From an optimization exercise on the open Yosys and OpenROAD flow, aimed at small area; shortcuts taken in it are not production practice.
RTL that was checked went through simulation tests only; none was proved equivalent to the original.
Some runs may be left out. An edit can pass the tests and still lose a function that they never use.
The RTL of runs 3 to 5 was laid out without a check of its function.

### flow/ROM.mem
52 // R
65 // e
73 // s
55 // U
4C // L
74 // t
2D // -
20 // space
45 // E 
72 // r
52 // R
6F // o
72 // r
3A // :
20 // space
66 // f
6F // o
72 // r
6D // m
61 // a
54 // T
20 // space
44 // D
61 // a
54 // T
61 // a
65 // e
52 // R
72 // r
6F // o
72 // r
3A // :
20 // space
70 // p
61 // a
52 // R
69 // i
54 // T
79 // y
20 // space
55 // U
41 // A
72 // r
74 // t
65 // e
72 // r
72 // r
4F // O
72 // r
3A // :
20 // space
66 // f
6F // o
52 // R
4D // M
61 // a
54 // T
20 // space
64 // d
41 // A
74 // t
61 // a
20 // space
55 // U
61 // a
52 // R
54 // T
45 // E
52 // R
52 // R
2D // -
55 // U
41 // A
72 // r
54 // T
00
00
00
00
00
00
00
00
00
00
00
00
00
00
00
00
00
00
00
00
00
00
00
00
00
00
00
00
00
00
00
00
00
00
00
00
00
00
00
00
00
00
00
00
00
00
00
00
00
00
00
00
### flow/run.sh
#!/bin/bash
# synth_recipe.tcl (not shown) runs the flow's synth.tcl, then flattens the netlist and writes it again
# the make line also repeats each setting of config.mk as NAME=value (left out here)
make -C /OpenROAD-flow-scripts/flow DESIGN_CONFIG=/design/flow/config.mk WORK_HOME=/design/flow/orfs CLKGATE_MAP_FILE= SYNTH_SCRIPT=/design/flow/synth_recipe.tcl finish
### flow/config.mk
export PLATFORM = sky130hd
export DESIGN_NAME = VS_LR_TOP
export DESIGN_NICKNAME = VS_LR_TOP
export VERILOG_FILES = /design/flow/design.v
export SDC_FILE = /design/flow/constraint.sdc
export NUM_CORES = 4
export LEC_CHECK = 0
export CAP_MARGIN = 20
export CORE_MARGIN = 2
export CORE_UTILIZATION = 40
export PLACE_DENSITY = 0.6
export SLEW_MARGIN = 20
### flow/constraint.sdc
create_clock -name core_clock -period 10.0 [get_ports {CLK}]
set_input_delay 2.0000 -clock core_clock [delete_from_list [all_inputs] [get_ports {CLK}]]
set_output_delay 2.0000 -clock core_clock [all_outputs]
set_load 0.01 [all_outputs]
### flow/design.v
`timescale 1ns / 1ps
module VS_RST_SYNC(
    input CLK,
    input SYS_NRST,
    output RST
    );
reg [1:0] SYNC;
always@(posedge CLK, negedge SYS_NRST)
    if(~SYS_NRST) SYNC <= 2'b11;
    else SYNC <= {SYNC[0], 1'b0};
assign RST = SYNC[1];
endmodule
`timescale 1ns / 1ps
module VS_FREQ_DIV #(
    parameter div=100000
)(
    input CLK,
    input RST,
    output reg CE_1KHz
);
reg [$clog2(div)-1:0] CNT;
always@(posedge CLK, posedge RST)
    if (RST) begin
        CNT <= 0;
        CE_1KHz <= 1'b0;
    end
    else if (CNT == div - 1) begin
        CNT <= 0;
        CE_1KHz <= 1'b1;
    end
    else begin
        CNT <= CNT + 1'b1;
        CE_1KHz <= 1'b0;
    end
endmodule
`timescale 1ns / 1ps
module M_BTN_FILTER_V10(
    input      CLK,                      
    input      CE,                       
    input      BTN_IN,                   
    input      RST,                      
    output     BTN_OUT,                  
    output reg BTN_CEO                   
    );
 parameter [3:0] CNTR_WIDTH = 4;         
 reg [CNTR_WIDTH - 1:0] FLTR_CNT;
 reg BTN_D, BTN_S1, BTN_S2;
 always @ (posedge CLK, posedge RST)
  if(RST) FLTR_CNT <= {CNTR_WIDTH{1'b0}};
  else
   if(!(BTN_S1 ^ BTN_S2))                
    FLTR_CNT <= {CNTR_WIDTH{1'b0}};      
   else if(CE)                           
    FLTR_CNT <= FLTR_CNT + 1;            
 always @ (posedge CLK, posedge RST)
  if(RST)
   begin
    BTN_D  <= 1'b0;
    BTN_S1 <= 1'b0;
   end
  else
   begin
    BTN_D  <= BTN_IN;
    BTN_S1 <= BTN_D;
   end
 always @ (posedge CLK, posedge RST)
  if(RST) BTN_S2 <= 1'b0;
  else if(&(FLTR_CNT) & CE) BTN_S2 <= BTN_S1;
 always @ (posedge CLK, posedge RST)
  if(RST) BTN_CEO <= 1'b0;
  else BTN_CEO <= &(FLTR_CNT) & CE & BTN_S1;
 assign BTN_OUT = BTN_S2;
endmodule
`timescale 1ns / 1ps
module VS_DTR(
    input CLK,
    input D,
    input RST,
    output reg Q
    );
always@(posedge CLK, posedge RST)
    if (RST)
        Q<=1'b1;
    else
        Q<= D;
endmodule
`timescale 1ns / 1ps
module VS_RG(
    input CLK,
    input D,
    input RST,
    output Q
    );
wire QD1;    
wire QD2; 
VS_DTR DTR_0(
    .CLK(CLK),
    .D(D),
    .RST(RST),
    .Q(QD1)
);
VS_DTR DTR_1(
    .CLK(CLK),
    .D(QD1),
    .RST(RST),
    .Q(QD2)
);
VS_DTR DTR_2(
    .CLK(CLK),
    .D(QD2),
    .RST(RST),
    .Q(Q)
);
endmodule
`timescale 1ns / 1ps
module VS_SYNC(
    input CLK,
    input RXD,
    input RST,
    output RXD_RG
    );
VS_RG RG(
    .CLK(CLK),
    .D(RXD),
    .RST(RST),
    .Q(RXD_RG)
);
endmodule
`timescale 1ns / 1ps
module VS_RX_C(
    input CLK,
    input RST,
    input UART_CE,
    input RXCT_R,
    output RX_CE
    );
reg [3:0] RX_SAMP_CT;
always@(posedge CLK, posedge RST)
    if (RST) RX_SAMP_CT <= 0;
    else if (RXCT_R) RX_SAMP_CT <= 0;
    else if (UART_CE) RX_SAMP_CT <= RX_SAMP_CT + 1'b1;
assign RX_CE = UART_CE & (RX_SAMP_CT == 4'h7);
endmodule
`timescale 1ns / 1ps
module VS_TX_C(
    input CLK,
    input RST,
    input UART_CE,
    input TXCT_R,
    output TX_CE
);
reg [3:0] TX_SAMP_CT;
always@(posedge CLK, posedge RST)
    if (RST) TX_SAMP_CT <= 0;
    else if (TXCT_R) TX_SAMP_CT <= 0;
    else if (UART_CE) TX_SAMP_CT <= TX_SAMP_CT + 1'b1;
assign TX_CE = UART_CE & (TX_SAMP_CT == 4'hf);
endmodule
`timescale 1ns / 1ps
module VS_RX_FSM(
    input RXD_RG,
    input CLK,
    input RST,
    output reg RX_DATA_EN,
    output reg [9:0] RX_DATA_T,
    output reg RXCT_R,
    input RX_CE
);
reg [2:0] RX_STATE;
reg [2:0] RX_DATA_CT;
localparam
    IDLE = 3'd0,
    RSTRB = 3'd1,
    RDT = 3'd2,
    RPARB = 3'd3,
    RSTB1 = 3'd4,
    RSTB2 = 3'd5,
    WEND = 3'd6;
always@(posedge CLK, posedge RST)
    if (RST) begin
        RX_DATA_EN <= 1'b0;
        RX_DATA_T <= 10'h000;
        RX_DATA_CT <= {3{1'b0}};
        RXCT_R <= 1'b1;
        RX_STATE <= IDLE;
    end
    else case (RX_STATE)
        IDLE: begin
            if (~RXD_RG) begin
                RX_DATA_EN <= 1'b0;
                RX_DATA_T[9] <= 1'b0;
                RXCT_R <= 1'b0;
                RX_STATE <= RSTRB;
            end
            else RX_DATA_EN <= 1'b0;
        end
        RSTRB: begin
            if (RX_CE) begin
                if(RXD_RG) begin
                    RXCT_R <= 1'b1;
                    RX_STATE <= IDLE;
                end
                else RX_STATE <= RDT;
            end
        end
        RDT: begin
            if (RX_CE) begin
                RX_DATA_T[7:0] <= {RXD_RG, RX_DATA_T[7:1]};
                RX_DATA_CT <= RX_DATA_CT + 1'b1;
                if (RX_DATA_CT == 4'h7) RX_STATE <= RPARB;
            end
        end
        RPARB: begin
            if (RX_CE) begin
                RX_DATA_T[8] <= RXD_RG ^ (^RX_DATA_T[7:0]);
                RX_STATE <= RSTB1;
            end
        end
        RSTB1: begin
            if (RX_CE) begin
                RX_DATA_T[9] <= ~RXD_RG;
                RX_STATE <= RSTB2;
            end
        end
        RSTB2: begin
             if (RX_CE) begin
                if (RXD_RG) begin
                    RX_DATA_EN <= 1'b1;
                    RXCT_R <= 1'b1;
                    RX_STATE <= IDLE;
                end
                else begin
                    RX_DATA_T[9] <= 1'b1;
                    RX_STATE <= WEND;
                end
            end
        end
        WEND: begin
            if (RXD_RG) begin
                RX_DATA_EN <= 1'b1;
                RXCT_R <= 1'b1;
                RX_STATE <= IDLE;
            end
        end
        default: RX_STATE <= IDLE;
    endcase
endmodule
`timescale 1ns / 1ps
module VS_TX_FSM(
    input CLK,
    input RST,
    input UART_CE,
    input TX_CE,
    output reg TXCT_R,
    input TX_RDY_T,
    input [7:0] TX_DATA_R,
    output reg TX_RDY_R,
    output reg TXD
);
reg [2:0] TX_STATE;
reg [7:0] TX_DATA;
reg TX_PAR_BIT_RG;
reg [2:0] TX_DATA_CT;
localparam 
    IDLE = 3'd0,
    WCE = 3'd1,
    TSTRB = 3'd2,
    TDT = 3'd3,
    TPARB = 3'd4,
    TSTB1 = 3'd5,
    TSTB2 = 3'd6;
always@(posedge CLK, posedge RST)
    if (RST) begin
        TX_DATA <= 8'h00;
        TX_PAR_BIT_RG <= 1'b0;
        TX_RDY_R <= 1'b1;
        TX_DATA_CT <= 3'b000;
        TXD <= 1'b1;
        TXCT_R <= 1'b1;
        TX_STATE <= IDLE;
    end
    else case(TX_STATE)
        IDLE: begin
            if(TX_RDY_T) begin
                TX_DATA <= TX_DATA_R;
                TX_PAR_BIT_RG <= (^TX_DATA_R[7:0]);
                TX_RDY_R <= 1'b0;
                if(UART_CE) begin
                    TXD <= 1'b0;
                    TXCT_R <= 1'b0;
                    TX_STATE <= TSTRB;
                end
                else TX_STATE <= WCE;
            end
        end
        WCE: begin
           if(UART_CE) begin
                TXD <= 1'b0;
                TXCT_R <= 1'b0;
                TX_STATE <= TSTRB;
            end
        end
        TSTRB: begin
            if(TX_CE) begin
                TXD <= TX_DATA[0];
                TX_DATA <= {1'b0, TX_DATA[7:1]};
                TX_STATE <= TDT;
            end
        end
        TDT: begin
            if (TX_CE) begin
                TX_DATA <= {1'b0, TX_DATA[7:1]};
                TX_DATA_CT <= TX_DATA_CT + 1'b1;
                if(TX_DATA_CT == 4'h7) begin
                    TXD <= TX_PAR_BIT_RG;
                    TX_STATE <= TPARB;
                end
                else TXD <= TX_DATA[0];
            end 
        end
        TPARB: begin
            if (TX_CE) begin
                TXD <= 1'b1;
                TX_STATE <= TSTB1;
            end
        end
        TSTB1: begin
            if(TX_CE) begin
                TXD <= 1'b1;
                TX_STATE <= TSTB2;
            end
        end
        TSTB2: begin
            if(TX_CE) begin
                TX_RDY_R <= 1'b1;
                TXCT_R <= 1'b1;
                TX_STATE <= IDLE;
            end
        end
        default: TX_STATE <= IDLE;
    endcase
endmodule
`timescale 1ns / 1ps
module VS_UART(
    input CLK,
    input RST,
    input RXD,
    output TXD,
    output RX_DATA_EN,
    output [9:0]RX_DATA_T,
    input TX_RDY_T,
    input [7:0] TX_DATA_R,
    output TX_RDY_R
    );
wire RXD_RG;
wire UART_CE;
wire RXCT_R;
wire RX_CE;
wire TXCT_R;
wire TX_CE;
VS_SYNC SYNC(
    .CLK(CLK),
    .RST(RST),
    .RXD(RXD),
    .RXD_RG(RXD_RG)
);
VS_FREQ_DIV #(.div(10)) FREQ_DIV(   
    .CLK(CLK),
    .RST(RST),
    .CE_1KHz(UART_CE)
);
VS_RX_FSM RX_FSM(
    .RXD_RG(RXD_RG),
    .CLK(CLK),
    .RST(RST),
    .RX_DATA_EN(RX_DATA_EN),
    .RX_DATA_T(RX_DATA_T),
    .RXCT_R(RXCT_R),
    .RX_CE(RX_CE)
);
VS_TX_FSM TX_FSM(
    .CLK(CLK),
    .RST(RST),
    .TXD(TXD),
    .UART_CE(UART_CE),
    .TX_CE(TX_CE),
    .TXCT_R(TXCT_R),
    .TX_RDY_T(TX_RDY_T),
    .TX_DATA_R(TX_DATA_R),
    .TX_RDY_R(TX_RDY_R)
);
VS_RX_C RX_C(
    .CLK(CLK),
    .RST(RST),
    .UART_CE(UART_CE),
    .RXCT_R(RXCT_R),
    .RX_CE(RX_CE)
);
VS_TX_C TX_C(
    .CLK(CLK),
    .RST(RST),
    .UART_CE(UART_CE),
    .TX_CE(TX_CE),
    .TXCT_R(TXCT_R)
);
endmodule
`timescale 1ns / 1ps
module VS_GEN_ERR(
    input [9:0] RX_DATA_T,
    input GEN_FRT_ERR,
    input GEN_PAR_ERR,
    output [9:0] DATA
    );
assign DATA[0] = RX_DATA_T[0];
assign DATA[1] = RX_DATA_T[1];
assign DATA[2] = RX_DATA_T[2];
assign DATA[3] = RX_DATA_T[3];
assign DATA[4] = RX_DATA_T[4];
assign DATA[5] = RX_DATA_T[5];
assign DATA[6] = RX_DATA_T[6];
assign DATA[7] = RX_DATA_T[7];
assign DATA[8] = RX_DATA_T[8]^GEN_PAR_ERR;
assign DATA[9] = RX_DATA_T[9]^GEN_FRT_ERR;
endmodule
`timescale 1ns / 1ps
module VS_DC_ASCII_HEX(
    input [7:0] ASCII,
    output reg [3:0] HEX,
    output reg HEX_FLG
    );
always@(ASCII)
    case(ASCII)
        8'h30: begin HEX=4'h0; HEX_FLG=1'b1;end
        8'h31: begin HEX=4'h1; HEX_FLG=1'b1;end
        8'h32: begin HEX=4'h2; HEX_FLG=1'b1;end
        8'h33: begin HEX=4'h3; HEX_FLG=1'b1;end
        8'h34: begin HEX=4'h4; HEX_FLG=1'b1;end
        8'h35: begin HEX=4'h5; HEX_FLG=1'b1;end
        8'h36: begin HEX=4'h6; HEX_FLG=1'b1;end
        8'h37: begin HEX=4'h7; HEX_FLG=1'b1;end
        8'h38: begin HEX=4'h8; HEX_FLG=1'b1;end
        8'h39: begin HEX=4'h9; HEX_FLG=1'b1;end
        8'h41,8'h61: begin HEX=4'hA; HEX_FLG=1'b1;end
        8'h42,8'h62: begin HEX=4'hB; HEX_FLG=1'b1;end
        8'h43,8'h63: begin HEX=4'hC; HEX_FLG=1'b1;end
        8'h44,8'h64: begin HEX=4'hD; HEX_FLG=1'b1;end
        8'h45,8'h65: begin HEX=4'hE; HEX_FLG=1'b1;end
        8'h46,8'h66: begin HEX=4'hF; HEX_FLG=1'b1;end
        default: begin HEX=4'h0; HEX_FLG=1'b0; end 
    endcase 
endmodule
`timescale 1ns / 1ps
module VS_DC_HEX_ASCII(
    input [3:0] HEX,
    output reg [7:0] ASCII
);
always@(HEX)
    case(HEX)
        4'h0: ASCII = 8'h30;
        4'h1: ASCII = 8'h31;
        4'h2: ASCII = 8'h32;
        4'h3: ASCII = 8'h33;
        4'h4: ASCII = 8'h34;
        4'h5: ASCII = 8'h35;
        4'h6: ASCII = 8'h36;
        4'h7: ASCII = 8'h37;
        4'h8: ASCII = 8'h38;
        4'h9: ASCII = 8'h39;
        4'hA: ASCII = 8'h41;
        4'hB: ASCII = 8'h42;
        4'hC: ASCII = 8'h43;
        4'hD: ASCII = 8'h44;
        4'hE: ASCII = 8'h45;
        4'hF: ASCII = 8'h46;
    endcase
endmodule
`timescale 1ns / 1ps
module VS_ROM(
    input [6:0] ADDR,
    output [7:0] DATA
    );
reg [7:0] ROM0 [0:127];
initial begin
    $readmemh("ROM.mem",ROM0);
end
assign DATA = ROM0[ADDR];
endmodule
`timescale 1ns / 1ps
module VS_FSM(
    input CLK,
    input RST,
    input RX_DATA_EN,
    input [9:0] RX_DATA_R,
    output reg TX_RDY_T,
    output reg [7:0] TX_DATA_T,
    input TX_RDY_R,
    output [7:0]ASCII_DATA,
    input HEX_FLAG,
    input [3:0]DC_HEX_DATA,
    output reg [3:0]HEX_DATA,
    input [7:0]DC_ASCII_DATA,
    output reg [6:0]ADDR,
    input [7:0]DATA
    );
reg [3:0] STATE;
reg [83:0] RES_REG;
reg [4:0] RES_CT;
reg [83:0] DATA_REG;
reg [4:0] DATA_CT;
reg [6:0] END_ADDR;
reg RES_FLG;
wire [6:0] RES_A0;
wire [6:0] RES_A1;
reg [6:0] ERR_A0_MX;
reg [6:0] ERR_A1_MX;
assign ASCII_DATA[7:0] = RX_DATA_R[7:0];
assign RES_A0 = 6'd0;
assign RES_A1 = 6'd7;
always@(*)
    case (RES_CT)
        0: HEX_DATA = RES_REG[83:80];
        1: HEX_DATA = RES_REG[79:76];
        2: HEX_DATA = RES_REG[75:72];
        3: HEX_DATA = RES_REG[71:68];
        4: HEX_DATA = RES_REG[67:64];
        5: HEX_DATA = RES_REG[63:60];
        6: HEX_DATA = RES_REG[59:56];
        7: HEX_DATA = RES_REG[55:52];
        8: HEX_DATA = RES_REG[51:48];
        9: HEX_DATA = RES_REG[47:44];
        10: HEX_DATA = RES_REG[43:40];
        11: HEX_DATA = RES_REG[39:36];
        12: HEX_DATA = RES_REG[35:32];
        13: HEX_DATA = RES_REG[31:28];
        14: HEX_DATA = RES_REG[27:24];
        15: HEX_DATA = RES_REG[23:20];
        16: HEX_DATA = RES_REG[19:16];
        17: HEX_DATA = RES_REG[15:12];
        18: HEX_DATA = RES_REG[11:8];
        19: HEX_DATA = RES_REG[7:4];
        20: HEX_DATA = RES_REG[3:0];
        default: HEX_DATA = 0;
    endcase
always@(*)
    case(RX_DATA_R[9:8])
        2'b00: begin 
            ERR_A0_MX = 7'd8;
            ERR_A1_MX = 7'd25;
        end
        2'b01: begin    
            ERR_A0_MX = 7'd26;
            ERR_A1_MX = 7'd43;
        end
        2'b10: begin 
            ERR_A0_MX = 7'd44;
            ERR_A1_MX = 7'd66;
        end
        2'b11: begin 
            ERR_A0_MX = 7'd67;
            ERR_A1_MX = 7'd74;
        end
    endcase
localparam
    IDLE = 4'd0,
    RDT = 4'd1,
    RCR = 4'd2,
    RLF = 4'd3,
    TRES = 4'd4,
    TMEM = 4'd5,
    TDT = 4'd6,
    TCR = 4'd7,
    TLF = 4'd8;
always@ (posedge CLK, posedge RST)
    if (RST) begin
        TX_DATA_T <= 8'h00;
        TX_RDY_T <= 1'b0;
        DATA_CT <= {5{1'b0}};
        RES_CT <= {5{1'b0}};
        RES_REG <= {84{1'b1}};  
        DATA_REG <= {84{1'b0}};
        ADDR <= {7{1'b0}};
        END_ADDR <= {7{1'b0}};
        RES_FLG <= 1'b0;
        STATE <= IDLE;
    end
    else case(STATE)
        IDLE: begin
            if (RX_DATA_EN) begin
                if (RX_DATA_R[9] | RX_DATA_R[8] | ~HEX_FLAG) begin
                    ADDR <= ERR_A0_MX;
                    END_ADDR <= ERR_A1_MX;
                    STATE <= TRES;
                end
                else if (HEX_FLAG) begin
                    ADDR <= RES_A0;
                    END_ADDR <= RES_A1;
                    DATA_REG <= {DATA_REG[79:0], DC_HEX_DATA};
                    DATA_CT <= DATA_CT + 1'b1;
                    STATE <= RDT;
                end
            end
        end
        RDT: begin
            if (RX_DATA_EN) begin
                if (RX_DATA_R[9] | RX_DATA_R[8] | ~HEX_FLAG) begin
                    DATA_CT <= {5{1'b0}};
                    ADDR <= ERR_A0_MX;
                    END_ADDR <= ERR_A1_MX;
                    STATE <= TRES;
                end
                else if (HEX_FLAG) begin
                    DATA_REG <= {DATA_REG[79:0], DC_HEX_DATA};
                    DATA_CT <= DATA_CT +'b1;
                    if (DATA_CT == 20) begin  
                        DATA_CT <= {5{1'b0}};
                        STATE <= RCR;
                    end
                end
            end
        end
        RCR: begin
            if (RX_DATA_EN) begin
                if (RX_DATA_R[9] | RX_DATA_R[8] | RX_DATA_R[7:0] != 8'h0D) begin
                    ADDR <= ERR_A0_MX;
                    END_ADDR <= ERR_A1_MX;
                    STATE <= TRES;
                end
                else if (RX_DATA_R[7:0] == 8'h0D) STATE <= RLF;
            end
        end
        RLF: begin
            if (RX_DATA_EN) begin
                if (RX_DATA_R[9] | RX_DATA_R[8] | RX_DATA_R[7:0] != 8'h0A) begin
                    ADDR <= ERR_A0_MX;
                    END_ADDR <= ERR_A1_MX;
                    STATE <= TRES;
                end
                else if (RX_DATA_R[7:0] == 8'h0A) begin
                    RES_REG <= RES_REG - DATA_REG;
                    RES_FLG <= 1'b1;
                    STATE <= TRES;
                end
            end
        end
        TRES: begin
            TX_DATA_T <= DATA;
            TX_RDY_T <= 1'b1;
            ADDR <= ADDR + 1'b1;
            STATE <= TMEM;
        end
        TMEM: begin
            if (TX_RDY_R) begin
                if (ADDR == END_ADDR + 1) begin
                    if (RES_FLG) begin
                        RES_FLG <= 1'b0;
                        TX_DATA_T <= DC_ASCII_DATA;
                        RES_CT <= RES_CT + 1'b1;
                        STATE <= TDT;
                    end
                    else begin
                        TX_DATA_T <= 8'h0D;
                        STATE <= TCR;
                    end
                end
                else begin
                    TX_DATA_T <= DATA;
                    ADDR <= ADDR + 1'b1;
                end
            end
        end
        TDT: begin
            if (TX_RDY_R) begin
                if (RES_CT == 21) begin  
                    TX_DATA_T <= 8'h0D;
                    RES_CT <= {5{1'b0}};
                    STATE <= TCR;
                end
                else begin
                    TX_DATA_T <= DC_ASCII_DATA;
                    RES_CT <= RES_CT + 1'b1;
                end
            end
        end
        TCR: begin
            if (TX_RDY_R) begin
                TX_DATA_T <= 8'h0A;
                STATE <= TLF;
            end
        end
        TLF: begin
            if (TX_RDY_R) begin
                TX_RDY_T <= 1'b0;
                STATE <= IDLE;
            end
        end
        default: STATE <= IDLE;
    endcase
endmodule
`timescale 1ns / 1ps
module VS_LR_TOP(
    input CLK,
    input SYS_NRST,
    input BTN_0,
    input BTN_1,
    input UART_RXD,
    output UART_TXD
    );
wire RST;
wire CE_1KHz;
wire GEN_FRT_ERR;
wire GEN_PAR_ERR;
wire RX_DATA_EN;
wire [9:0] RX_DATA;
wire [1:0] TX_RDY;
wire [7:0] TX_DATA;
wire [9:0] RX_DATA_ERR;
wire [7:0 ]ASCII_DATA;
wire HEX_FLAG;
wire [3:0] DC_HEX_DATA;
wire [3:0] HEX_DATA;
wire [7:0] DC_ASCII_DATA;
wire [6:0] ADDR;
wire [7:0] MEM_DATA;
VS_RST_SYNC RST_SYNC(
    .CLK(CLK),
    .SYS_NRST(SYS_NRST),
    .RST(RST)
);
VS_FREQ_DIV #(.div(100)) FREQ_DIV(   
    .CLK(CLK),
    .RST(RST),
    .CE_1KHz(CE_1KHz)
);
M_BTN_FILTER_V10 BTN_0_FILTER(
    .CLK(CLK),
    .CE(CE_1KHz),
    .BTN_IN(BTN_0),
    .RST(RST),
    .BTN_OUT(GEN_FRT_ERR)
);
M_BTN_FILTER_V10 BTN_1_FILTER(
    .CLK(CLK),
    .CE(CE_1KHz),
    .BTN_IN(BTN_1),
    .RST(RST),
    .BTN_OUT(GEN_PAR_ERR)
);
VS_UART UART(
    .CLK(CLK),
    .RST(RST),
    .RXD(UART_RXD),
    .TXD(UART_TXD),
    .RX_DATA_EN(RX_DATA_EN),
    .RX_DATA_T(RX_DATA),
    .TX_RDY_T(TX_RDY[1]),
    .TX_DATA_R(TX_DATA),
    .TX_RDY_R(TX_RDY[0])
);
VS_GEN_ERR GEN_ERR(
    .RX_DATA_T(RX_DATA),
    .GEN_FRT_ERR(GEN_FRT_ERR),
    .GEN_PAR_ERR(GEN_PAR_ERR),
    .DATA(RX_DATA_ERR)
);
VS_FSM FSM(
    .CLK(CLK),
    .RST(RST),
    .RX_DATA_EN(RX_DATA_EN),
    .RX_DATA_R(RX_DATA_ERR),
    .TX_RDY_T(TX_RDY[1]),
    .TX_DATA_T(TX_DATA),
    .TX_RDY_R(TX_RDY[0]),
    .ASCII_DATA(ASCII_DATA),
    .HEX_FLAG(HEX_FLAG),
    .DC_HEX_DATA(DC_HEX_DATA),
    .HEX_DATA(HEX_DATA),
    .DC_ASCII_DATA(DC_ASCII_DATA),
    .ADDR(ADDR),
    .DATA(MEM_DATA)
);
VS_DC_ASCII_HEX DC_ASCII_HEX(
    .ASCII(ASCII_DATA),
    .HEX(DC_HEX_DATA),
    .HEX_FLG(HEX_FLAG)
);
VS_DC_HEX_ASCII DC_HEX_ASCII(
    .HEX(HEX_DATA),
    .ASCII(DC_ASCII_DATA)
);
VS_ROM ROM(
    .ADDR(ADDR),
    .DATA(MEM_DATA)
);
endmodule
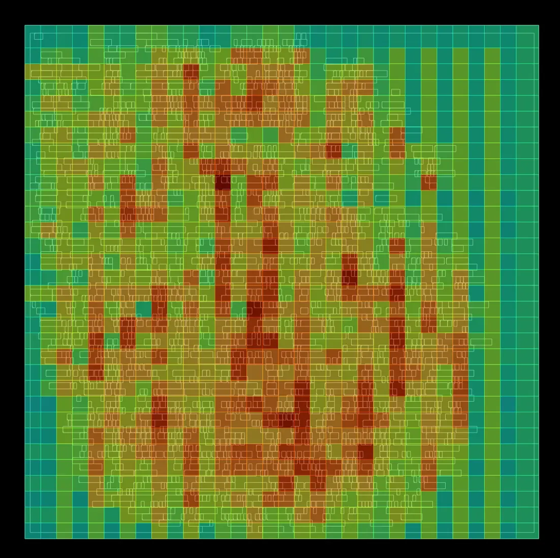
*Congestion heat map, run 1*
WL/cell: 17.4 um
end-of-flow core utilization: 43.7%

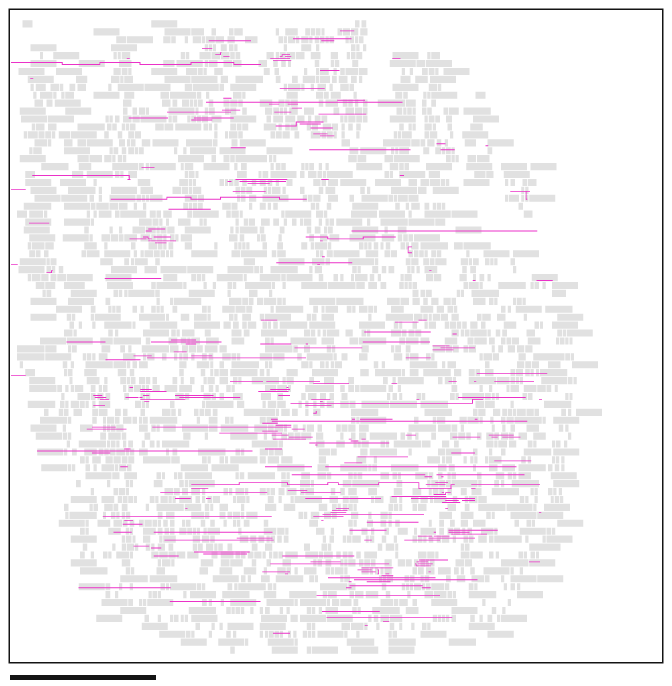
*Metal 3, run 1*
Bar = 50 um.
- wire length on this layer: 3070 um
- nets with wire on the layer: 183
- main direction: horizontal

==> results.yml, run 1 <==
global_routing:
  grt_util_all_layers_pct: 20.4
  grt_pass1_vias: 15909
  grt_antenna_before_repair: 1
synth:
  yosys_most_used_dff: "dfrtp_1"
  avgSynthCellArea_um2: 8.23
  synth_xor_area_share_pct: 5.71
  synth_nets: 2477
  synth-seq-cells: 280
  syn_area_um2: 19300
  synth_mux_area_share_pct: 2.42
  synth_edf_count: 0
  yosysSeqAreaShare_pct: 36.9
  async_flop_share_pct: 100
  synth_top_family_by_area: "compound AO/OA/AOI/OAI gates"
worst_setup_path:
  cp.required_ns: 10.44
  crit_path_max_fanout: 91
  critPathLaunchType: "flop"
clocking:
  htree_num_levels: 2
  post_cts_buffers: 0
  cts_tree: "built"
  insertion_delay_ns: 0.56
  post_cts_resized: 0
  cts_buffers: 35
final_layout:
  nNonClkBuffers: 10
  clock_buffers: 42
  area_growth_pct: 8.09
  final-clk-cell-share_pct: 5.74
  seq_cells: 280
  largestClassByArea: "multi-input gates"
  postLayoutCellArea_um2: 20900
  multiInputGateArea_um2: 11100
  regArea_um2: 7120
  num-nonclk-inverters: 141
die:
  rows: 80
  core-area_um2: 47700
  well_tap_count: 615
routing:
  topRoutingLayerUsed: "met4"
  wl_met1_um: 23900
  wl_met2_um: 22300
  drc: 0
  first_pass_iters: 6
place:
  dpl.hpwl_um: 37300
  pre_cts_ws_ns: 5.81
  gp_congestion: 0.962
  placed_area_um2: 19700
hold_path:
  hold_class: "reg -> reg"
outcome:
  status: "complete, no violations"
sta:
  slew_viol_final: 0
  worst_slack_ns: 5.77
  rsz0062_at_grt: "false"
  max_slew_margin_pct: 31.0
  fmax_mhz: 236
  min_period_ns: 4.23
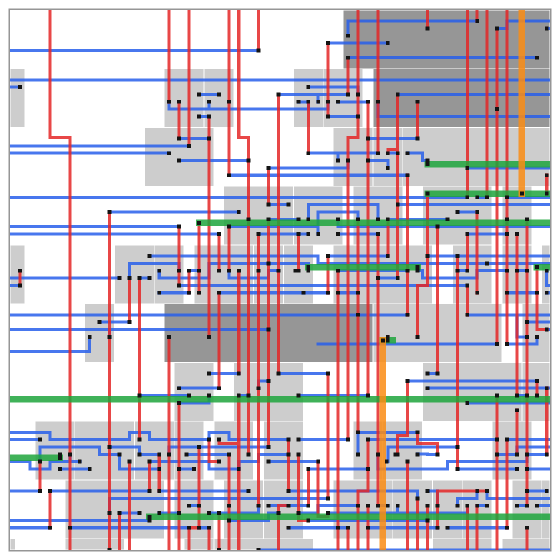
*Close-up of the layout, run 1*
Region (43, 43) to (68, 68) um. Cells in grey, sequential cells in the stronger grey; small squares are vias.
- green: M3
- red: M2
- orange: M4
- blue: M1
- most frequent: nand2_1 (10), o21ai_0 (9), a21oi_1 (6)
- cells with their middle in the window: 50
- sequential cells in the window: 3
- netlist names of flops here include: FSM.RES_REG (3)

==> run 1: synthesized netlist by cell type (28+ instances only) <==
master and number:
a211oi_1 30, a21o_1 31, a21oi_1 172, a31oi_1 28
clkbuf_1 100, dfrtp_1 187, dfstp_2 93, ha_1 123
inv_1 141, nand2_1 356, nand3_1 49, nand4_1 37
nor2_1 158, nor3_1 42, o21ai_0 284, xnor2_1 64
xor2_1 62
==> run 1: state kept, by name, indices dropped and copies added (netlist names), 5 cells and up <==
name / flops
FSM.DATA_REG: 84
FSM.RES_REG: 84
UART.RX_FSM.RX_DATA_T: 10
FREQ_DIV.CNT: 7
FSM.ADDR: 7
FSM.END_ADDR: 7
FSM.TX_DATA_T: 7
UART.TX_FSM.TX_DATA: 7
FSM.DATA_CT: 5
FSM.RES_CT: 5
==> run 1: worst max-delay path: stages, from the launching register on <==
cell	delay (ns)
dfrtp_1	0.40
inv_1	0.09
ha_1	0.27
or3_1	0.38
a21oi_1	0.17
o22ai_1	0.11
o21bai_1	0.42
nor2_1	0.17
nand3_4	0.56
buf_4	0.69
nand2_1	0.31
nand4_1	0.20
xor2_1	0.16
nor2_1	0.05
==> run 1: worst paths after layout <==
kind | startpoint | endpoint | slack, ns | depth (start not counted)
min in group asynchronous | RST_SYNC.SYNC[1] | FSM.DATA_REG[16] | 0.41 | 1
worst min register to register | BTN_0_FILTER.BTN_D | BTN_0_FILTER.BTN_S1 | 0.35 | 0
worst max register to register | UART.RX_FSM.RX_DATA_T[1] | FSM.DATA_CT[4] | 5.77 | 13
worst min-delay path | BTN_0_FILTER.BTN_D | BTN_0_FILTER.BTN_S1 | 0.35 | 0
worst max-delay path | UART.RX_FSM.RX_DATA_T[1] | FSM.DATA_CT[4] | 5.77 | 13
max in group asynchronous | RST_SYNC.SYNC[1] | FSM.DATA_REG[44] | 8.12 | 2
==> run 1: per-layer routing <==
layer,track usage [%],up-vias
li1,-,8145
met1,28.8,7923
met2,32.1,468
met3,3.67,86
met4,5.85,0
met5,0,-
## Run 2: files that changed since run 1, shown whole
removed: flow/ROM.mem
==> flow/design.v <==
`timescale 1ns / 1ps
module VS_LR_TOP(
    input CLK,
    input SYS_NRST,
    input BTN_0,
    input BTN_1,
    input UART_RXD,
    output UART_TXD
    );
function [7:0] msg_char(input [8:0] idx);
    casez (idx)
        9'b?_??_11111: msg_char = 8'h0D;
        9'b?_??_11110: msg_char = 8'h0A;
        9'b0_00_10001: msg_char = 8'h45;  
        9'b0_00_10000: msg_char = 8'h72;  
        9'b0_00_01111: msg_char = 8'h52;  
        9'b0_00_01110: msg_char = 8'h6F;  
        9'b0_00_01101: msg_char = 8'h72;  
        9'b0_00_01100: msg_char = 8'h3A;  
        9'b0_00_01011: msg_char = 8'h20;  
        9'b0_00_01010: msg_char = 8'h66;  
        9'b0_00_01001: msg_char = 8'h6F;  
        9'b0_00_01000: msg_char = 8'h72;  
        9'b0_00_00111: msg_char = 8'h6D;  
        9'b0_00_00110: msg_char = 8'h61;  
        9'b0_00_00101: msg_char = 8'h54;  
        9'b0_00_00100: msg_char = 8'h20;  
        9'b0_00_00011: msg_char = 8'h44;  
        9'b0_00_00010: msg_char = 8'h61;  
        9'b0_00_00001: msg_char = 8'h54;  
        9'b0_00_00000: msg_char = 8'h61;  
        9'b0_01_10001: msg_char = 8'h65;  
        9'b0_01_10000: msg_char = 8'h52;  
        9'b0_01_01111: msg_char = 8'h72;  
        9'b0_01_01110: msg_char = 8'h6F;  
        9'b0_01_01101: msg_char = 8'h72;  
        9'b0_01_01100: msg_char = 8'h3A;  
        9'b0_01_01011: msg_char = 8'h20;  
        9'b0_01_01010: msg_char = 8'h70;  
        9'b0_01_01001: msg_char = 8'h61;  
        9'b0_01_01000: msg_char = 8'h52;  
        9'b0_01_00111: msg_char = 8'h69;  
        9'b0_01_00110: msg_char = 8'h54;  
        9'b0_01_00101: msg_char = 8'h79;  
        9'b0_01_00100: msg_char = 8'h20;  
        9'b0_01_00011: msg_char = 8'h55;  
        9'b0_01_00010: msg_char = 8'h41;  
        9'b0_01_00001: msg_char = 8'h72;  
        9'b0_01_00000: msg_char = 8'h74;  
        9'b0_10_10110: msg_char = 8'h65;  
        9'b0_10_10101: msg_char = 8'h72;  
        9'b0_10_10100: msg_char = 8'h72;  
        9'b0_10_10011: msg_char = 8'h4F;  
        9'b0_10_10010: msg_char = 8'h72;  
        9'b0_10_10001: msg_char = 8'h3A;  
        9'b0_10_10000: msg_char = 8'h20;  
        9'b0_10_01111: msg_char = 8'h66;  
        9'b0_10_01110: msg_char = 8'h6F;  
        9'b0_10_01101: msg_char = 8'h52;  
        9'b0_10_01100: msg_char = 8'h4D;  
        9'b0_10_01011: msg_char = 8'h61;  
        9'b0_10_01010: msg_char = 8'h54;  
        9'b0_10_01001: msg_char = 8'h20;  
        9'b0_10_01000: msg_char = 8'h64;  
        9'b0_10_00111: msg_char = 8'h41;  
        9'b0_10_00110: msg_char = 8'h74;  
        9'b0_10_00101: msg_char = 8'h61;  
        9'b0_10_00100: msg_char = 8'h20;  
        9'b0_10_00011: msg_char = 8'h55;  
        9'b0_10_00010: msg_char = 8'h61;  
        9'b0_10_00001: msg_char = 8'h52;  
        9'b0_10_00000: msg_char = 8'h54;  
        9'b0_11_00111: msg_char = 8'h45;  
        9'b0_11_00110: msg_char = 8'h52;  
        9'b0_11_00101: msg_char = 8'h52;  
        9'b0_11_00100: msg_char = 8'h2D;  
        9'b0_11_00011: msg_char = 8'h55;  
        9'b0_11_00010: msg_char = 8'h41;  
        9'b0_11_00001: msg_char = 8'h72;  
        9'b0_11_00000: msg_char = 8'h54;  
        9'b1_00_11100: msg_char = 8'h52;  
        9'b1_01_11100: msg_char = 8'h52;  
        9'b1_10_11100: msg_char = 8'h52;  
        9'b1_11_11100: msg_char = 8'h52;  
        9'b1_00_11011: msg_char = 8'h65;  
        9'b1_01_11011: msg_char = 8'h65;  
        9'b1_10_11011: msg_char = 8'h65;  
        9'b1_11_11011: msg_char = 8'h65;  
        9'b1_00_11010: msg_char = 8'h73;  
        9'b1_01_11010: msg_char = 8'h73;  
        9'b1_10_11010: msg_char = 8'h73;  
        9'b1_11_11010: msg_char = 8'h73;  
        9'b1_00_11001: msg_char = 8'h55;  
        9'b1_01_11001: msg_char = 8'h55;  
        9'b1_10_11001: msg_char = 8'h55;  
        9'b1_11_11001: msg_char = 8'h55;  
        9'b1_00_11000: msg_char = 8'h4C;  
        9'b1_01_11000: msg_char = 8'h4C;  
        9'b1_10_11000: msg_char = 8'h4C;  
        9'b1_11_11000: msg_char = 8'h4C;  
        9'b1_00_10111: msg_char = 8'h74;  
        9'b1_01_10111: msg_char = 8'h74;  
        9'b1_10_10111: msg_char = 8'h74;  
        9'b1_11_10111: msg_char = 8'h74;  
        9'b1_00_10110: msg_char = 8'h2D;  
        9'b1_01_10110: msg_char = 8'h2D;  
        9'b1_10_10110: msg_char = 8'h2D;  
        9'b1_11_10110: msg_char = 8'h2D;  
        9'b1_00_10101: msg_char = 8'h20;  
        9'b1_01_10101: msg_char = 8'h20;  
        9'b1_10_10101: msg_char = 8'h20;  
        9'b1_11_10101: msg_char = 8'h20;  
        default: msg_char = 8'h00;
    endcase
endfunction
reg [6:0] P;
wire pwrap = (P == 7'd83);
always @(posedge CLK, negedge SYS_NRST)
    if (!SYS_NRST) P <= 7'd0;
    else P <= pwrap ? 7'd0 : P + 1'b1;
reg B0, B1;
reg [4:0] C0, C1;
always @(posedge CLK, negedge SYS_NRST)
    if (!SYS_NRST) begin
        B0 <= 1'b0; C0 <= 5'd0;
    end
    else if (BTN_0 == B0) C0 <= 5'd0;
    else if (pwrap) begin
        if (C0[4] & C0[0]) begin B0 <= BTN_0; C0 <= 5'd0; end
        else C0 <= C0 + 1'b1;
    end
always @(posedge CLK, negedge SYS_NRST)
    if (!SYS_NRST) begin
        B1 <= 1'b0; C1 <= 5'd0;
    end
    else if (BTN_1 == B1) C1 <= 5'd0;
    else if (pwrap) begin
        if (C1[4] & C1[0]) begin B1 <= BTN_1; C1 <= 5'd0; end
        else C1 <= C1 + 1'b1;
    end
reg [4:0] CNT;
reg TXON;            
reg RSP;             
reg [7:0] T;         
reg [3:0] I;         
reg TXD;             
reg NB;              
reg [7:0] D;         
reg PE, FE;          
reg BR;              
reg [83:0] ACC;
reg [83:0] NR;
assign UART_TXD = TXD;
wire t_end = (T == 8'd159);
wire t_mid = (T == 8'd79);
wire init = (CNT == 5'd29);
wire [1:0] sel = {FE ^ B0, PE ^ B1};
wire err = sel[1] | sel[0];
wire [3:0] lo = D[3:0];
wire [3:0] hi = D[7:4];
wire is_dig = (hi == 4'h3) & (lo <= 4'h9);
wire is_let = ((hi == 4'h4) | (hi == 4'h6)) & (lo != 4'h0) & (lo <= 4'h6);
wire is_hex = is_dig | is_let;
wire is_cr = (D == 8'h0D);
wire is_lf = (D == 8'h0A);
wire [3:0] hval = lo + (D[6] ? 4'd9 : 4'd0);
wire ch_ok = (CNT[4:3] != 2'b11) ? is_hex :
             CNT[0] ? is_cr : is_lf;           
wire rx_act = ~TXON & ((I != 4'd0) | (T != 8'd0));
wire rx_done = rx_act & UART_RXD & ((I == 4'd11 & t_mid) | (I == 4'd12));
wire win = (P[6:2] == CNT);
wire win0 = win & (P[1:0] == 2'b00);
wire [7:0] mchar = msg_char({RSP, sel, CNT});
wire [3:0] tnib = ACC[3:0];
wire [7:0] dchar = (tnib > 4'd9) ? {4'h4, 1'b0, tnib[2:0] - 3'd1} : {4'h3, tnib};
wire digit = RSP & (CNT <= 5'd20);
wire [7:0] tch = digit ? dchar : mchar;
reg g;
always @(*)
    case (I)
        4'd0: g = tch[0];
        4'd1: g = tch[1];
        4'd2: g = tch[2];
        4'd3: g = tch[3];
        4'd4: g = tch[4];
        4'd5: g = tch[5];
        4'd6: g = tch[6];
        4'd7: g = tch[7];
        4'd8: g = ^tch;
        4'd11: g = (CNT == 5'd30);
        default: g = 1'b1;
    endcase
reg [4:0] err_start;
always @(*)
    case (sel)
        2'b00: err_start = 5'd17;
        2'b01: err_start = 5'd17;
        2'b10: err_start = 5'd22;
        2'b11: err_start = 5'd7;
    endcase
always @(posedge CLK, negedge SYS_NRST)
    if (!SYS_NRST) begin
        CNT <= 5'd29;
        TXON <= 1'b0;
        RSP <= 1'b0;
        T <= 8'd0;
        I <= 4'd0;
        TXD <= 1'b1;
    end
    else if (TXON) begin
        T <= t_end ? 8'd0 : T + 1'b1;
        if (t_end) begin
            TXD <= NB;
            if (I == 4'd11) begin
                I <= 4'd0;
                if (CNT == 5'd30) begin
                    TXON <= 1'b0;
                    RSP <= 1'b0;
                    CNT <= 5'd20;
                end
                else CNT <= CNT - 1'b1;
            end
            else I <= I + 1'b1;
        end
    end
    else begin
        if (init & pwrap) CNT <= 5'd20;
        if (RSP) begin
            if (pwrap) begin
                TXON <= 1'b1;
                CNT <= 5'd28;
                T <= 8'd0;
                I <= 4'd0;
                TXD <= 1'b0;
            end
        end
        else if (!rx_act) begin
            if (!UART_RXD) T <= 8'd1;
        end
        else if (rx_done) begin
            T <= 8'd0;
            I <= 4'd0;
            if (!err & ch_ok) begin
                if (CNT == 5'd30) RSP <= 1'b1;
                else CNT <= CNT - 1'b1;
            end
            else begin
                TXON <= 1'b1;
                CNT <= err_start;
                TXD <= 1'b0;
            end
        end
        else if (I == 4'd12) begin
            T <= 8'd0;
        end
        else begin
            T <= t_end ? 8'd0 : T + 1'b1;
            if (t_end) I <= I + 1'b1;
            if (t_mid) begin
                if (I == 4'd0) begin
                    if (UART_RXD) T <= 8'd0;     
                end
                else if (I == 4'd11) begin
                    I <= 4'd12;                   
                    T <= 8'd0;
                end
            end
        end
    end
always @(posedge CLK) begin
    if (rx_act & t_mid) begin
        if ((I != 4'd0) & (I <= 4'd8)) D <= {UART_RXD, D[7:1]};
        if (I == 4'd9) PE <= UART_RXD ^ (^D);
        if (I == 4'd10) FE <= ~UART_RXD;
        if (I == 4'd11) FE <= FE | ~UART_RXD;
    end
end
always @(posedge CLK)
    if (~digit | win0) NB <= g;
wire sub = TXON & RSP & (CNT == 5'd28) & (I == 4'd0) & (T < 8'd84);
wire a0 = ACC[0];
wire n0 = NR[0];
wire diff = a0 ^ n0 ^ BR;
wire bout = (~a0 & n0) | (~a0 & BR) | (n0 & BR);
always @(posedge CLK) begin
    BR <= sub & bout;
    ACC <= {init ? 1'b1 : sub ? diff : a0, ACC[83:1]};
    NR <= {win ? hval[P[1:0]] : n0, NR[83:1]};
end
endmodule
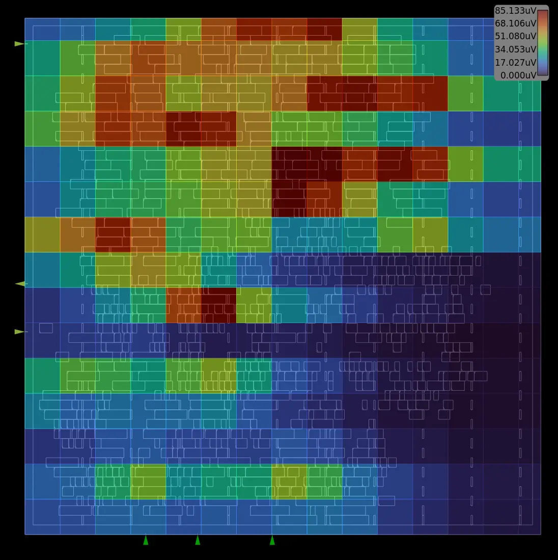
*Supply voltage drop heat map, run 2*

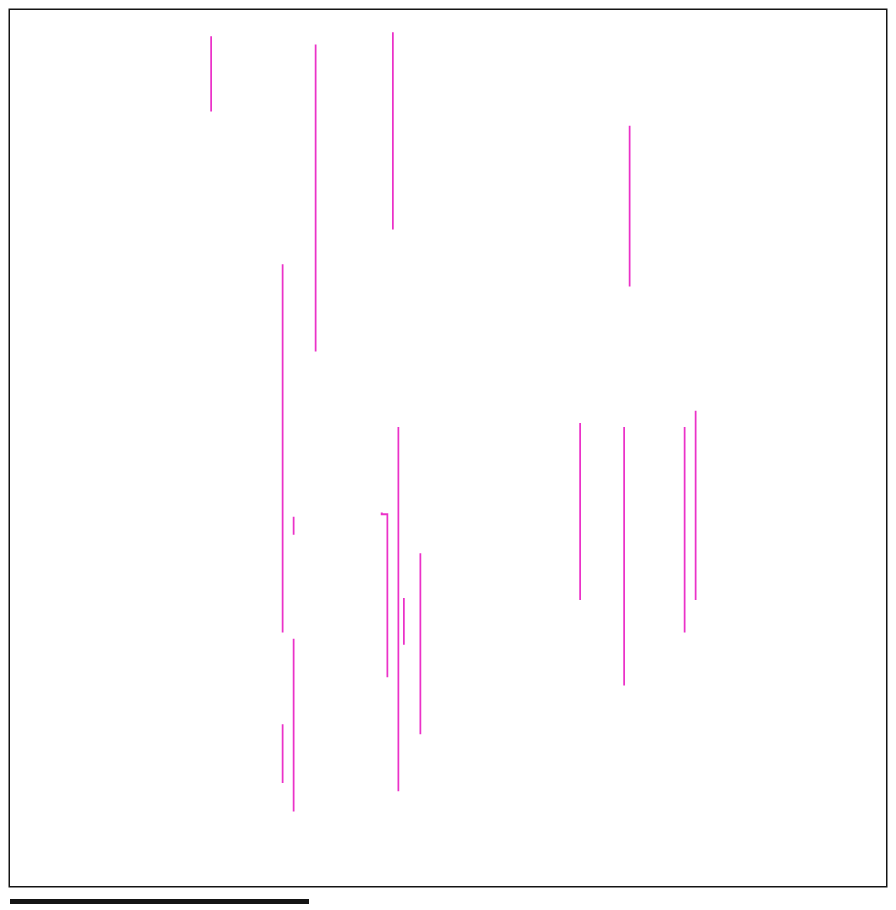
*M4 wires, run 2*
Bar = 50 um.
- nets with wire on the layer: 13
- main direction: vertical
- longest straight run: 61.2 um
- share of all routed wire: 3.0%

==> run 2 against run 1 <==
Effect of this change: critical path depth down 5; synthesized cell count decreased by 68%; count of clock-buffer cells in the layout is 15 lower; register-to-register slack gained 0.64 ns; flip-flop and latch count shrank 61; final cell count down 65%; critical path type is now in -> reg; largest cell class is now sequential cells.
==> results.yml, run 2 <==
outcome:
  status: "complete, no violations"
clocking:
  post_cts_buffers: 0
  post_cts_resized: 0
  cts_tree: "built"
  cts_buffers: 21
  clockBufferDepth: 3
  cts_sinks: 219
  root_buffer: "clkbuf_16"
  cts.clk_slew.worst_paths_ns: 0.07
  insertion_delay_ns: 0.49
  htree_num_levels: 1
  holdBufCountCts: 0
die:
  die_area_um2: 21400
  ios: 6
  initial_utilization_pct: 40.4
  core-area_um2: 20000
  rows: 52
  dieWidth_um: 146
  chipHeight_um: 146
sta:
  slew_viol_final: 0
  hold_viol: 0
  setup_tns_ns: 0
  rsz0062_at_grt: "false"
  worst_pin_slew_ns: 0.927
  min_period_ns: 3.65
  max_slew_margin_pct: 38.2
  setup_violations: 0
  post-route-period-util_pct: 36.5
  fmax_mhz: 274
  finClkSkew_ns: 0.0142
final_layout:
  final_nets: 786
  area_growth_pct: 12.0
  final.fill_count: 1895
  top_regs: "ACC: 84 flops, NR: 84 flops"
  antenna_cells: 0
  final_cell_mix: "169 x dfxtp_1, 56 x nor2_1, 54 x nand2_1, 37 x o21ai_0, 37 x a21oi_1"
  multiInputGateArea_um2: 3110
  regArea_um2: 4700
  final_common_cell: "dfxtp_1"
  drive_gt1_share_pct: 8.91
routing:
  viasPerCell: 5.29
  drtIter0Drc: 526
  first_pass_iters: 5
  routedWlPerCell_um: 15.7
  vias: 5463
  drc: 0
  ant_nets: 0
  wirelength_um: 16200
worst_setup_path:
  endpoint_kind: "flop"
  crit_path_max_fanout: 7
  cp.required_ns: 10.41
  reg2reg_from: "CNT[0]"
  crit_arrival_ns: 4.06
  critPathKind: "in -> reg"
  critPathLaunchType: "input pin"
  startpoint: "UART_RXD"
synth:
  yosysSeqAreaShare_pct: 58.0
  synth_area_leaders: "dfxtp_1 42%, dfrtp_1 11%, ha_1 4.9%"
  synth_top_area_share_pct: 41.8
  synth-seq-cells: 219
  syn_area_um2: 8100
  synth_nets: 790
  avgSynthCellArea_um2: 10.8
  yosys_most_used_dff: "dfxtp_1"
  synth.most_common_cell: "dfxtp_1"
  synth_edf_count: 11
  synth.distinct_cells: 80
  async_flop_share_pct: 17.8
  yosysWarningCount: 1
  yosysTopAreaCell: "dfxtp_1"
  synth_common_cells: "169 x dfxtp_1, 56 x nor2_1, 54 x nand2_1, 37 x a21oi_1, 37 x o21ai_0"
  synthCells: 752
hold_path:
  hold_class: "reg -> reg"
  hp-start: "ACC[24]"
global_routing:
  grt_overflow: 0
  grt_util_all_layers_pct: 15.2
  grt_pass1_vias: 5245
  grt_pass1_wl_um: 27200
  grt_max_degree: 40
  grt_antenna_before_repair: 0
place:
  gp_congestion: 0.920
  port_buffers: 5
  dpl.hpwl_um: 10600
run:
  maxCapViolations: 0
run 2: worst paths after layout:
kind | endpoint | slack (ns) | depth (start not counted)
max | CNT[3] | 6.35 | 8
min | ACC[23] | 0.33 | 0
max reg2reg | NB | 6.41 | 11
min reg2reg | ACC[23] | 0.33 | 0
max in group asynchronous | I[1] | 7.82 | 1
min in group asynchronous | P[0] | 1.62 | 1
run 2: through the flow:
step | util [%] | cells | setup slack (ns) | instance area, um2 | hold slack [ns]
global route | 45.3 | 1033 | 6.19 | 9080 | 0.326
floorplan | - | 752 | 6.83 | 8100 | 0.310
detailed placement | 41.6 | 995 | 5.93 | 8350 | 0.312
CTS | 45.3 | 1033 | 6.37 | 9080 | 0.325
finish | 45.3 | 1033 | 6.35 | 9080 | 0.326
global placement | 41.6 | 995 | 5.98 | 8350 | 0.313
run 2: area by class of cell:
| type | count | area share (%) |
|---|---|---|
| Clock inverter | 11 | 1.47 |
| Timing Repair Buffer | 9 | 0.827 |
| Sequential cell | 219 | 51.7 |
| Inverter | 33 | 1.36 |
| Clock buffer | 27 | 6.60 |
| Tap cell | 270 | 3.72 |
| Multi-Input combinational cell | 464 | 34.3 |
run 2: cells by family after synthesis:
logic type,share of synthesized area (%)
multiplexers,1.16
AND/OR/NAND/NOR,15.2
flip-flops,58.0
AO/OA/AOI/OAI,12.3
XOR/XNOR,4.57
buffers and inverters,3.63
adder cells (fa/ha/maj),5.19
run 2: critical path: stages:
cell and delay (ns):
clkdlybuf4s50_1 0.64, o2111ai_1 0.33, nor2_1 0.27, a21oi_1 0.12, or2_1 0.26, o32ai_1 0.18, a21oi_1 0.07, o221ai_1 0.19
run 2: per-layer routing:
| layer | GRT usage (%) | vias up | routed length [um] |
|---|---|---|---|
| met2 | 22.9 | 182 | 7080 |
| met3 | 2.69 | 35 | 834 |
| met1 | 22.0 | 2609 | 7780 |
| li1 | - | 2637 | - |
| met5 | 0 | - | 0 |
| met4 | 5.68 | 0 | 487 |
## Run 3: files that changed since run 2, shown whole
==> flow/design.v <==
`timescale 1ns / 1ps
module VS_LR_TOP(
    input CLK,
    input SYS_NRST,
    input BTN_0,
    input BTN_1,
    input UART_RXD,
    output UART_TXD
    );
reg [6:0] P;
wire pwrap = (P == 7'd83);
always @(posedge CLK, negedge SYS_NRST)
    if (!SYS_NRST) P <= 7'd0;
    else P <= pwrap ? 7'd0 : P + 1'b1;
reg [1:0] TD;
wire tick = pwrap & TD[1];
always @(posedge CLK, negedge SYS_NRST)
    if (!SYS_NRST) TD <= 2'd0;
    else if (pwrap) TD <= TD[1] ? 2'd0 : TD + 1'b1;
reg B0, B1;
reg [2:0] C0, C1;
always @(posedge CLK, negedge SYS_NRST)
    if (!SYS_NRST) begin
        B0 <= 1'b0; C0 <= 3'd0;
    end
    else if (BTN_0 == B0) C0 <= 3'd0;
    else if (tick) begin
        if (C0[2] & C0[1]) begin B0 <= BTN_0; C0 <= 3'd0; end
        else C0 <= C0 + 1'b1;
    end
always @(posedge CLK, negedge SYS_NRST)
    if (!SYS_NRST) begin
        B1 <= 1'b0; C1 <= 3'd0;
    end
    else if (BTN_1 == B1) C1 <= 3'd0;
    else if (tick) begin
        if (C1[2] & C1[1]) begin B1 <= BTN_1; C1 <= 3'd0; end
        else C1 <= C1 + 1'b1;
    end
reg [4:0] CNT;
reg TXON;            
reg RSP;             
reg [7:0] T;         
reg [3:0] I;         
reg TXD;             
reg NB;              
reg [7:0] D;         
reg PE, FE;          
reg BR;              
reg [83:0] ACC;
reg [83:0] NR;
assign UART_TXD = TXD;
wire t_end = (T == 8'd159);
wire t_mid = (T == 8'd79);
wire init = (CNT == 5'd29);
wire [1:0] sel = {FE ^ B0, PE ^ B1};
wire err = sel[1] | sel[0];
wire [3:0] lo = D[3:0];
wire [3:0] hi = D[7:4];
wire is_dig = (hi == 4'h3) & (lo <= 4'h9);
wire is_let = ((hi == 4'h4) | (hi == 4'h6)) & (lo != 4'h0) & (lo <= 4'h6);
wire is_hex = is_dig | is_let;
wire is_cr = (D == 8'h0D);
wire is_lf = (D == 8'h0A);
wire [3:0] hval = D[6] ? {1'b1, lo[2] | (lo[1] & lo[0]), lo[1] ^ lo[0], ~lo[0]} : lo;
wire ch_ok = (CNT[4:3] != 2'b11) ? is_hex :
             CNT[0] ? is_cr : is_lf;           
wire rx_act = ~TXON & ((I != 4'd0) | (T != 8'd0));
wire rx_done = rx_act & UART_RXD & ((I == 4'd11 & t_mid) | (I == 4'd12));
wire win = (P[6:2] == CNT);
wire win0 = win & (P[1:0] == 2'b00);
wire mch_0 = (CNT[0] & CNT[1] & CNT[3] & CNT[4]) | (~CNT[0] & ~CNT[1] & CNT[3] & ~RSP) | (CNT[0] & ~CNT[2] & ~CNT[3]) | (CNT[0] & ~CNT[2] & RSP) | (CNT[1] & ~CNT[2] & RSP) | (~CNT[0] & ~CNT[3] & RSP) | (CNT[0] & CNT[1] & ~CNT[3] & ~CNT[4]) | (CNT[0] & CNT[2] & CNT[3] & sel[0]) | (~CNT[1] & ~CNT[2] & ~CNT[3] & ~sel[0]) | (~CNT[0] & ~CNT[2] & ~CNT[4] & ~sel[0]) | (~CNT[1] & ~CNT[2] & ~CNT[4] & sel[0]);
wire mch_1 = (~CNT[0] & CNT[1] & CNT[3] & CNT[4]) | (~CNT[0] & CNT[1] & ~CNT[3] & ~RSP) | (~CNT[1] & CNT[3] & CNT[4] & ~RSP) | (~CNT[0] & CNT[2] & CNT[3] & CNT[4]) | (CNT[1] & ~CNT[3] & CNT[4] & ~sel[0] & ~RSP) | (~CNT[0] & ~CNT[1] & CNT[2] & ~CNT[3] & ~sel[0]) | (CNT[0] & CNT[1] & ~CNT[2] & ~CNT[4] & sel[0]) | (~CNT[0] & CNT[1] & ~CNT[2] & sel[0] & sel[1]) | (CNT[1] & CNT[2] & ~CNT[3] & CNT[4] & ~RSP);
wire mch_2 = (CNT[0] & CNT[1] & CNT[3] & CNT[4]) | (~CNT[0] & ~CNT[1] & ~CNT[2] & CNT[3]) | (CNT[1] & ~CNT[3] & RSP) | (CNT[0] & ~CNT[1] & CNT[2] & ~CNT[4]) | (CNT[0] & ~CNT[2] & RSP) | (CNT[0] & CNT[1] & CNT[3] & ~sel[0]) | (CNT[0] & ~CNT[2] & ~CNT[3] & ~sel[0]) | (~CNT[1] & ~CNT[4] & sel[0] & sel[1]) | (~CNT[0] & ~CNT[1] & CNT[2] & ~CNT[3] & ~sel[0]) | (~CNT[0] & ~CNT[1] & ~CNT[2] & sel[0]) | (~CNT[0] & ~CNT[2] & ~CNT[4] & sel[0] & ~sel[1]);
wire mch_3 = (CNT[1] & CNT[2] & CNT[3] & CNT[4]) | (~CNT[0] & CNT[1] & CNT[2] & CNT[4]) | (~CNT[0] & ~CNT[1] & ~CNT[2] & CNT[3] & CNT[4]) | (CNT[0] & ~CNT[2] & ~CNT[3] & ~sel[0]) | (CNT[0] & ~CNT[1] & ~CNT[2] & ~CNT[3]) | (CNT[0] & CNT[1] & CNT[2] & CNT[3] & sel[0]) | (CNT[0] & ~CNT[1] & ~CNT[2] & ~CNT[4] & sel[0]);
wire mch_4 = (~CNT[0] & CNT[1] & ~CNT[2] & CNT[4]) | (CNT[0] & CNT[1] & CNT[3] & ~CNT[4]) | (CNT[0] & ~CNT[1] & CNT[3] & CNT[4]) | (CNT[0] & CNT[1] & CNT[2] & ~CNT[3] & CNT[4]) | (~CNT[0] & CNT[1] & ~CNT[3] & ~RSP) | (~CNT[1] & CNT[2] & CNT[3] & CNT[4]) | (~CNT[0] & ~CNT[2] & ~CNT[4] & sel[0]) | (~CNT[1] & ~CNT[3] & ~CNT[4]) | (~CNT[0] & ~CNT[1] & ~CNT[3] & sel[0]) | (~CNT[0] & ~CNT[1] & ~CNT[2] & ~CNT[4]) | (CNT[0] & ~CNT[4] & sel[0] & ~sel[1]);
wire mch_5 = (CNT[2] & ~CNT[3] & CNT[4]) | (CNT[1] & ~CNT[2] & RSP) | (~CNT[0] & ~CNT[2] & ~sel[0] & ~sel[1] & ~RSP) | (CNT[0] & ~CNT[2] & sel[0] & ~sel[1] & ~RSP) | (CNT[1] & ~CNT[2] & CNT[3] & ~sel[0] & sel[1]) | (CNT[0] & ~CNT[1] & CNT[3] & sel[1] & ~RSP) | (CNT[0] & CNT[1] & ~CNT[3] & ~sel[0]) | (CNT[0] & ~CNT[3] & ~sel[1]) | (~CNT[0] & ~CNT[1] & ~CNT[3] & ~sel[0]) | (~CNT[0] & CNT[2] & ~CNT[3] & sel[0]) | (~CNT[0] & ~CNT[4] & ~sel[0] & ~sel[1]) | (CNT[1] & ~CNT[4] & sel[0] & ~sel[1]) | (~CNT[0] & CNT[1] & CNT[2] & CNT[3] & ~CNT[4]) | (~CNT[1] & CNT[3] & CNT[4] & sel[0] & ~RSP);
wire mch_6 = (~CNT[2] & CNT[4]) | (~CNT[0] & ~CNT[1]) | (CNT[0] & CNT[2] & ~CNT[4]) | (CNT[1] & ~CNT[2]) | (CNT[0] & CNT[1] & ~CNT[3]) | (~CNT[3] & ~CNT[4]);
wire msg_last = (~CNT[1] & ~CNT[3] & ~CNT[4] & ~RSP) | (~CNT[0] & ~CNT[2] & ~CNT[4] & ~sel[1] & ~RSP);
wire [6:0] mch = {mch_6, mch_5, mch_4, mch_3, mch_2, mch_1, mch_0};
wire [4:0] err_start = (sel == 2'b11) ? 5'd12 : 5'd27;
wire [3:0] tnib = ACC[3:0];
wire [7:0] dchar = (tnib > 4'd9) ? {4'h4, 1'b0, tnib[2:0] - 3'd1} : {4'h3, tnib};
wire digit = RSP & (CNT <= 5'd20);
wire [6:0] tch = digit ? dchar[6:0] : mch;
reg g;
always @(*)
    case (I)
        4'd0: g = tch[0];
        4'd1: g = tch[1];
        4'd2: g = tch[2];
        4'd3: g = tch[3];
        4'd4: g = tch[4];
        4'd5: g = tch[5];
        4'd6: g = tch[6];
        4'd7: g = 1'b0;
        4'd8: g = ^tch;
        4'd11: g = (CNT == 5'd30);
        default: g = 1'b1;
    endcase
always @(posedge CLK, negedge SYS_NRST)
    if (!SYS_NRST) begin
        CNT <= 5'd29;
        TXON <= 1'b0;
        RSP <= 1'b0;
        T <= 8'd0;
        I <= 4'd0;
        TXD <= 1'b1;
    end
    else if (TXON) begin
        T <= t_end ? 8'd0 : T + 1'b1;
        if (t_end) begin
            TXD <= NB;
            if (I == 4'd11) begin
                I <= 4'd0;
                if (CNT == 5'd30) begin
                    TXON <= 1'b0;
                    RSP <= 1'b0;
                    CNT <= 5'd20;
                end
                else if (msg_last) CNT <= 5'd31;
                else CNT <= CNT - 1'b1;
            end
            else I <= I + 1'b1;
        end
    end
    else begin
        if (init & pwrap) CNT <= 5'd20;
        if (RSP) begin
            if (pwrap) begin
                TXON <= 1'b1;
                CNT <= 5'd28;
                T <= 8'd0;
                I <= 4'd0;
                TXD <= 1'b0;
            end
        end
        else if (!rx_act) begin
            if (!UART_RXD) T <= 8'd1;
        end
        else if (rx_done) begin
            T <= 8'd0;
            I <= 4'd0;
            if (!err & ch_ok) begin
                if (CNT == 5'd30) RSP <= 1'b1;
                else CNT <= CNT - 1'b1;
            end
            else begin
                TXON <= 1'b1;
                CNT <= err_start;
                TXD <= 1'b0;
            end
        end
        else if (I == 4'd12) begin
            T <= 8'd0;
        end
        else begin
            T <= t_end ? 8'd0 : T + 1'b1;
            if (t_end) I <= I + 1'b1;
            if (t_mid) begin
                if (I == 4'd0) begin
                    if (UART_RXD) T <= 8'd0;     
                end
                else if (I == 4'd11) begin
                    I <= 4'd12;                   
                    T <= 8'd0;
                end
            end
        end
    end
always @(posedge CLK) begin
    if (rx_act & t_mid) begin
        if ((I != 4'd0) & (I <= 4'd8)) D <= {UART_RXD, D[7:1]};
        if (I == 4'd9) PE <= UART_RXD ^ (^D);
        if (I == 4'd10) FE <= ~UART_RXD;
        if (I == 4'd11) FE <= FE | ~UART_RXD;
    end
end
always @(posedge CLK)
    if (~digit | win0) NB <= g;
wire sub = TXON & RSP & (CNT == 5'd28) & (I == 4'd0) & (T < 8'd84);
wire a0 = ACC[0];
wire n0 = NR[0];
wire diff = a0 ^ n0 ^ BR;
wire bout = (~a0 & n0) | (~a0 & BR) | (n0 & BR);
always @(posedge CLK) begin
    BR <= sub & bout;
    ACC <= {init ? 1'b1 : sub ? diff : a0, ACC[83:1]};
    NR <= {win ? hval[P[1:0]] : n0, NR[83:1]};
end
endmodule
==> flow/config.mk <==
export PLATFORM = sky130hd
export DESIGN_NAME = VS_LR_TOP
export DESIGN_NICKNAME = VS_LR_TOP
export VERILOG_FILES = /design/flow/design.v
export SDC_FILE = /design/flow/constraint.sdc
export NUM_CORES = 4
export LEC_CHECK = 0
export CAP_MARGIN = 20
export CORE_MARGIN = 2
export CORE_UTILIZATION = 40
export CTS_BUF_LIST = sky130_fd_sc_hd__clkbuf_4
export PLACE_DENSITY = 0.6
export SLEW_MARGIN = 20
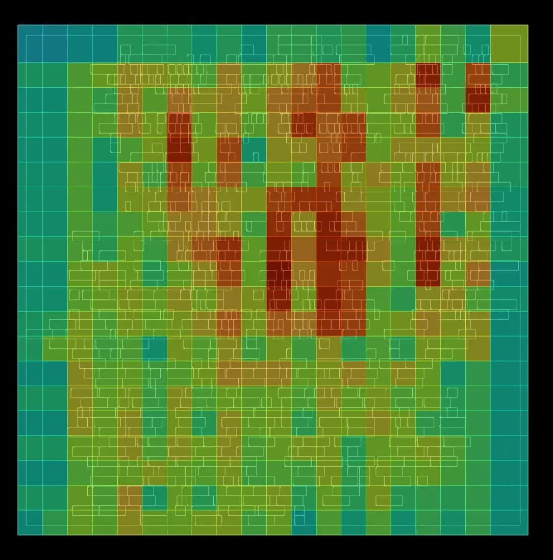
*Congestion heat map, run 3*
met1 Resource Use GR: 21.8%
end-of-flow core utilization: 45.7%
grt met2 use: 24.3%
gr busiest metal: met2
WL/cell: 15.8 um

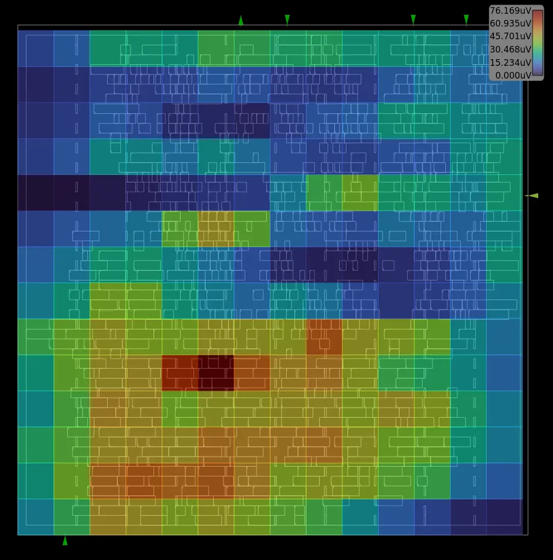
*Supply voltage drop heat map, run 3*

==> run 3 against run 2 <==
Effect of this change: utilization rose by 0.39 points; hold slack got worse by 0.029 ns; die area fell by 6.4%; highest routed layer unchanged.
==> results.yml, run 3 <==
outcome:
  status: "complete, no violations"
die:
  core-area_um2: 18600
  dieWidth_um: 142
  rows: 50
  die_area_um2: 20000
  chipHeight_um: 142
synth:
  syn_area_um2: 7570
  synth_edf_count: 11
  synth-seq-cells: 217
  yosysSeqAreaShare_pct: 61.4
  synth_top_area_share_pct: 44.7
  synth.distinct_cells: 72
  synth_common_cells: "169 x dfxtp_1, 48 x nand2_1, 41 x nor2_1, 37 x a21oi_1"
  yosysTopAreaCell: "dfxtp_1"
  async_flop_share_pct: 17.1
  yosysWarningCount: 1
  synthCells: 682
  synth_area_leaders: "dfxtp_1 45%, dfrtp_1 11%, ha_1 5.0%"
  synth.most_common_cell: "dfxtp_1"
  synth_nets: 718
  yosys_most_used_dff: "dfxtp_1"
routing:
  wl_met1_um: 7420
  drtIter0Drc: 376
  drc: 0
  viasPerCell: 5.26
  wirelength_um: 15800
  wl_met2_um: 7030
  first_pass_iters: 6
  wl_met3_um: 898
  ant_nets: 0
  topRoutingLayerUsed: "met4"
worst_setup_path:
  startpoint: "CNT[1]"
  endpoint_kind: "flop"
  critPathKind: "reg -> reg"
  crit_path_top_delay_cell: "dfrtp_1"
  crit_path_max_incr_delay_ns: 0.57
  cp_cell_sequence: "inv_1, ha_1, inv_1, a311oi_2, nor3_1, a22oi_1, o21ai_0, o31ai_1, nor4_1, or3b_1"
  crit_top_cell: "inv_1"
  reg2reg_from: "CNT[1]"
  critPathLaunchType: "flop"
  crit_arrival_ns: 4.29
  crit_path_max_fanout: 12
  cp.required_ns: 10.42
global_routing:
  grt_pass1_vias: 5413
  grt_max_degree: 38
  grt_pass1_wl_um: 26500
  grt_antenna_before_repair: 1
  grt_util_all_layers_pct: 16.3
final_layout:
  final.fill_count: 1724
  top_regs: "ACC: 84 flops, NR: 84 flops"
  final_cell_mix: "169 x dfxtp_1, 83 x clkbuf_4, 48 x nand2_1, 41 x nor2_1, 37 x a21oi_1"
  regArea_um2: 4650
  drive_gt1_share_pct: 14.0
  area_growth_pct: 12.6
  instances_no_fill: 999
  postLayoutCellArea_um2: 8520
  multiInputGateArea_um2: 2690
place:
  placed_area_um2: 7820
  port_buffers: 5
  gp_congestion: 0.868
  dp.cells: 900
  dpl.hpwl_um: 9930
sta:
  min_period_ns: 3.87
  finClkSkew_ns: 0.0405
  rsz0062_at_grt: "false"
  slew_viol_final: 0
  max_slew_margin_pct: 35.8
  fmax_mhz: 258
  setup_violations: 0
  setup_tns_ns: 0
  hold_viol: 0
  worst_pin_slew_ns: 0.956
clocking:
  cts_tree: "built"
  cts.clk_slew.worst_paths_ns: 0.07
  clockBufferDepth: 3
  cts_sinks: 217
  htree_num_levels: 2
  insertion_delay_ns: 0.67
  post_cts_resized: 0
  root_buffer: "clkbuf_4"
  holdBufCountCts: 0
  cts_buffers: 53
hold_path:
  hp-start: "ACC[6]"
run 3: changes by cell type after synthesis, moves of 4 or more:
cell	before	now
nor2_1	56	41
clkbuf_1	21	11
nor4_1	13	5
xnor2_1	25	18
nand2_1	54	48
xor2_1	11	5
nand3b_1	8	4
o211ai_1	6	10
o21a_1	1	5
o31ai_1	4	8
or4_1	4	0
run 3: final timing paths:
| path | depth (start not counted) | to | slack (ns) |
|---|---|---|---|
| min in group asynchronous | 1 | T[7] | 1.43 |
| max in group asynchronous | 1 | T[1] | 8.02 |
| setup reg to reg | 10 | NB | 6.13 |
| hold / removal | 0 | ACC[5] | 0.30 |
| setup / recovery | 10 | NB | 6.13 |
| hold reg to reg | 0 | ACC[5] | 0.30 |
run 3: metrics by stage:
step,hold WS [ns],setup slack (ns),utilization [%]
after floorplan,0.310,6.87,-
after global routing,0.316,6.00,45.7
after CTS,0.304,6.18,45.7
after detailed placement,0.312,6.00,41.9
final,0.296,6.13,45.7
after global placement,0.313,6.03,41.9
run 3: final cells by class:
class	count	share of cell area, %
antenna	1	0.0294
clock buffer	83	7.31
clock inverter	15	0.852
inverter	36	1.59
multi-input combinational	407	31.6
sequential	217	54.5
tap	234	3.44
timing repair buffer	6	0.617
run 3: critical path, delay by kind of cell (launching register included):
kind            cells  cell delay, ns
compound gates      4            1.48
flops               1            0.57
buf+inv             2            0.57
simple gates        3            0.55
fa+ha+maj           1            0.46
run 3: layer usage:
| metal | vias to the layer above | GRT usage [%] |
|---|---|---|
| met5 | - | 0 |
| met4 | 0 | 8.53 |
| met3 | 41 | 4.18 |
| met2 | 167 | 24.3 |
| met1 | 2530 | 21.8 |
| li1 | 2517 | - |
run 3: cells by family after synthesis:
kind of cell / Yosys count / share of synthesized area, %
mux: 9 / 1.22
flops: 217 / 61.4
simple gates: 184 / 11.9
buf+inv: 58 / 3.01
compound gates: 158 / 14.1
xor+xnor: 25 / 3.09
fa+ha+maj: 31 / 5.22
## Run 4: what changed since run 3
--- a/flow/design.v
+++ b/flow/design.v
@@ -52,7 +52,6 @@
 assign UART_TXD = TXD;
 wire t_end = (T == 8'd159);
 wire t_mid = (T == 8'd79);
-wire init = (CNT == 5'd29);
 wire [1:0] sel = {FE ^ B0, PE ^ B1};
 wire err = sel[1] | sel[0];
 wire [3:0] lo = D[3:0];
@@ -125,14 +124,14 @@
         end
     end
     else begin
-        if (init & pwrap) CNT <= 5'd20;
+        if (CNT == 5'd29 & ~RSP & pwrap) CNT <= 5'd20;   
         if (RSP) begin
             if (pwrap) begin
-                TXON <= 1'b1;
-                CNT <= 5'd28;
-                T <= 8'd0;
-                I <= 4'd0;
-                TXD <= 1'b0;
+                CNT <= CNT - 1'b1;
+                if (CNT == 5'd29) begin
+                    TXON <= 1'b1;
+                    TXD <= 1'b0;
+                end
             end
         end
         else if (!rx_act) begin
@@ -171,21 +170,26 @@
 always @(posedge CLK) begin
     if (rx_act & t_mid) begin
         if ((I != 4'd0) & (I <= 4'd8)) D <= {UART_RXD, D[7:1]};
-        if (I == 4'd9) PE <= UART_RXD ^ (^D);
-        if (I == 4'd10) FE <= ~UART_RXD;
-        if (I == 4'd11) FE <= FE | ~UART_RXD;
+        if (I == 4'd0) begin
+            PE <= 1'b0;
+            FE <= 1'b0;
+        end
+        if ((I != 4'd0) & (I <= 4'd9)) PE <= PE ^ UART_RXD;   
+        if (I >= 4'd10) FE <= FE | ~UART_RXD;  
     end
 end
 always @(posedge CLK)
     if (~digit | win0) NB <= g;
-wire sub = TXON & RSP & (CNT == 5'd28) & (I == 4'd0) & (T < 8'd84);
+wire c29 = (CNT == 5'd29);
+wire sub = c29 & RSP;      
+wire init = c29 & ~RSP;    
 wire a0 = ACC[0];
 wire n0 = NR[0];
 wire diff = a0 ^ n0 ^ BR;
 wire bout = (~a0 & n0) | (~a0 & BR) | (n0 & BR);
 always @(posedge CLK) begin
     BR <= sub & bout;
-    ACC <= {init ? 1'b1 : sub ? diff : a0, ACC[83:1]};
+    ACC <= {c29 ? (init | diff) : a0, ACC[83:1]};
     NR <= {win ? hval[P[1:0]] : n0, NR[83:1]};
 end
 endmodule
--- a/flow/config.mk
+++ b/flow/config.mk
@@ -8,6 +8,6 @@
 export CAP_MARGIN = 20
 export CORE_MARGIN = 2
 export CORE_UTILIZATION = 40
-export CTS_BUF_LIST = sky130_fd_sc_hd__clkbuf_4
+export CTS_BUF_LIST = sky130_fd_sc_hd__clkbuf_8
 export PLACE_DENSITY = 0.6
 export SLEW_MARGIN = 20
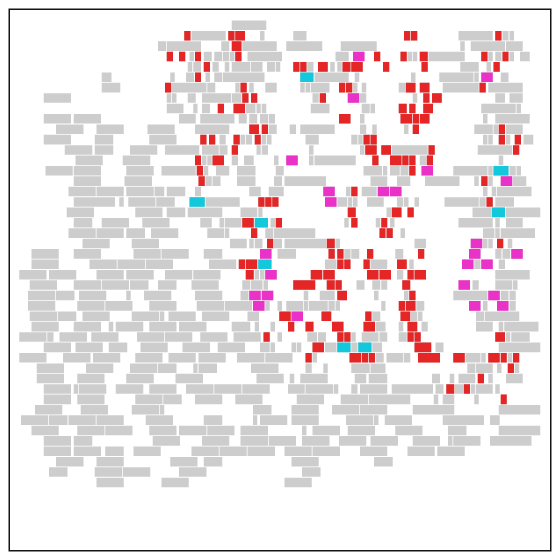
*Selected gate families, run 4*
- cyan: mux cells (cells 8; most used mux2i_1)
- red: aoi and oai cells (cells 149; most used o21ai_0)
- magenta: xor and xnor cells (cells 25; most used xnor2_1)

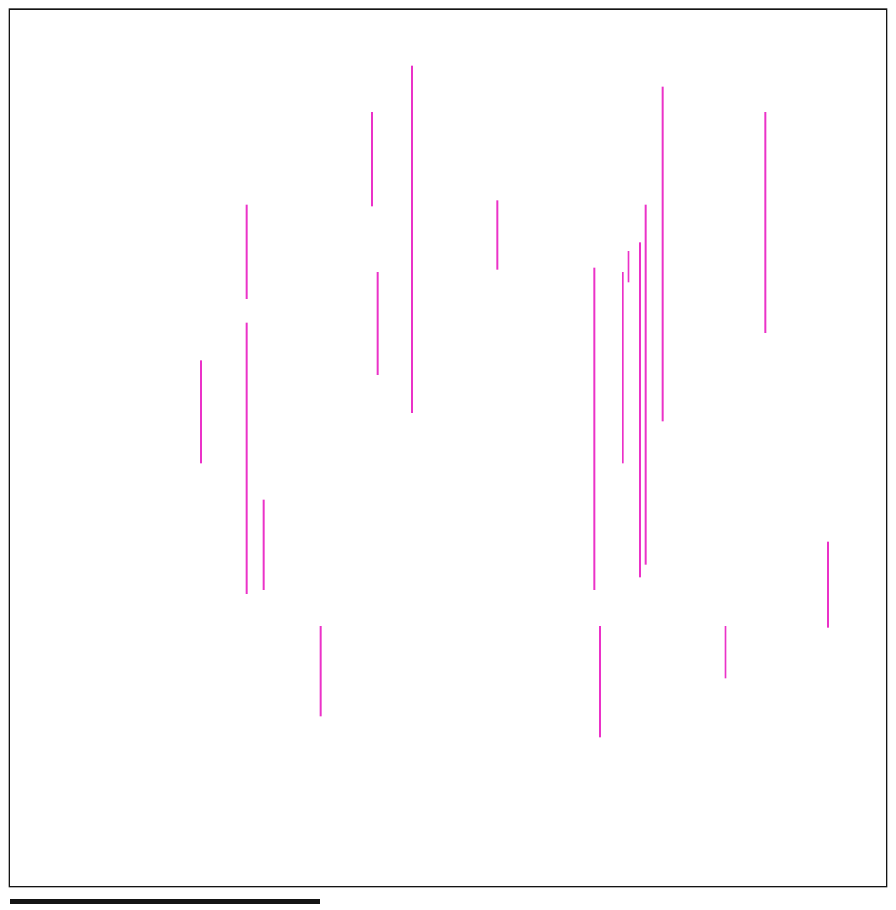
*M4 wires, run 4*
Bar = 50 um.
- main direction: vertical
- share of all routed wire: 3.6%

==> run 4 against run 3 <==
Effect of this change: critical path depth is 9 lower; die area is 0.25% lower; critical path type is now reg -> out; largest cell class unchanged; highest routed layer unchanged.
==> results.yml, run 4 <==
clocking:
  holdBufCountCts: 0
  cts_tree: "built"
  insertion_delay_ns: 0.53
  htree_num_levels: 2
  root_buffer: "clkbuf_8"
  clockBufferDepth: 3
  cts_buffers: 35
  cts.clk_slew.worst_paths_ns: 0.07
  cts_sinks: 217
  post_cts_buffers: 0
routing:
  drtIter0Drc: 388
  ant_nets: 0
  drc: 0
  viasPerCell: 5.28
  routedWlPerCell_um: 15.5
  wirelength_um: 14900
  vias: 5064
worst_setup_path:
  cp.required_ns: 8.00
  startpoint: "TXD"
  cp_top_family: "buffers and inverters"
  crit_path_top_delay_cell: "clkdlybuf4s50_1"
  endpoint_kind: "output port"
  r2r_slack_ns: 6.54
  rr_worst_depth: 11
  crit_path_max_incr_delay_ns: 0.55
  crit_arrival_ns: 1.61
  r2r-end: "NB"
  cp_cell_sequence: "clkdlybuf4s50_1"
  path_buf_inv: 1
  critPathKind: "reg -> out"
  critPathLaunchType: "flop"
global_routing:
  grt_antenna_before_repair: 0
  grt_overflow: 0
  grt_pass1_vias: 5068
  grt_util_all_layers_pct: 15.5
  grt_pass1_wl_um: 25100
die:
  initial_utilization_pct: 40.6
  dieWidth_um: 141
  die_area_um2: 20000
  chipHeight_um: 141
  rows: 50
  ios: 6
  core-area_um2: 18600
synth:
  synth_edf_count: 11
  synth-seq-cells: 217
  yosys_most_used_dff: "dfxtp_1"
  synth_top_area_share_pct: 44.8
  synthCells: 684
  syn_area_um2: 7550
  synth_nets: 711
  yosysTopAreaCell: "dfxtp_1"
  synth_common_cells: "169 x dfxtp_1, 55 x o21ai_0, 52 x nor2_1, 43 x nand2_1, 39 x a21oi_1"
  avgSynthCellArea_um2: 11.0
  async_flop_share_pct: 17.1
  synth.most_common_cell: "dfxtp_1"
  yosysWarningCount: 1
  synth.distinct_cells: 80
  yosysSeqAreaShare_pct: 61.5
final_layout:
  top_regs: "ACC: 84 flops, NR: 84 flops"
  final_nets: 726
  area_growth_pct: 12.4
  antenna_cells: 0
  drive_gt1_share_pct: 11.4
  final_common_cell: "dfxtp_1"
sta:
  min_period_ns: 3.61
  fmax_mhz: 277
  hold_viol: 0
  setup_violations: 0
  max_slew_margin_pct: 35.4
  worst_pin_slew_ns: 0.969
  slew_viol_final: 0
  finClkSkew_ns: 0.0163
  worst_slack_ns: 6.39
place:
  gp_congestion: 0.901
  port_buffers: 5
  pre_cts_ws_ns: 5.87
run:
  maxCapViolations: 0
hold_path:
  hold_depth: 0
  min_to: "ACC[41]"
  hold_class: "reg -> reg"
  hp-start: "ACC[42]"
outcome:
  status: "complete, no violations"
==> run 4: changes by cell type in the layout (fill, tap and decap cells not counted), moves of 4 or more <==
cell and change:
a21oi_2 +4, a31oi_1 -4, clkbuf_4 -83, clkbuf_8 +42, clkinv_1 -10, ha_1 -9, nand2_1 -5, nand2b_1 +4
nor2_1 +11, o2111ai_1 -4, o211ai_1 -7, o21ai_0 +21
==> run 4: how the worst max path moves through the flow <==
stage / to / slack, ns / cells after the start
floorplan: T[3] / 6.81 / 8
global placement: T[3] / 5.97 / 10
detailed placement: T[3] / 5.87 / 10
CTS: UART_TXD / 6.35 / 1
global route: T[3] / 6.25 / 10
finish: UART_TXD / 6.39 / 1
==> run 4: cell families after synthesis <==
family,share of synthesized area [%]
DFF,61.5
and+or+nand+nor,13.8
AOI/OAI and AO/OA,13.2
buffers and inverters,3.63
xor gates and xnor gates,2.90
adders and majority gates,3.75
muxes,1.09
==> run 4: stage by stage <==
step | hold WS [ns] | util, % | std cells | area [um2]
after floorplan | 0.310 | - | 684 | 7550
after global placement | 0.312 | 41.5 | 896 | 7720
after detailed placement | 0.312 | 41.5 | 896 | 7720
after CTS | 0.318 | 45.7 | 960 | 8480
after global routing | 0.322 | 45.7 | 960 | 8480
final | 0.319 | 45.7 | 960 | 8480
==> run 4: layer usage <==
metal  wire [um]  vias up  GRT usage [%]  share of wire, %
li1            -     2440              -                 -
met1        6930     2412           20.3                47
met2        6600      167           23.8                44
met3         823       45           3.78               5.5
met4         528        0           8.53               3.5
met5           0        -              0                 0
==> run 4: area by class of cell <==
cell class,count,area [um2]
fillers,1724,10100
flip-flops and latches,217,4650
multi-input cells,414,2630
clock buffers,42,578
well taps,234,293
clock inverters,22,186
inverters,25,93.8
repair buffers,6,52.6
## Run 5: what changed since run 4
--- a/flow/config.mk
+++ b/flow/config.mk
@@ -8,6 +8,5 @@
 export CAP_MARGIN = 20
 export CORE_MARGIN = 2
 export CORE_UTILIZATION = 40
-export CTS_BUF_LIST = sky130_fd_sc_hd__clkbuf_8
 export PLACE_DENSITY = 0.6
 export SLEW_MARGIN = 20
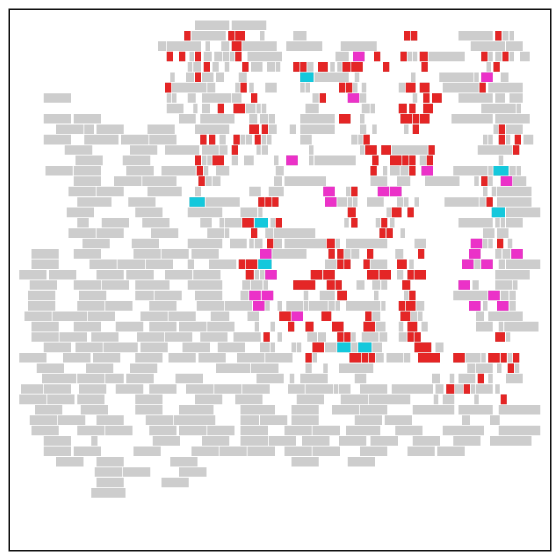
*Selected gate families, run 5*
- magenta: xor and xnor cells (cells 25; most used xnor2_1)
- red: aoi and oai cells (cells 149; most used o21ai_0)
- cyan: mux cells (cells 8; most used mux2i_1)

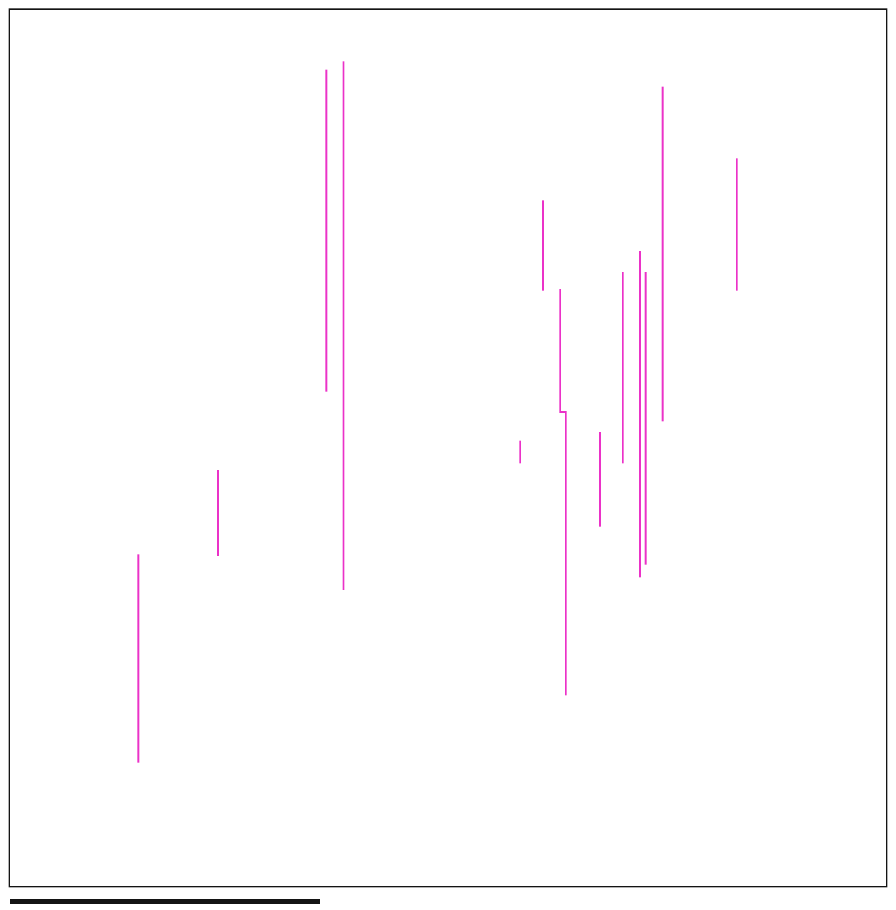
*M4 wires, run 5*
Bar = 50 um.
vias: 4971
drt total wl: 14600 um

==> run 5 against run 4 <==
Effect of this change: wire length is 1.9% lower; maximum frequency hardly changed; via count is 1.8% lower; final cell count is 2.5% lower; hold slack better by 0.0018 ns; count of clock-buffer cells in the layout is 15 lower.
==> results.yml, run 5 <==
clocking:
  cts_buffers: 22
  post_cts_buffers: 0
  insertion_delay_ns: 0.51
  htree_num_levels: 1
  root_buffer: "clkbuf_16"
global_routing:
  grt_pass1_vias: 4912
  grt_util_all_layers_pct: 15.1
  grt_overflow: 0
hold_path:
  hold_class: "reg -> reg"
  hold_depth: 0
sta:
  post-route-period-util_pct: 36.1
  max_slew_margin_pct: 33.5
  min_period_ns: 3.61
  hold_viol: 0
  worst_pin_slew_ns: 0.997
  worst_slack_ns: 6.39
  finClkSkew_ns: 0.00722
routing:
  viasPerCell: 5.31
  first_pass_iters: 5
  drtIter0Drc: 370
  ant_nets: 0
  wl_met3_um: 636
  wl_met2_um: 6590
  topRoutingLayerUsed: "met4"
  drc: 0
place:
  pre_cts_ws_ns: 5.87
  port_buffers: 5
worst_setup_path:
  rr_worst_depth: 11
  reg2reg_from: "CNT[1]"
  crit_arrival_ns: 1.61
  startpoint: "TXD"
  path_buf_inv: 1
  crit_path_max_incr_delay_ns: 0.56
  critPathLaunchType: "flop"
  crit_path_max_fanout: 3
  r2r_slack_ns: 6.55
die:
  chipHeight_um: 141
  rows: 50
  die_area_um2: 20000
  initial_utilization_pct: 40.6
  ios: 6
final_layout:
  postLayoutCellArea_um2: 8520
  antenna_cells: 0
  instances_no_fill: 936
  drive_gt1_share_pct: 10.3
  final_cell_mix: "169 x dfxtp_1, 55 x o21ai_0, 52 x nor2_1, 43 x nand2_1, 39 x a21oi_1"
  final.fill_count: 1689
  top_regs: "ACC: 84 flops, NR: 84 flops"
synth:
  async_flop_share_pct: 17.1
  syn_area_um2: 7550
  synthCells: 684
  avgSynthCellArea_um2: 11.0
  synth_area_leaders: "dfxtp_1 45%, dfrtp_1 11%, edfxtp_1 4.4%"
  synth_top_area_share_pct: 44.8
  synth-seq-cells: 217
  yosys_most_used_dff: "dfxtp_1"
run:
  maxCapViolations: 0
outcome:
  status: "complete, no violations"
==> run 5: how the worst min path moves through the flow <==
stage                     startpoint       to  slack, ns
after floorplan              ACC[11]  ACC[10]       0.31
after global placement        ACC[6]   ACC[5]       0.31
after detailed placement     ACC[46]  ACC[45]       0.31
after CTS                    ACC[69]  ACC[68]       0.32
after global routing          NR[29]   NR[28]       0.33
final                        ACC[59]  ACC[58]       0.32
==> run 5: per-layer routing <==
layer | global-route usage [%] | up-vias
met1 | 20.4 | 2408
met3 | 2.83 | 33
li1 | - | 2406
met2 | 23.9 | 124
met5 | 0 | -
met4 | 6.00 | 0
==> run 5: logic make-up (layout without fill, tap and decap cells) <==
logic type | count (synthesis) | count (layout) | synth area share [%]
multiplexers | 8 | 8 | 1.09
AND/OR/NAND/NOR | 200 | 200 | 13.8
XOR/XNOR | 25 | 25 | 2.90
flip-flops | 217 | 217 | 61.5
AO/OA/AOI/OAI | 159 | 159 | 13.2
buffers and inverters | 53 | 71 | 3.63
adder cells (fa/ha/maj) | 22 | 22 | 3.75
==> run 5: cell type report <==
class	count	area, um2	area share [%]
multi-input combinational	414	2630	30.9
timing repair buffer	6	52.6	0.617
inverter	25	93.8	1.10
clock inverter	13	174	2.04
sequential	217	4650	54.5
clock buffer	27	631	7.40
tap	234	293	3.44
## Run 6: what changed since run 5
--- a/flow/design.v
+++ b/flow/design.v
@@ -97,6 +97,33 @@
         4'd11: g = (CNT == 5'd30);
         default: g = 1'b1;
     endcase
+wire i0 = (I == 4'd0);
+wire c29 = (CNT == 5'd29);
+wire i11 = (I == 4'd11);
+wire i12 = (I == 4'd12);
+wire c30 = (CNT == 5'd30);
+wire ok = ~err & ch_ok;                      
+wire rx_err = rx_done & ~ok;                 
+wire frame_end = TXON & t_end & i11;         
+wire tx_done = frame_end & c30;              
+wire res_go = RSP & ~TXON & pwrap & c29;     
+wire t_go = TXON | (~RSP & ~rx_done & ~i12 & ~(i0 & UART_RXD & ((T == 8'd0) | t_mid)));
+wire [7:0] T_n = (t_go & ~t_end) ? T + 1'b1 : 8'd0;
+wire [3:0] I_n = (rx_done | frame_end) ? 4'd0 : (t_end & ~i12) ? I + 1'b1 : I;
+reg [4:0] CNT_n;
+always @(*) begin
+    CNT_n = CNT;
+    if (TXON) begin
+        if (frame_end) CNT_n = c30 ? 5'd20 : msg_last ? 5'd31 : CNT - 1'b1;
+    end
+    else if (RSP) begin
+        if (pwrap) CNT_n = CNT - 1'b1;           
+    end
+    else if (c29) begin
+        if (pwrap) CNT_n = 5'd20;                
+    end
+    else if (rx_done) CNT_n = ~ok ? err_start : c30 ? CNT : CNT - 1'b1;
+end
 always @(posedge CLK, negedge SYS_NRST)
     if (!SYS_NRST) begin
         CNT <= 5'd29;
@@ -106,66 +133,13 @@
         I <= 4'd0;
         TXD <= 1'b1;
     end
-    else if (TXON) begin
-        T <= t_end ? 8'd0 : T + 1'b1;
-        if (t_end) begin
-            TXD <= NB;
-            if (I == 4'd11) begin
-                I <= 4'd0;
-                if (CNT == 5'd30) begin
-                    TXON <= 1'b0;
-                    RSP <= 1'b0;
-                    CNT <= 5'd20;
-                end
-                else if (msg_last) CNT <= 5'd31;
-                else CNT <= CNT - 1'b1;
-            end
-            else I <= I + 1'b1;
-        end
-    end
     else begin
-        if (CNT == 5'd29 & ~RSP & pwrap) CNT <= 5'd20;   
-        if (RSP) begin
-            if (pwrap) begin
-                CNT <= CNT - 1'b1;
-                if (CNT == 5'd29) begin
-                    TXON <= 1'b1;
-                    TXD <= 1'b0;
-                end
-            end
-        end
-        else if (!rx_act) begin
-            if (!UART_RXD) T <= 8'd1;
-        end
-        else if (rx_done) begin
-            T <= 8'd0;
-            I <= 4'd0;
-            if (!err & ch_ok) begin
-                if (CNT == 5'd30) RSP <= 1'b1;
-                else CNT <= CNT - 1'b1;
-            end
-            else begin
-                TXON <= 1'b1;
-                CNT <= err_start;
-                TXD <= 1'b0;
-            end
-        end
-        else if (I == 4'd12) begin
-            T <= 8'd0;
-        end
-        else begin
-            T <= t_end ? 8'd0 : T + 1'b1;
-            if (t_end) I <= I + 1'b1;
-            if (t_mid) begin
-                if (I == 4'd0) begin
-                    if (UART_RXD) T <= 8'd0;     
-                end
-                else if (I == 4'd11) begin
-                    I <= 4'd12;                   
-                    T <= 8'd0;
-                end
-            end
-        end
+        T <= T_n;
+        I <= I_n;
+        CNT <= CNT_n;
+        TXON <= TXON ? ~tx_done : (rx_err | res_go);
+        RSP <= RSP ? ~tx_done : (rx_done & ok & c30);
+        TXD <= (rx_err | res_go) ? 1'b0 : (TXON & t_end) ? NB : TXD;
     end
 always @(posedge CLK) begin
     if (rx_act & t_mid) begin
@@ -180,7 +154,6 @@
 end
 always @(posedge CLK)
     if (~digit | win0) NB <= g;
-wire c29 = (CNT == 5'd29);
 wire sub = c29 & RSP;      
 wire init = c29 & ~RSP;    
 wire a0 = ACC[0];
--- a/flow/config.mk
+++ b/flow/config.mk
@@ -8,5 +8,8 @@
 export CAP_MARGIN = 20
 export CORE_MARGIN = 2
 export CORE_UTILIZATION = 40
+export CTS_BUF_LIST = sky130_fd_sc_hd__clkbuf_8
+export CTS_CLUSTER_DIAMETER = 50
+export CTS_CLUSTER_SIZE = 20
 export PLACE_DENSITY = 0.6
 export SLEW_MARGIN = 20
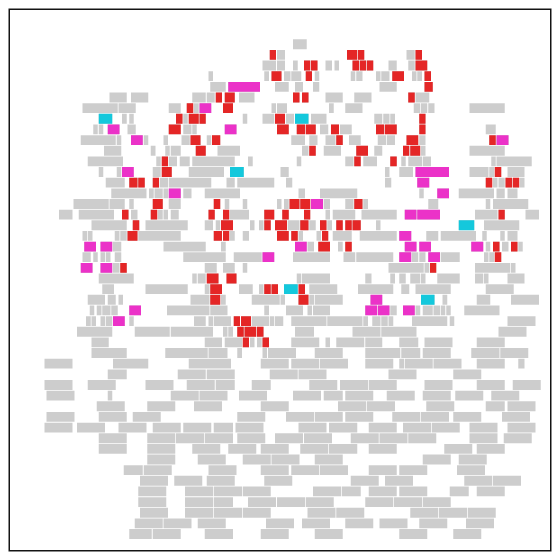
*Selected gate families, run 6*
most common cell after layout, fill and taps aside: dfxtp_1
multi-input combinational area share: 29.8%
final non-filler cell total: 859

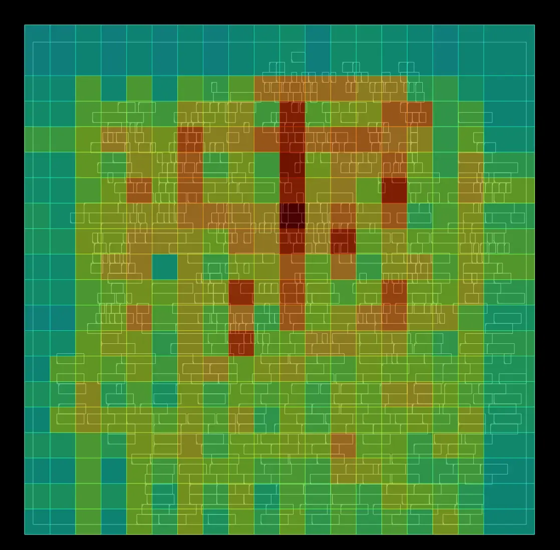
*Congestion heat map, run 6*
met3 GRT Util: 2.85%
gr busiest metal: met1
grt met2 use: 21.2%
end-of-flow core utilization: 44.7%
WL/cell: 15.3 um

==> run 6 against run 5 <==
Effect of this change: first-iteration DRC count fell by 8.6%; count of clock-buffer cells in the layout decreased by 7; non-clock buffer count is the same; register-to-register slack better by 0.02 ns; maximum frequency up 0.82%; sequential share of layout area rose by 5.1 points; cell area decreased by 8.6%.
==> results.yml, run 6 <==
synth:
  syn_area_um2: 7180
  yosysTopAreaCell: "dfxtp_1"
  synth-seq-cells: 217
  synth_area_leaders: "dfxtp_1 47%, dfrtp_1 11%, edfxtp_1 4.6%"
  synth.distinct_cells: 72
  synth_common_cells: "169 x dfxtp_1, 43 x nor2_1, 39 x nand2_1, 33 x o21ai_0, 32 x dfrtp_1"
  synth.most_common_cell: "dfxtp_1"
  synth_top_area_share_pct: 47.1
  yosysWarningCount: 1
  synth_nets: 650
  yosysSeqAreaShare_pct: 64.7
routing:
  wirelength_um: 13100
  drtIter0Drc: 338
  viasPerCell: 5.16
  drc: 0
  vias: 4436
place:
  pre_cts_ws_ns: 6.25
  dpl.hpwl_um: 8550
  dp.cells: 830
  port_buffers: 5
  gp_congestion: 0.883
worst_setup_path:
  cp_cell_sequence: "clkdlybuf4s50_1"
  cp.depth: 1
  critPathLaunchType: "flop"
  crit_path_top_delay_cell: "dfstp_2"
  rr_worst_depth: 10
  crit_path_max_incr_delay_ns: 0.56
  cp.required_ns: 8.00
  critPathKind: "reg -> out"
  crit_path_max_fanout: 2
  path_buf_inv: 1
  cp_top_family: "flip-flops"
  endpoint_kind: "output port"
  crit_arrival_ns: 1.58
clocking:
  clockBufferDepth: 3
  insertion_delay_ns: 0.51
  cts_sinks: 217
  holdBufCountCts: 0
  cts_buffers: 18
  cts.clk_slew.worst_paths_ns: 0.11
  htree_num_levels: 1
  post_cts_resized: 0
  post_cts_buffers: 0
  root_buffer: "clkbuf_8"
  cts_tree: "built"
die:
  core-area_um2: 17400
  die_area_um2: 19000
  ios: 6
  chipHeight_um: 138
  dieWidth_um: 138
  rows: 48
  initial_utilization_pct: 41.2
final_layout:
  top_regs: "ACC: 84 flops, NR: 84 flops"
  drive_gt1_share_pct: 7.41
  multiInputGateArea_um2: 2320
  antenna_cells: 0
  area_growth_pct: 8.56
  final.fill_count: 1590
  final_cell_mix: "169 x dfxtp_1, 43 x nor2_1, 39 x nand2_1, 33 x o21ai_0, 32 x dfrtp_1"
  final_nets: 652
sta:
  fmax_mhz: 279
  setup_tns_ns: 0
  min_period_ns: 3.58
  post-route-period-util_pct: 35.8
  max_slew_margin_pct: 40.5
  slew_viol_final: 0
  worst_slack_ns: 6.42
  worst_pin_slew_ns: 0.892
  setup_violations: 0
  hold_viol: 0
  rsz0062_at_grt: "false"
  finClkSkew_ns: 0.0237
run:
  maxCapViolations: 0
outcome:
  status: "complete, no violations"
global_routing:
  grt_util_all_layers_pct: 14.4
  grt_antenna_before_repair: 0
  grt_overflow: 0
  grt_pass1_wl_um: 21700
  grt_pass1_vias: 4174
hold_path:
  hold_depth: 0
  hold_class: "reg -> reg"
==> run 6: changes by cell type after synthesis, sizes merged, moves of 5 or more <==
| cell | change |
|---|---|
| xor2 | +6 |
| o211ai | +5 |
| nor2 | -10 |
| a21oi | -16 |
| o21ai | -23 |
| inv | +5 |
| clkbuf | -6 |
==> run 6: final cells by class <==
type / instances / area share, %
well taps: 225 / 3.61
flip-flops and latches: 217 / 59.6
clock buffers: 20 / 3.53
multi-input cells: 353 / 29.8
repair buffers: 6 / 0.674
inverters: 29 / 1.40
clock inverters: 9 / 1.40
==> run 6: per-layer routing <==
| metal | global-route usage (%) | vias up | part of all wire (%) |
|---|---|---|---|
| met1 | 21.3 | 2126 | 50 |
| met2 | 21.2 | 128 | 43 |
| met4 | 4.14 | 0 | 2.4 |
| li1 | - | 2154 | - |
| met3 | 2.85 | 28 | 5.2 |
| met5 | 0 | - | 0 |
==> run 6: final timing paths <==
check	start	end	slack (ns)
setup / recovery	TXD	UART_TXD	6.42
hold / removal	ACC[32]	ACC[31]	0.33
setup reg to reg	CNT[0]	NB	6.57
hold reg to reg	ACC[32]	ACC[31]	0.33
max in group asynchronous	SYS_NRST	RSP	7.82
min in group asynchronous	SYS_NRST	P[2]	1.61
==> run 6: cells by family after synthesis <==
logic type,share of synthesized area (%)
DFF,64.7
and+or+nand+nor,12.2
AOI/OAI and AO/OA,10.9
buffers and inverters,2.96
xor gates and xnor gates,4.41
adders and majority gates,3.94
muxes,0.854
==> run 6: per-stage QoR <==
stage / cell area (um2) / utilization [%] / hold slack [ns]
after floorplan: 7180 / - / 0.310
after global placement: 7410 / 42.5 / 0.312
after detailed placement: 7410 / 42.5 / 0.312
after CTS: 7790 / 44.7 / 0.332
after global routing: 7790 / 44.7 / 0.335
final: 7790 / 44.7 / 0.329
## Run 7: what changed since run 6
==> flow/flow/run.sh (new file) <==
#!/bin/bash
# Own layout flow: the standard flow (standard.sh, unchanged synthesis,
# floorplan, power grid, placement, routing), with two settings changed:
#  - clock tree: no dummy loads, clkbuf_8 leaf buffers, sink clusters of 20
#  - port buffers: buf_1 (the standard flow picks a delay cell)
# Each tool's full output goes to standard.log (make) and the ORFS logs in
# orfs/logs/.
set -euo pipefail
export CTS_ARGS="-sink_clustering_enable -repair_clock_nets -dont_use_dummy_load -buf_list sky130_fd_sc_hd__clkbuf_4 -sink_clustering_size 12 -sink_clustering_max_diameter 40"
export BUFFER_PORTS_ARGS="-buffer_cell sky130_fd_sc_hd__buf_1"
bash standard.sh > standard.log 2>&1
==> flow/standard.sh (new file) <==
#!/bin/bash
# synth_recipe.tcl (not shown) runs the flow's synth.tcl, then flattens the netlist and writes it again
# the make line also repeats each setting of config.mk as NAME=value (left out here)
make -C /OpenROAD-flow-scripts/flow DESIGN_CONFIG=/design/flow/config.mk WORK_HOME=/design/flow/orfs CLKGATE_MAP_FILE= SYNTH_SCRIPT=/design/flow/synth_recipe.tcl "${@:-finish}"
--- a/flow/config.mk
+++ b/flow/config.mk
@@ -8,8 +8,5 @@
 export CAP_MARGIN = 20
 export CORE_MARGIN = 2
 export CORE_UTILIZATION = 40
-export CTS_BUF_LIST = sky130_fd_sc_hd__clkbuf_8
-export CTS_CLUSTER_DIAMETER = 50
-export CTS_CLUSTER_SIZE = 20
 export PLACE_DENSITY = 0.6
 export SLEW_MARGIN = 20
removed: flow/run.sh
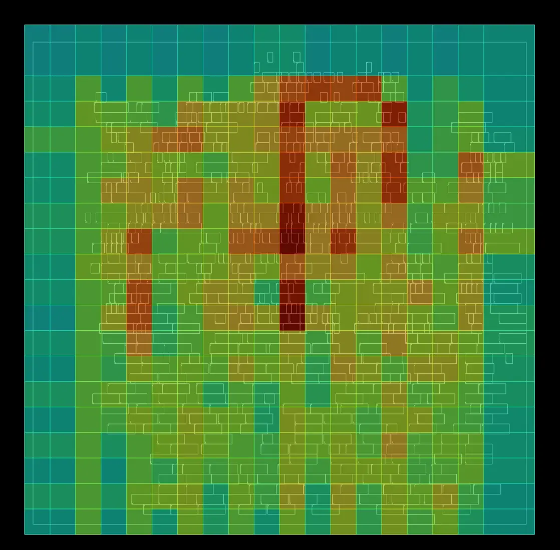
*Congestion heat map, run 7*
WL/cell: 14.8 um
met3 GRT Util: 3.44%
grt met2 use: 21.2%
met1 Resource Use GR: 19.4%

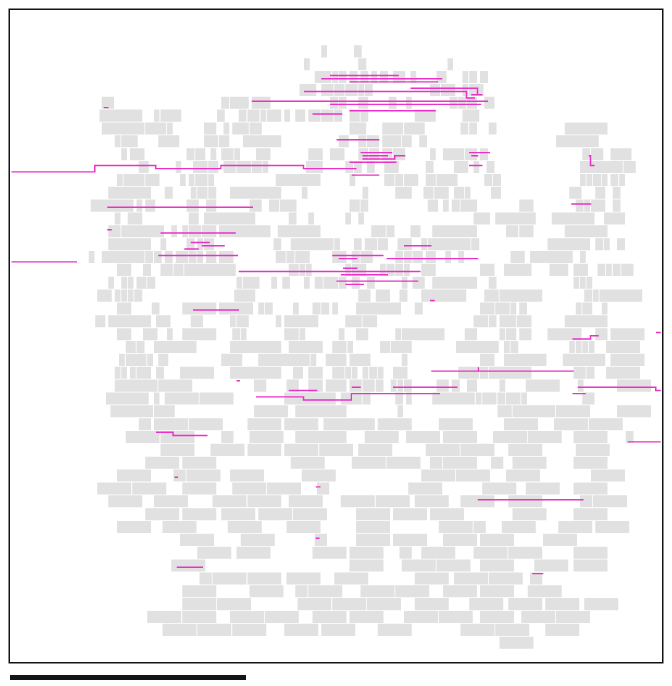
*Metal 3, run 7*
Bar = 50 um.
- share of all routed wire: 5.8%
- wire length on this layer: 730 um
- main direction: horizontal

==> run 7 against run 6 <==
Effect of this change: area after synthesis stayed put; utilization is 1.2 points lower; hold slack worse by 0.029 ns; maximum frequency is 7.3% higher; count of clock-buffer cells in the layout is 6 higher; register-to-register slack better by 0.09 ns; sequential share of layout area is 1.7 points higher; synthesized cell count stayed put; via count is 0.47% lower.
==> results.yml, run 7 <==
worst_setup_path:
  critPathKind: "reg -> reg"
  cp.required_ns: 10.32
  critPathLaunchType: "flop"
  crit_path_max_fanout: 19
  cp_cell_sequence: "inv_1, ha_1, nand2b_1, a21o_1, a21o_2, or4_4, and4_4, nor3_2, xor2_1, o211ai_1"
  crit_path_top_delay_cell: "dfstp_2"
  endpoint_kind: "flop"
die:
  rows: 48
  die_area_um2: 19000
  initial_utilization_pct: 41.2
  ios: 6
  dieWidth_um: 138
final_layout:
  final_nets: 660
  area_growth_pct: 5.58
  top_regs: "ACC: 84 flops, NR: 84 flops"
  final_cell_mix: "169 x dfxtp_1, 43 x nor2_1, 39 x nand2_1, 33 x o21ai_0, 32 x dfrtp_1"
  final_common_cell: "dfxtp_1"
  fin_util_pct: 43.5
  antenna_cells: 0
synth:
  synth_common_cells: "169 x dfxtp_1, 43 x nor2_1, 39 x nand2_1, 33 x o21ai_0, 32 x dfrtp_1"
  synth_top_area_share_pct: 47.1
  synth_edf_count: 11
  yosys_most_used_dff: "dfxtp_1"
  avgSynthCellArea_um2: 11.5
  synthCells: 623
  syn_area_um2: 7180
  synth.most_common_cell: "dfxtp_1"
  synth-seq-cells: 217
  synth.distinct_cells: 72
clocking:
  root_buffer: "clkbuf_4"
  htree_num_levels: 1
  clockBufferDepth: 3
  holdBufCountCts: 0
  cts_buffers: 26
  post_cts_resized: 0
  post_cts_buffers: 0
global_routing:
  grt_max_degree: 38
  grt_util_all_layers_pct: 13.8
  grt_pass1_wl_um: 21100
  grt_pass1_vias: 4248
sta:
  min_period_ns: 3.34
  post-route-period-util_pct: 33.4
  worst_slack_ns: 6.66
  max_slew_margin_pct: 35.1
  hold_viol: 0
  setup_violations: 0
  worst_pin_slew_ns: 0.973
  rsz0062_at_grt: "false"
  finClkSkew_ns: 0.0679
  setup_tns_ns: 0
  fmax_mhz: 300
routing:
  drc: 0
  ant_nets: 0
  first_pass_iters: 5
  viasPerCell: 5.16
  wirelength_um: 12700
  vias: 4415
outcome:
  status: "complete, no violations"
place:
  port_buffers: 5
  dpl.hpwl_um: 8400
run 7: cell counts after synthesis:
No cell type changed its count.
run 7: metal layers:
metal / GRT usage, % / up-vias / wire [um]
met3: 3.44 / 27 / 729
li1: - / 2167 / -
met4: 4.02 / 0 / 278
met5: 0 / - / 0
met1: 19.4 / 2120 / 6290
met2: 21.2 / 101 / 5390
run 7: path summary, 6_finish.rpt:
check | startpoint | endpoint | slack [ns] | depth (start not counted)
max in group asynchronous | SYS_NRST | I[1] | 7.78 | 1
min in group asynchronous | SYS_NRST | P[2] | 1.55 | 1
worst max register to register | CNT[0] | NB | 6.66 | 10
worst min-delay path | NR[3] | NR[2] | 0.30 | 0
worst min register to register | NR[3] | NR[2] | 0.30 | 0
worst max-delay path | CNT[0] | NB | 6.66 | 10
run 7: cell type report:
cell class | count | area [um2]
inverters | 29 | 109
repair buffers | 6 | 27.5
clock buffers | 26 | 195
fillers | 1628 | 9840
flip-flops and latches | 217 | 4650
well taps | 225 | 282
multi-input cells | 353 | 2320
run 7: critical path: cells and delay by family, from the launching register on:
family	cells	cell delay [ns]
AND/OR/NAND/NOR	4	1.05
flip-flops	1	0.77
AO/OA/AOI/OAI	3	0.58
adder cells (fa/ha/maj)	1	0.33
buffers and inverters	1	0.19
XOR/XNOR	1	0.16
run 7: cell families after synthesis:
family,share of synthesized area [%]
AO/OA/AOI/OAI,10.9
multiplexers,0.854
adder cells (fa/ha/maj),3.94
AND/OR/NAND/NOR,12.2
flip-flops,64.7
XOR/XNOR,4.41
buffers and inverters,2.96
run 7: through the flow:
step | std cells | hold WS (ns) | area [um2]
2_1_floorplan | 623 | 0.310 | 7180
3_3_place_gp | 830 | 0.312 | 7380
3_5_place_dp | 830 | 0.312 | 7380
4_1_cts | 856 | 0.297 | 7580
5_1_grt | 856 | 0.296 | 7580
6_report | 856 | 0.300 | 7580
## Run 8: what changed since run 7
--- a/flow/flow/run.sh
+++ b/flow/flow/run.sh
@@ -6,6 +6,6 @@
 # Each tool's full output goes to standard.log (make) and the ORFS logs in
 # orfs/logs/.
 set -euo pipefail
-export CTS_ARGS="-sink_clustering_enable -repair_clock_nets -dont_use_dummy_load -buf_list sky130_fd_sc_hd__clkbuf_4 -sink_clustering_size 12 -sink_clustering_max_diameter 40"
+export CTS_ARGS="-sink_clustering_enable -repair_clock_nets -dont_use_dummy_load -buf_list {sky130_fd_sc_hd__clkbuf_4 sky130_fd_sc_hd__clkbuf_8} -sink_clustering_size 16 -sink_clustering_max_diameter 45"
 export BUFFER_PORTS_ARGS="-buffer_cell sky130_fd_sc_hd__buf_1"
 bash standard.sh > standard.log 2>&1
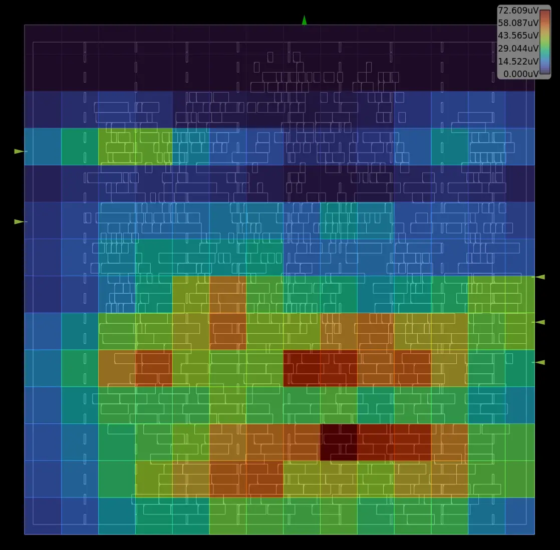
*Supply voltage drop heat map, run 8*

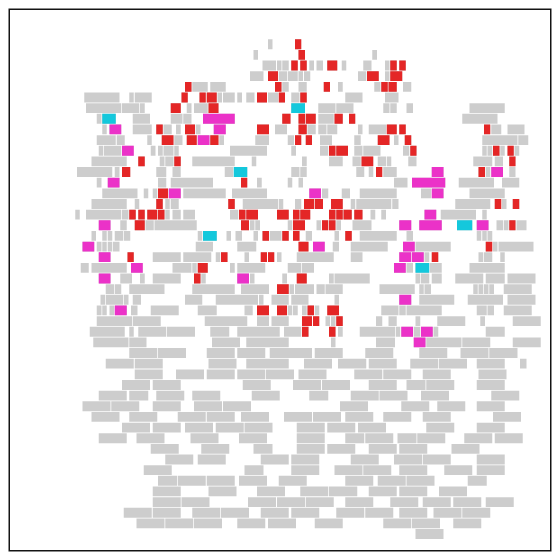
*Selected gate families, run 8*
- cyan: mux cells (cells 6; most used mux2i_1)
- red: aoi and oai cells (cells 106; most used o21ai_0)
- magenta: xor and xnor cells (cells 32; most used xnor2_1)

==> run 8 against run 7 <==
Effect of this change: non-clock buffer count unchanged; sequential share of layout area shrank 0.75 points; count of clock-buffer cells in the layout is 5 lower; utilization up 0.54 points; via count is 1.2% lower; wire length increased by 0.17%; clock skew is 0.024 ns lower; critical path depth unchanged; maximum frequency about the same.
==> results.yml, run 8 <==
outcome:
  status: "complete, no violations"
die:
  core-area_um2: 17400
  ios: 6
  initial_utilization_pct: 41.2
  rows: 48
  die_area_um2: 19000
  dieWidth_um: 138
  chipHeight_um: 138
routing:
  drc: 0
  wirelength_um: 12700
  vias: 4361
  drtIter0Drc: 341
  ant_nets: 0
  routedWlPerCell_um: 14.9
  viasPerCell: 5.12
  first_pass_iters: 5
clocking:
  insertion_delay_ns: 0.50
  holdBufCountCts: 0
  cts.clk_slew.worst_paths_ns: 0.09
  post_cts_buffers: 0
  cts_buffers: 21
  root_buffer: "clkbuf_8"
  clockBufferDepth: 3
  cts_tree: "built"
  post_cts_resized: 0
  cts_sinks: 217
  htree_num_levels: 1
synth:
  async_flop_share_pct: 17.1
  synth_nets: 650
  syn_area_um2: 7180
  yosysSeqAreaShare_pct: 64.7
  synth_area_leaders: "dfxtp_1 47%, dfrtp_1 11%, edfxtp_1 4.6%"
  synth_common_cells: "169 x dfxtp_1, 43 x nor2_1, 39 x nand2_1, 33 x o21ai_0, 32 x dfrtp_1"
  synth.distinct_cells: 72
  synth_edf_count: 11
  avgSynthCellArea_um2: 11.5
  synth_top_area_share_pct: 47.1
  yosysWarningCount: 1
  yosysTopAreaCell: "dfxtp_1"
  synthCells: 623
  synth.most_common_cell: "dfxtp_1"
  synth-seq-cells: 217
  yosys_most_used_dff: "dfxtp_1"
worst_setup_path:
  endpoint_kind: "flop"
  crit_path_max_fanout: 19
  crit_path_max_incr_delay_ns: 0.76
  startpoint: "CNT[0]"
  r2r_slack_ns: 6.66
  cp_cell_sequence: "inv_1, ha_1, nand2b_1, a21o_1, a21o_2, or4_4, and4_4, nor3_2, xor2_1, o211ai_1"
  path_buf_inv: 1
  cp.depth: 10
  crit_path_top_delay_cell: "dfstp_2"
  critPathKind: "reg -> reg"
  critPathLaunchType: "flop"
  critPathCapture: "NB"
  reg2reg_from: "CNT[0]"
  r2r-end: "NB"
  cp_top_family: "simple AND/OR/NAND/NOR gates"
  cp.required_ns: 10.20
  rr_worst_depth: 10
  crit_arrival_ns: 3.53
sta:
  setup_violations: 0
  max_slew_margin_pct: 33.7
  fmax_mhz: 299
  setup_tns_ns: 0
  rsz0062_at_grt: "false"
  post-route-period-util_pct: 33.4
  finClkSkew_ns: 0.0435
  worst_pin_slew_ns: 0.994
  slew_viol_final: 0
  hold_viol: 0
  min_period_ns: 3.34
run:
  maxCapViolations: 0
final_layout:
  final_cell_mix: "169 x dfxtp_1, 43 x nor2_1, 39 x nand2_1, 33 x o21ai_0, 32 x dfrtp_1"
  multiInputGateArea_um2: 2320
  final.fill_count: 1611
  final_common_cell: "dfxtp_1"
  area_growth_pct: 6.89
  regArea_um2: 4650
  top_regs: "ACC: 84 flops, NR: 84 flops"
  fin_util_pct: 44.0
  final_nets: 655
  antenna_cells: 0
  drive_gt1_share_pct: 6.55
global_routing:
  grt_max_degree: 38
  grt_pass1_vias: 4187
  grt_util_all_layers_pct: 13.8
  grt_pass1_wl_um: 21000
  grt_antenna_before_repair: 0
place:
  dpl.hpwl_um: 8400
  gp_congestion: 0.884
hold_path:
  hold_depth: 0
  hold_class: "reg -> reg"
[run 8: cell counts after synthesis]
Identical to the previous run, type by type.
[run 8: per-layer routing]
metal  routed length, um  up-vias  GRT usage (%)
met5                   0        -              0
met4                 216        0           3.80
met3                 687       26           3.51
met2                5360       86           20.9
met1                6450     2108           19.7
li1                    -     2141              -
[run 8: area by class of cell]
cell class              count  area share [%]
multi-input cells         353            30.2
inverters                  29            1.42
flip-flops and latches    217            60.6
well taps                 225            3.67
clock buffers              21            3.77
repair buffers              6           0.359
[run 8: worst min-delay path by stage]
stage	from	to
3_3_place_gp	NR[36]	NR[35]
2_1_floorplan	ACC[11]	ACC[10]
4_1_cts	ACC[83]	ACC[82]
5_1_grt	ACC[83]	ACC[82]
3_5_place_dp	ACC[56]	ACC[55]
6_report	ACC[83]	ACC[82]
[run 8: logic make-up after synthesis]
kind of cell	Yosys count	synth area share, %
adders and majority gates	22	3.94
buffers and inverters	53	2.96
and+or+nand+nor	172	12.2
DFF	217	64.7
AOI/OAI and AO/OA	121	10.9
xor gates and xnor gates	32	4.41
muxes	6	0.854
[run 8: through the flow]
step / hold slack [ns] / worst slack [ns] / area, um2 / std cells
finish: 0.310 / 6.66 / 7670 / 851
floorplan: 0.310 / 7.03 / 7180 / 623
CTS: 0.314 / 6.67 / 7670 / 851
detailed placement: 0.312 / 6.65 / 7380 / 830
global placement: 0.312 / 6.70 / 7380 / 830
global route: 0.314 / 6.43 / 7670 / 851
[run 8: worst reg2reg max path, cell delays in order, from the launching register on]
cell      delay (ns)
dfstp_2         0.76
inv_1           0.19
ha_1            0.33
nand2b_1        0.21
a21o_1          0.24
a21o_2          0.23
or4_4           0.51
and4_4          0.21
nor3_2          0.13
xor2_1          0.16
o211ai_1        0.11

==> screenshots <==
Selected gate families.
picture 1
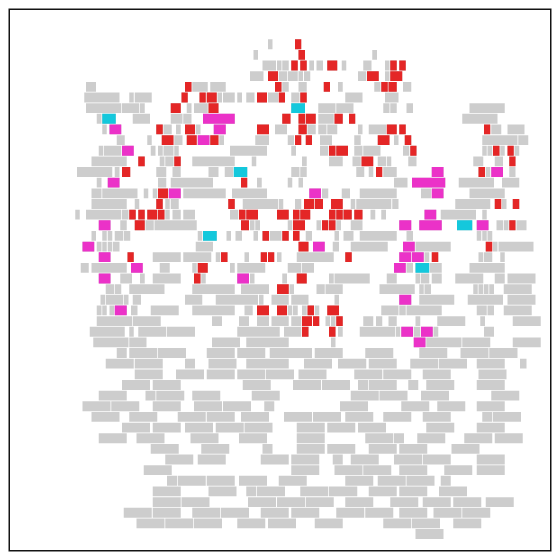
picture 2
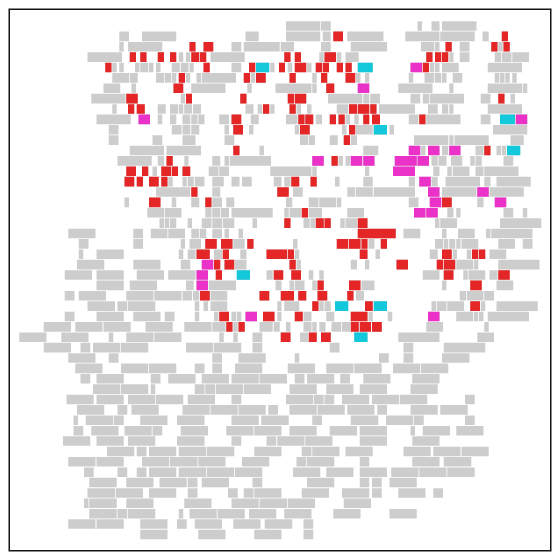
picture 3
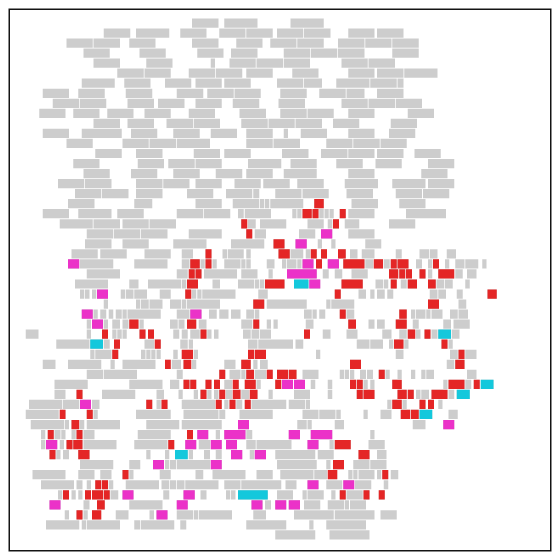
picture 4
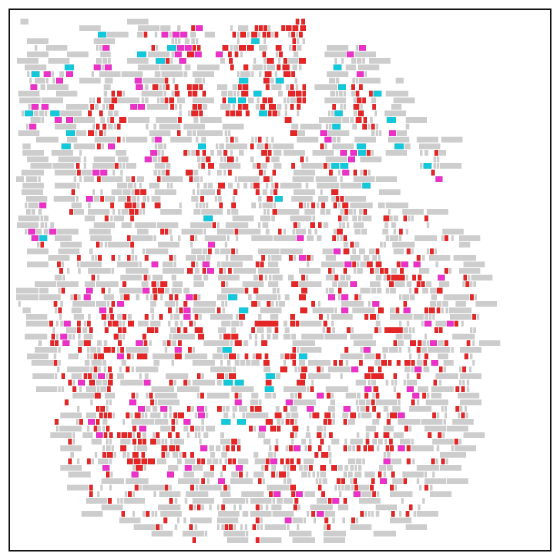
Picture 1 is run 7.
Picture 4 is run 1.
Picture 3 is run 2.
Picture 2 is run 3.

Key to picture 2:
- red: aoi and oai cells (cells 138; most used a21oi_1)
- magenta: xor and xnor cells (cells 25; most used xnor2_1)
- cyan: mux cells (cells 9; most used mux2i_1)


## Gallery

Metal 3.
Bar = 50 um.
(a)
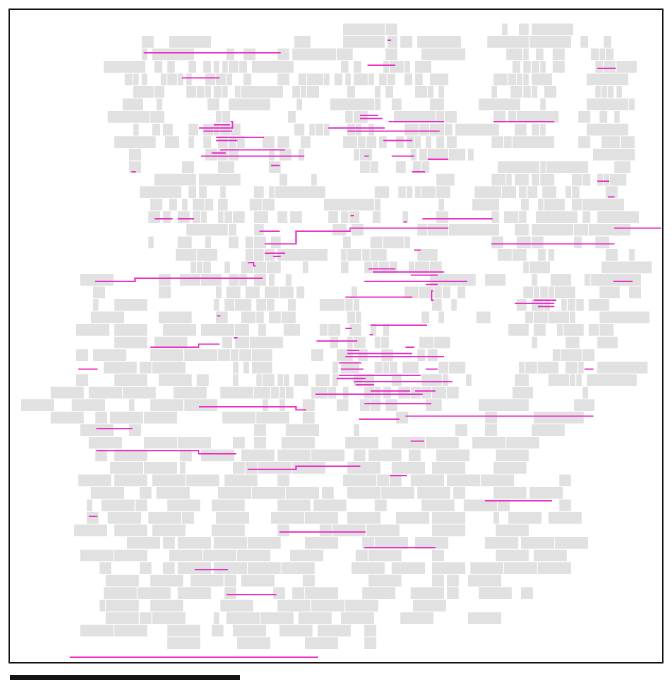
(b)
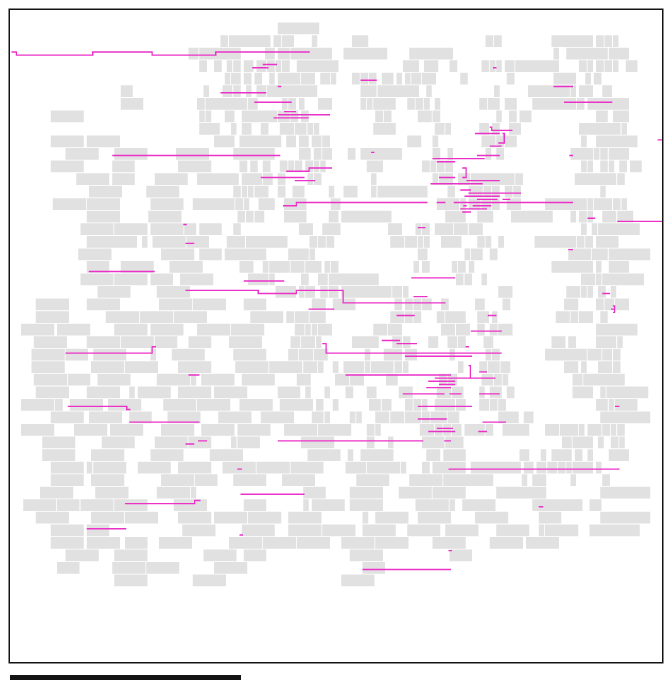
(c)
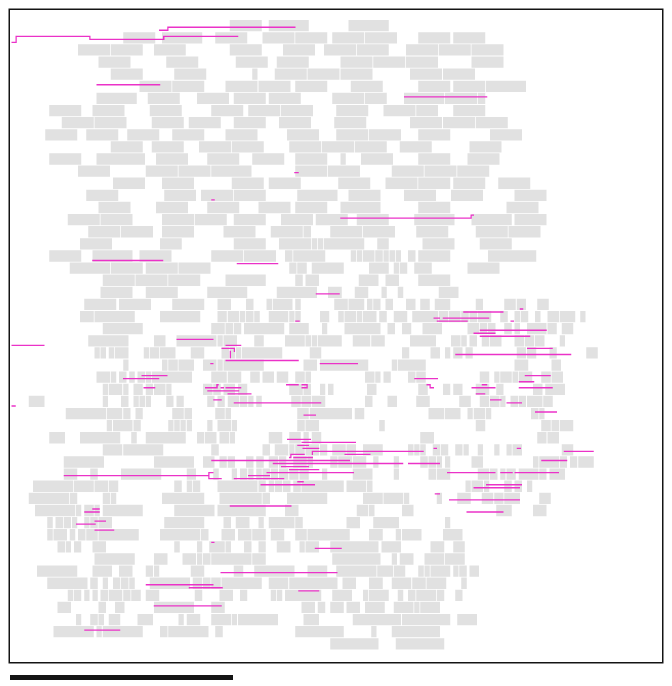
(d)
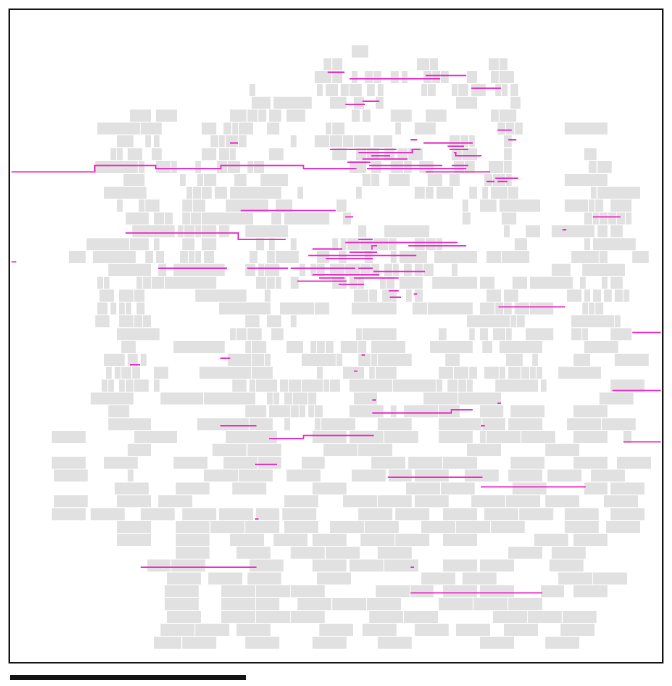
| picture | from |
|---|---|
| (c) | run 2 |
| (a) | run 3 |
| (b) | run 4 |
| (d) | run 6 |

Key to (a):
- nets with wire on the layer: 50
- wire length on this layer: 898 um
- share of all routed wire: 5.7%
- longest straight run: 53.6 um
- main direction: horizontal

-- static timing again, ports no longer ideal --
No port has a modelled driver above. Below, the same layouts with a new extraction and two added sets of constraints.
Step 1, drivers: a clkbuf_16 drives CLK and a buf_2 each remaining input, both assumed.
Step 2 also shifts input and output timing later by t, the mid clock arrival at the registers, as if the neighbouring blocks saw the same clock.
a / b / c = no drivers / after step 1 / after step 2; a / b = the first two.
run | shift t [ns] | slack for setup (ns) | clock arrival spread, ns
run 1 | 0.599 | 5.766 / 5.766 / 5.766 | 0.025 / 0.025
run 2 | 0.524 | 6.348 / 6.355 / 5.832 | 0.015 / 0.015
run 3 | 0.683 | 6.125 / 6.125 / 5.968 | 0.050 / 0.050
run 4 | 0.556 | 6.391 / 6.351 / 5.859 | 0.019 / 0.019
run 5 | 0.552 | 6.390 / 6.347 / 5.842 | 0.008 / 0.009
run 6 | 0.534 | 6.419 / 6.380 / 6.248 | 0.024 / 0.024
run 7 | 0.609 | 6.663 / 6.663 / 6.575 | 0.068 / 0.068
run 8 | 0.512 | 6.661 / 6.661 / 6.560 | 0.044 / 0.043
After both steps setup and hold are still met in every run listed. For run 5, which loses most, drivers alone change the setup slack by -0.043 ns; drivers and shift together by -0.548 ns.
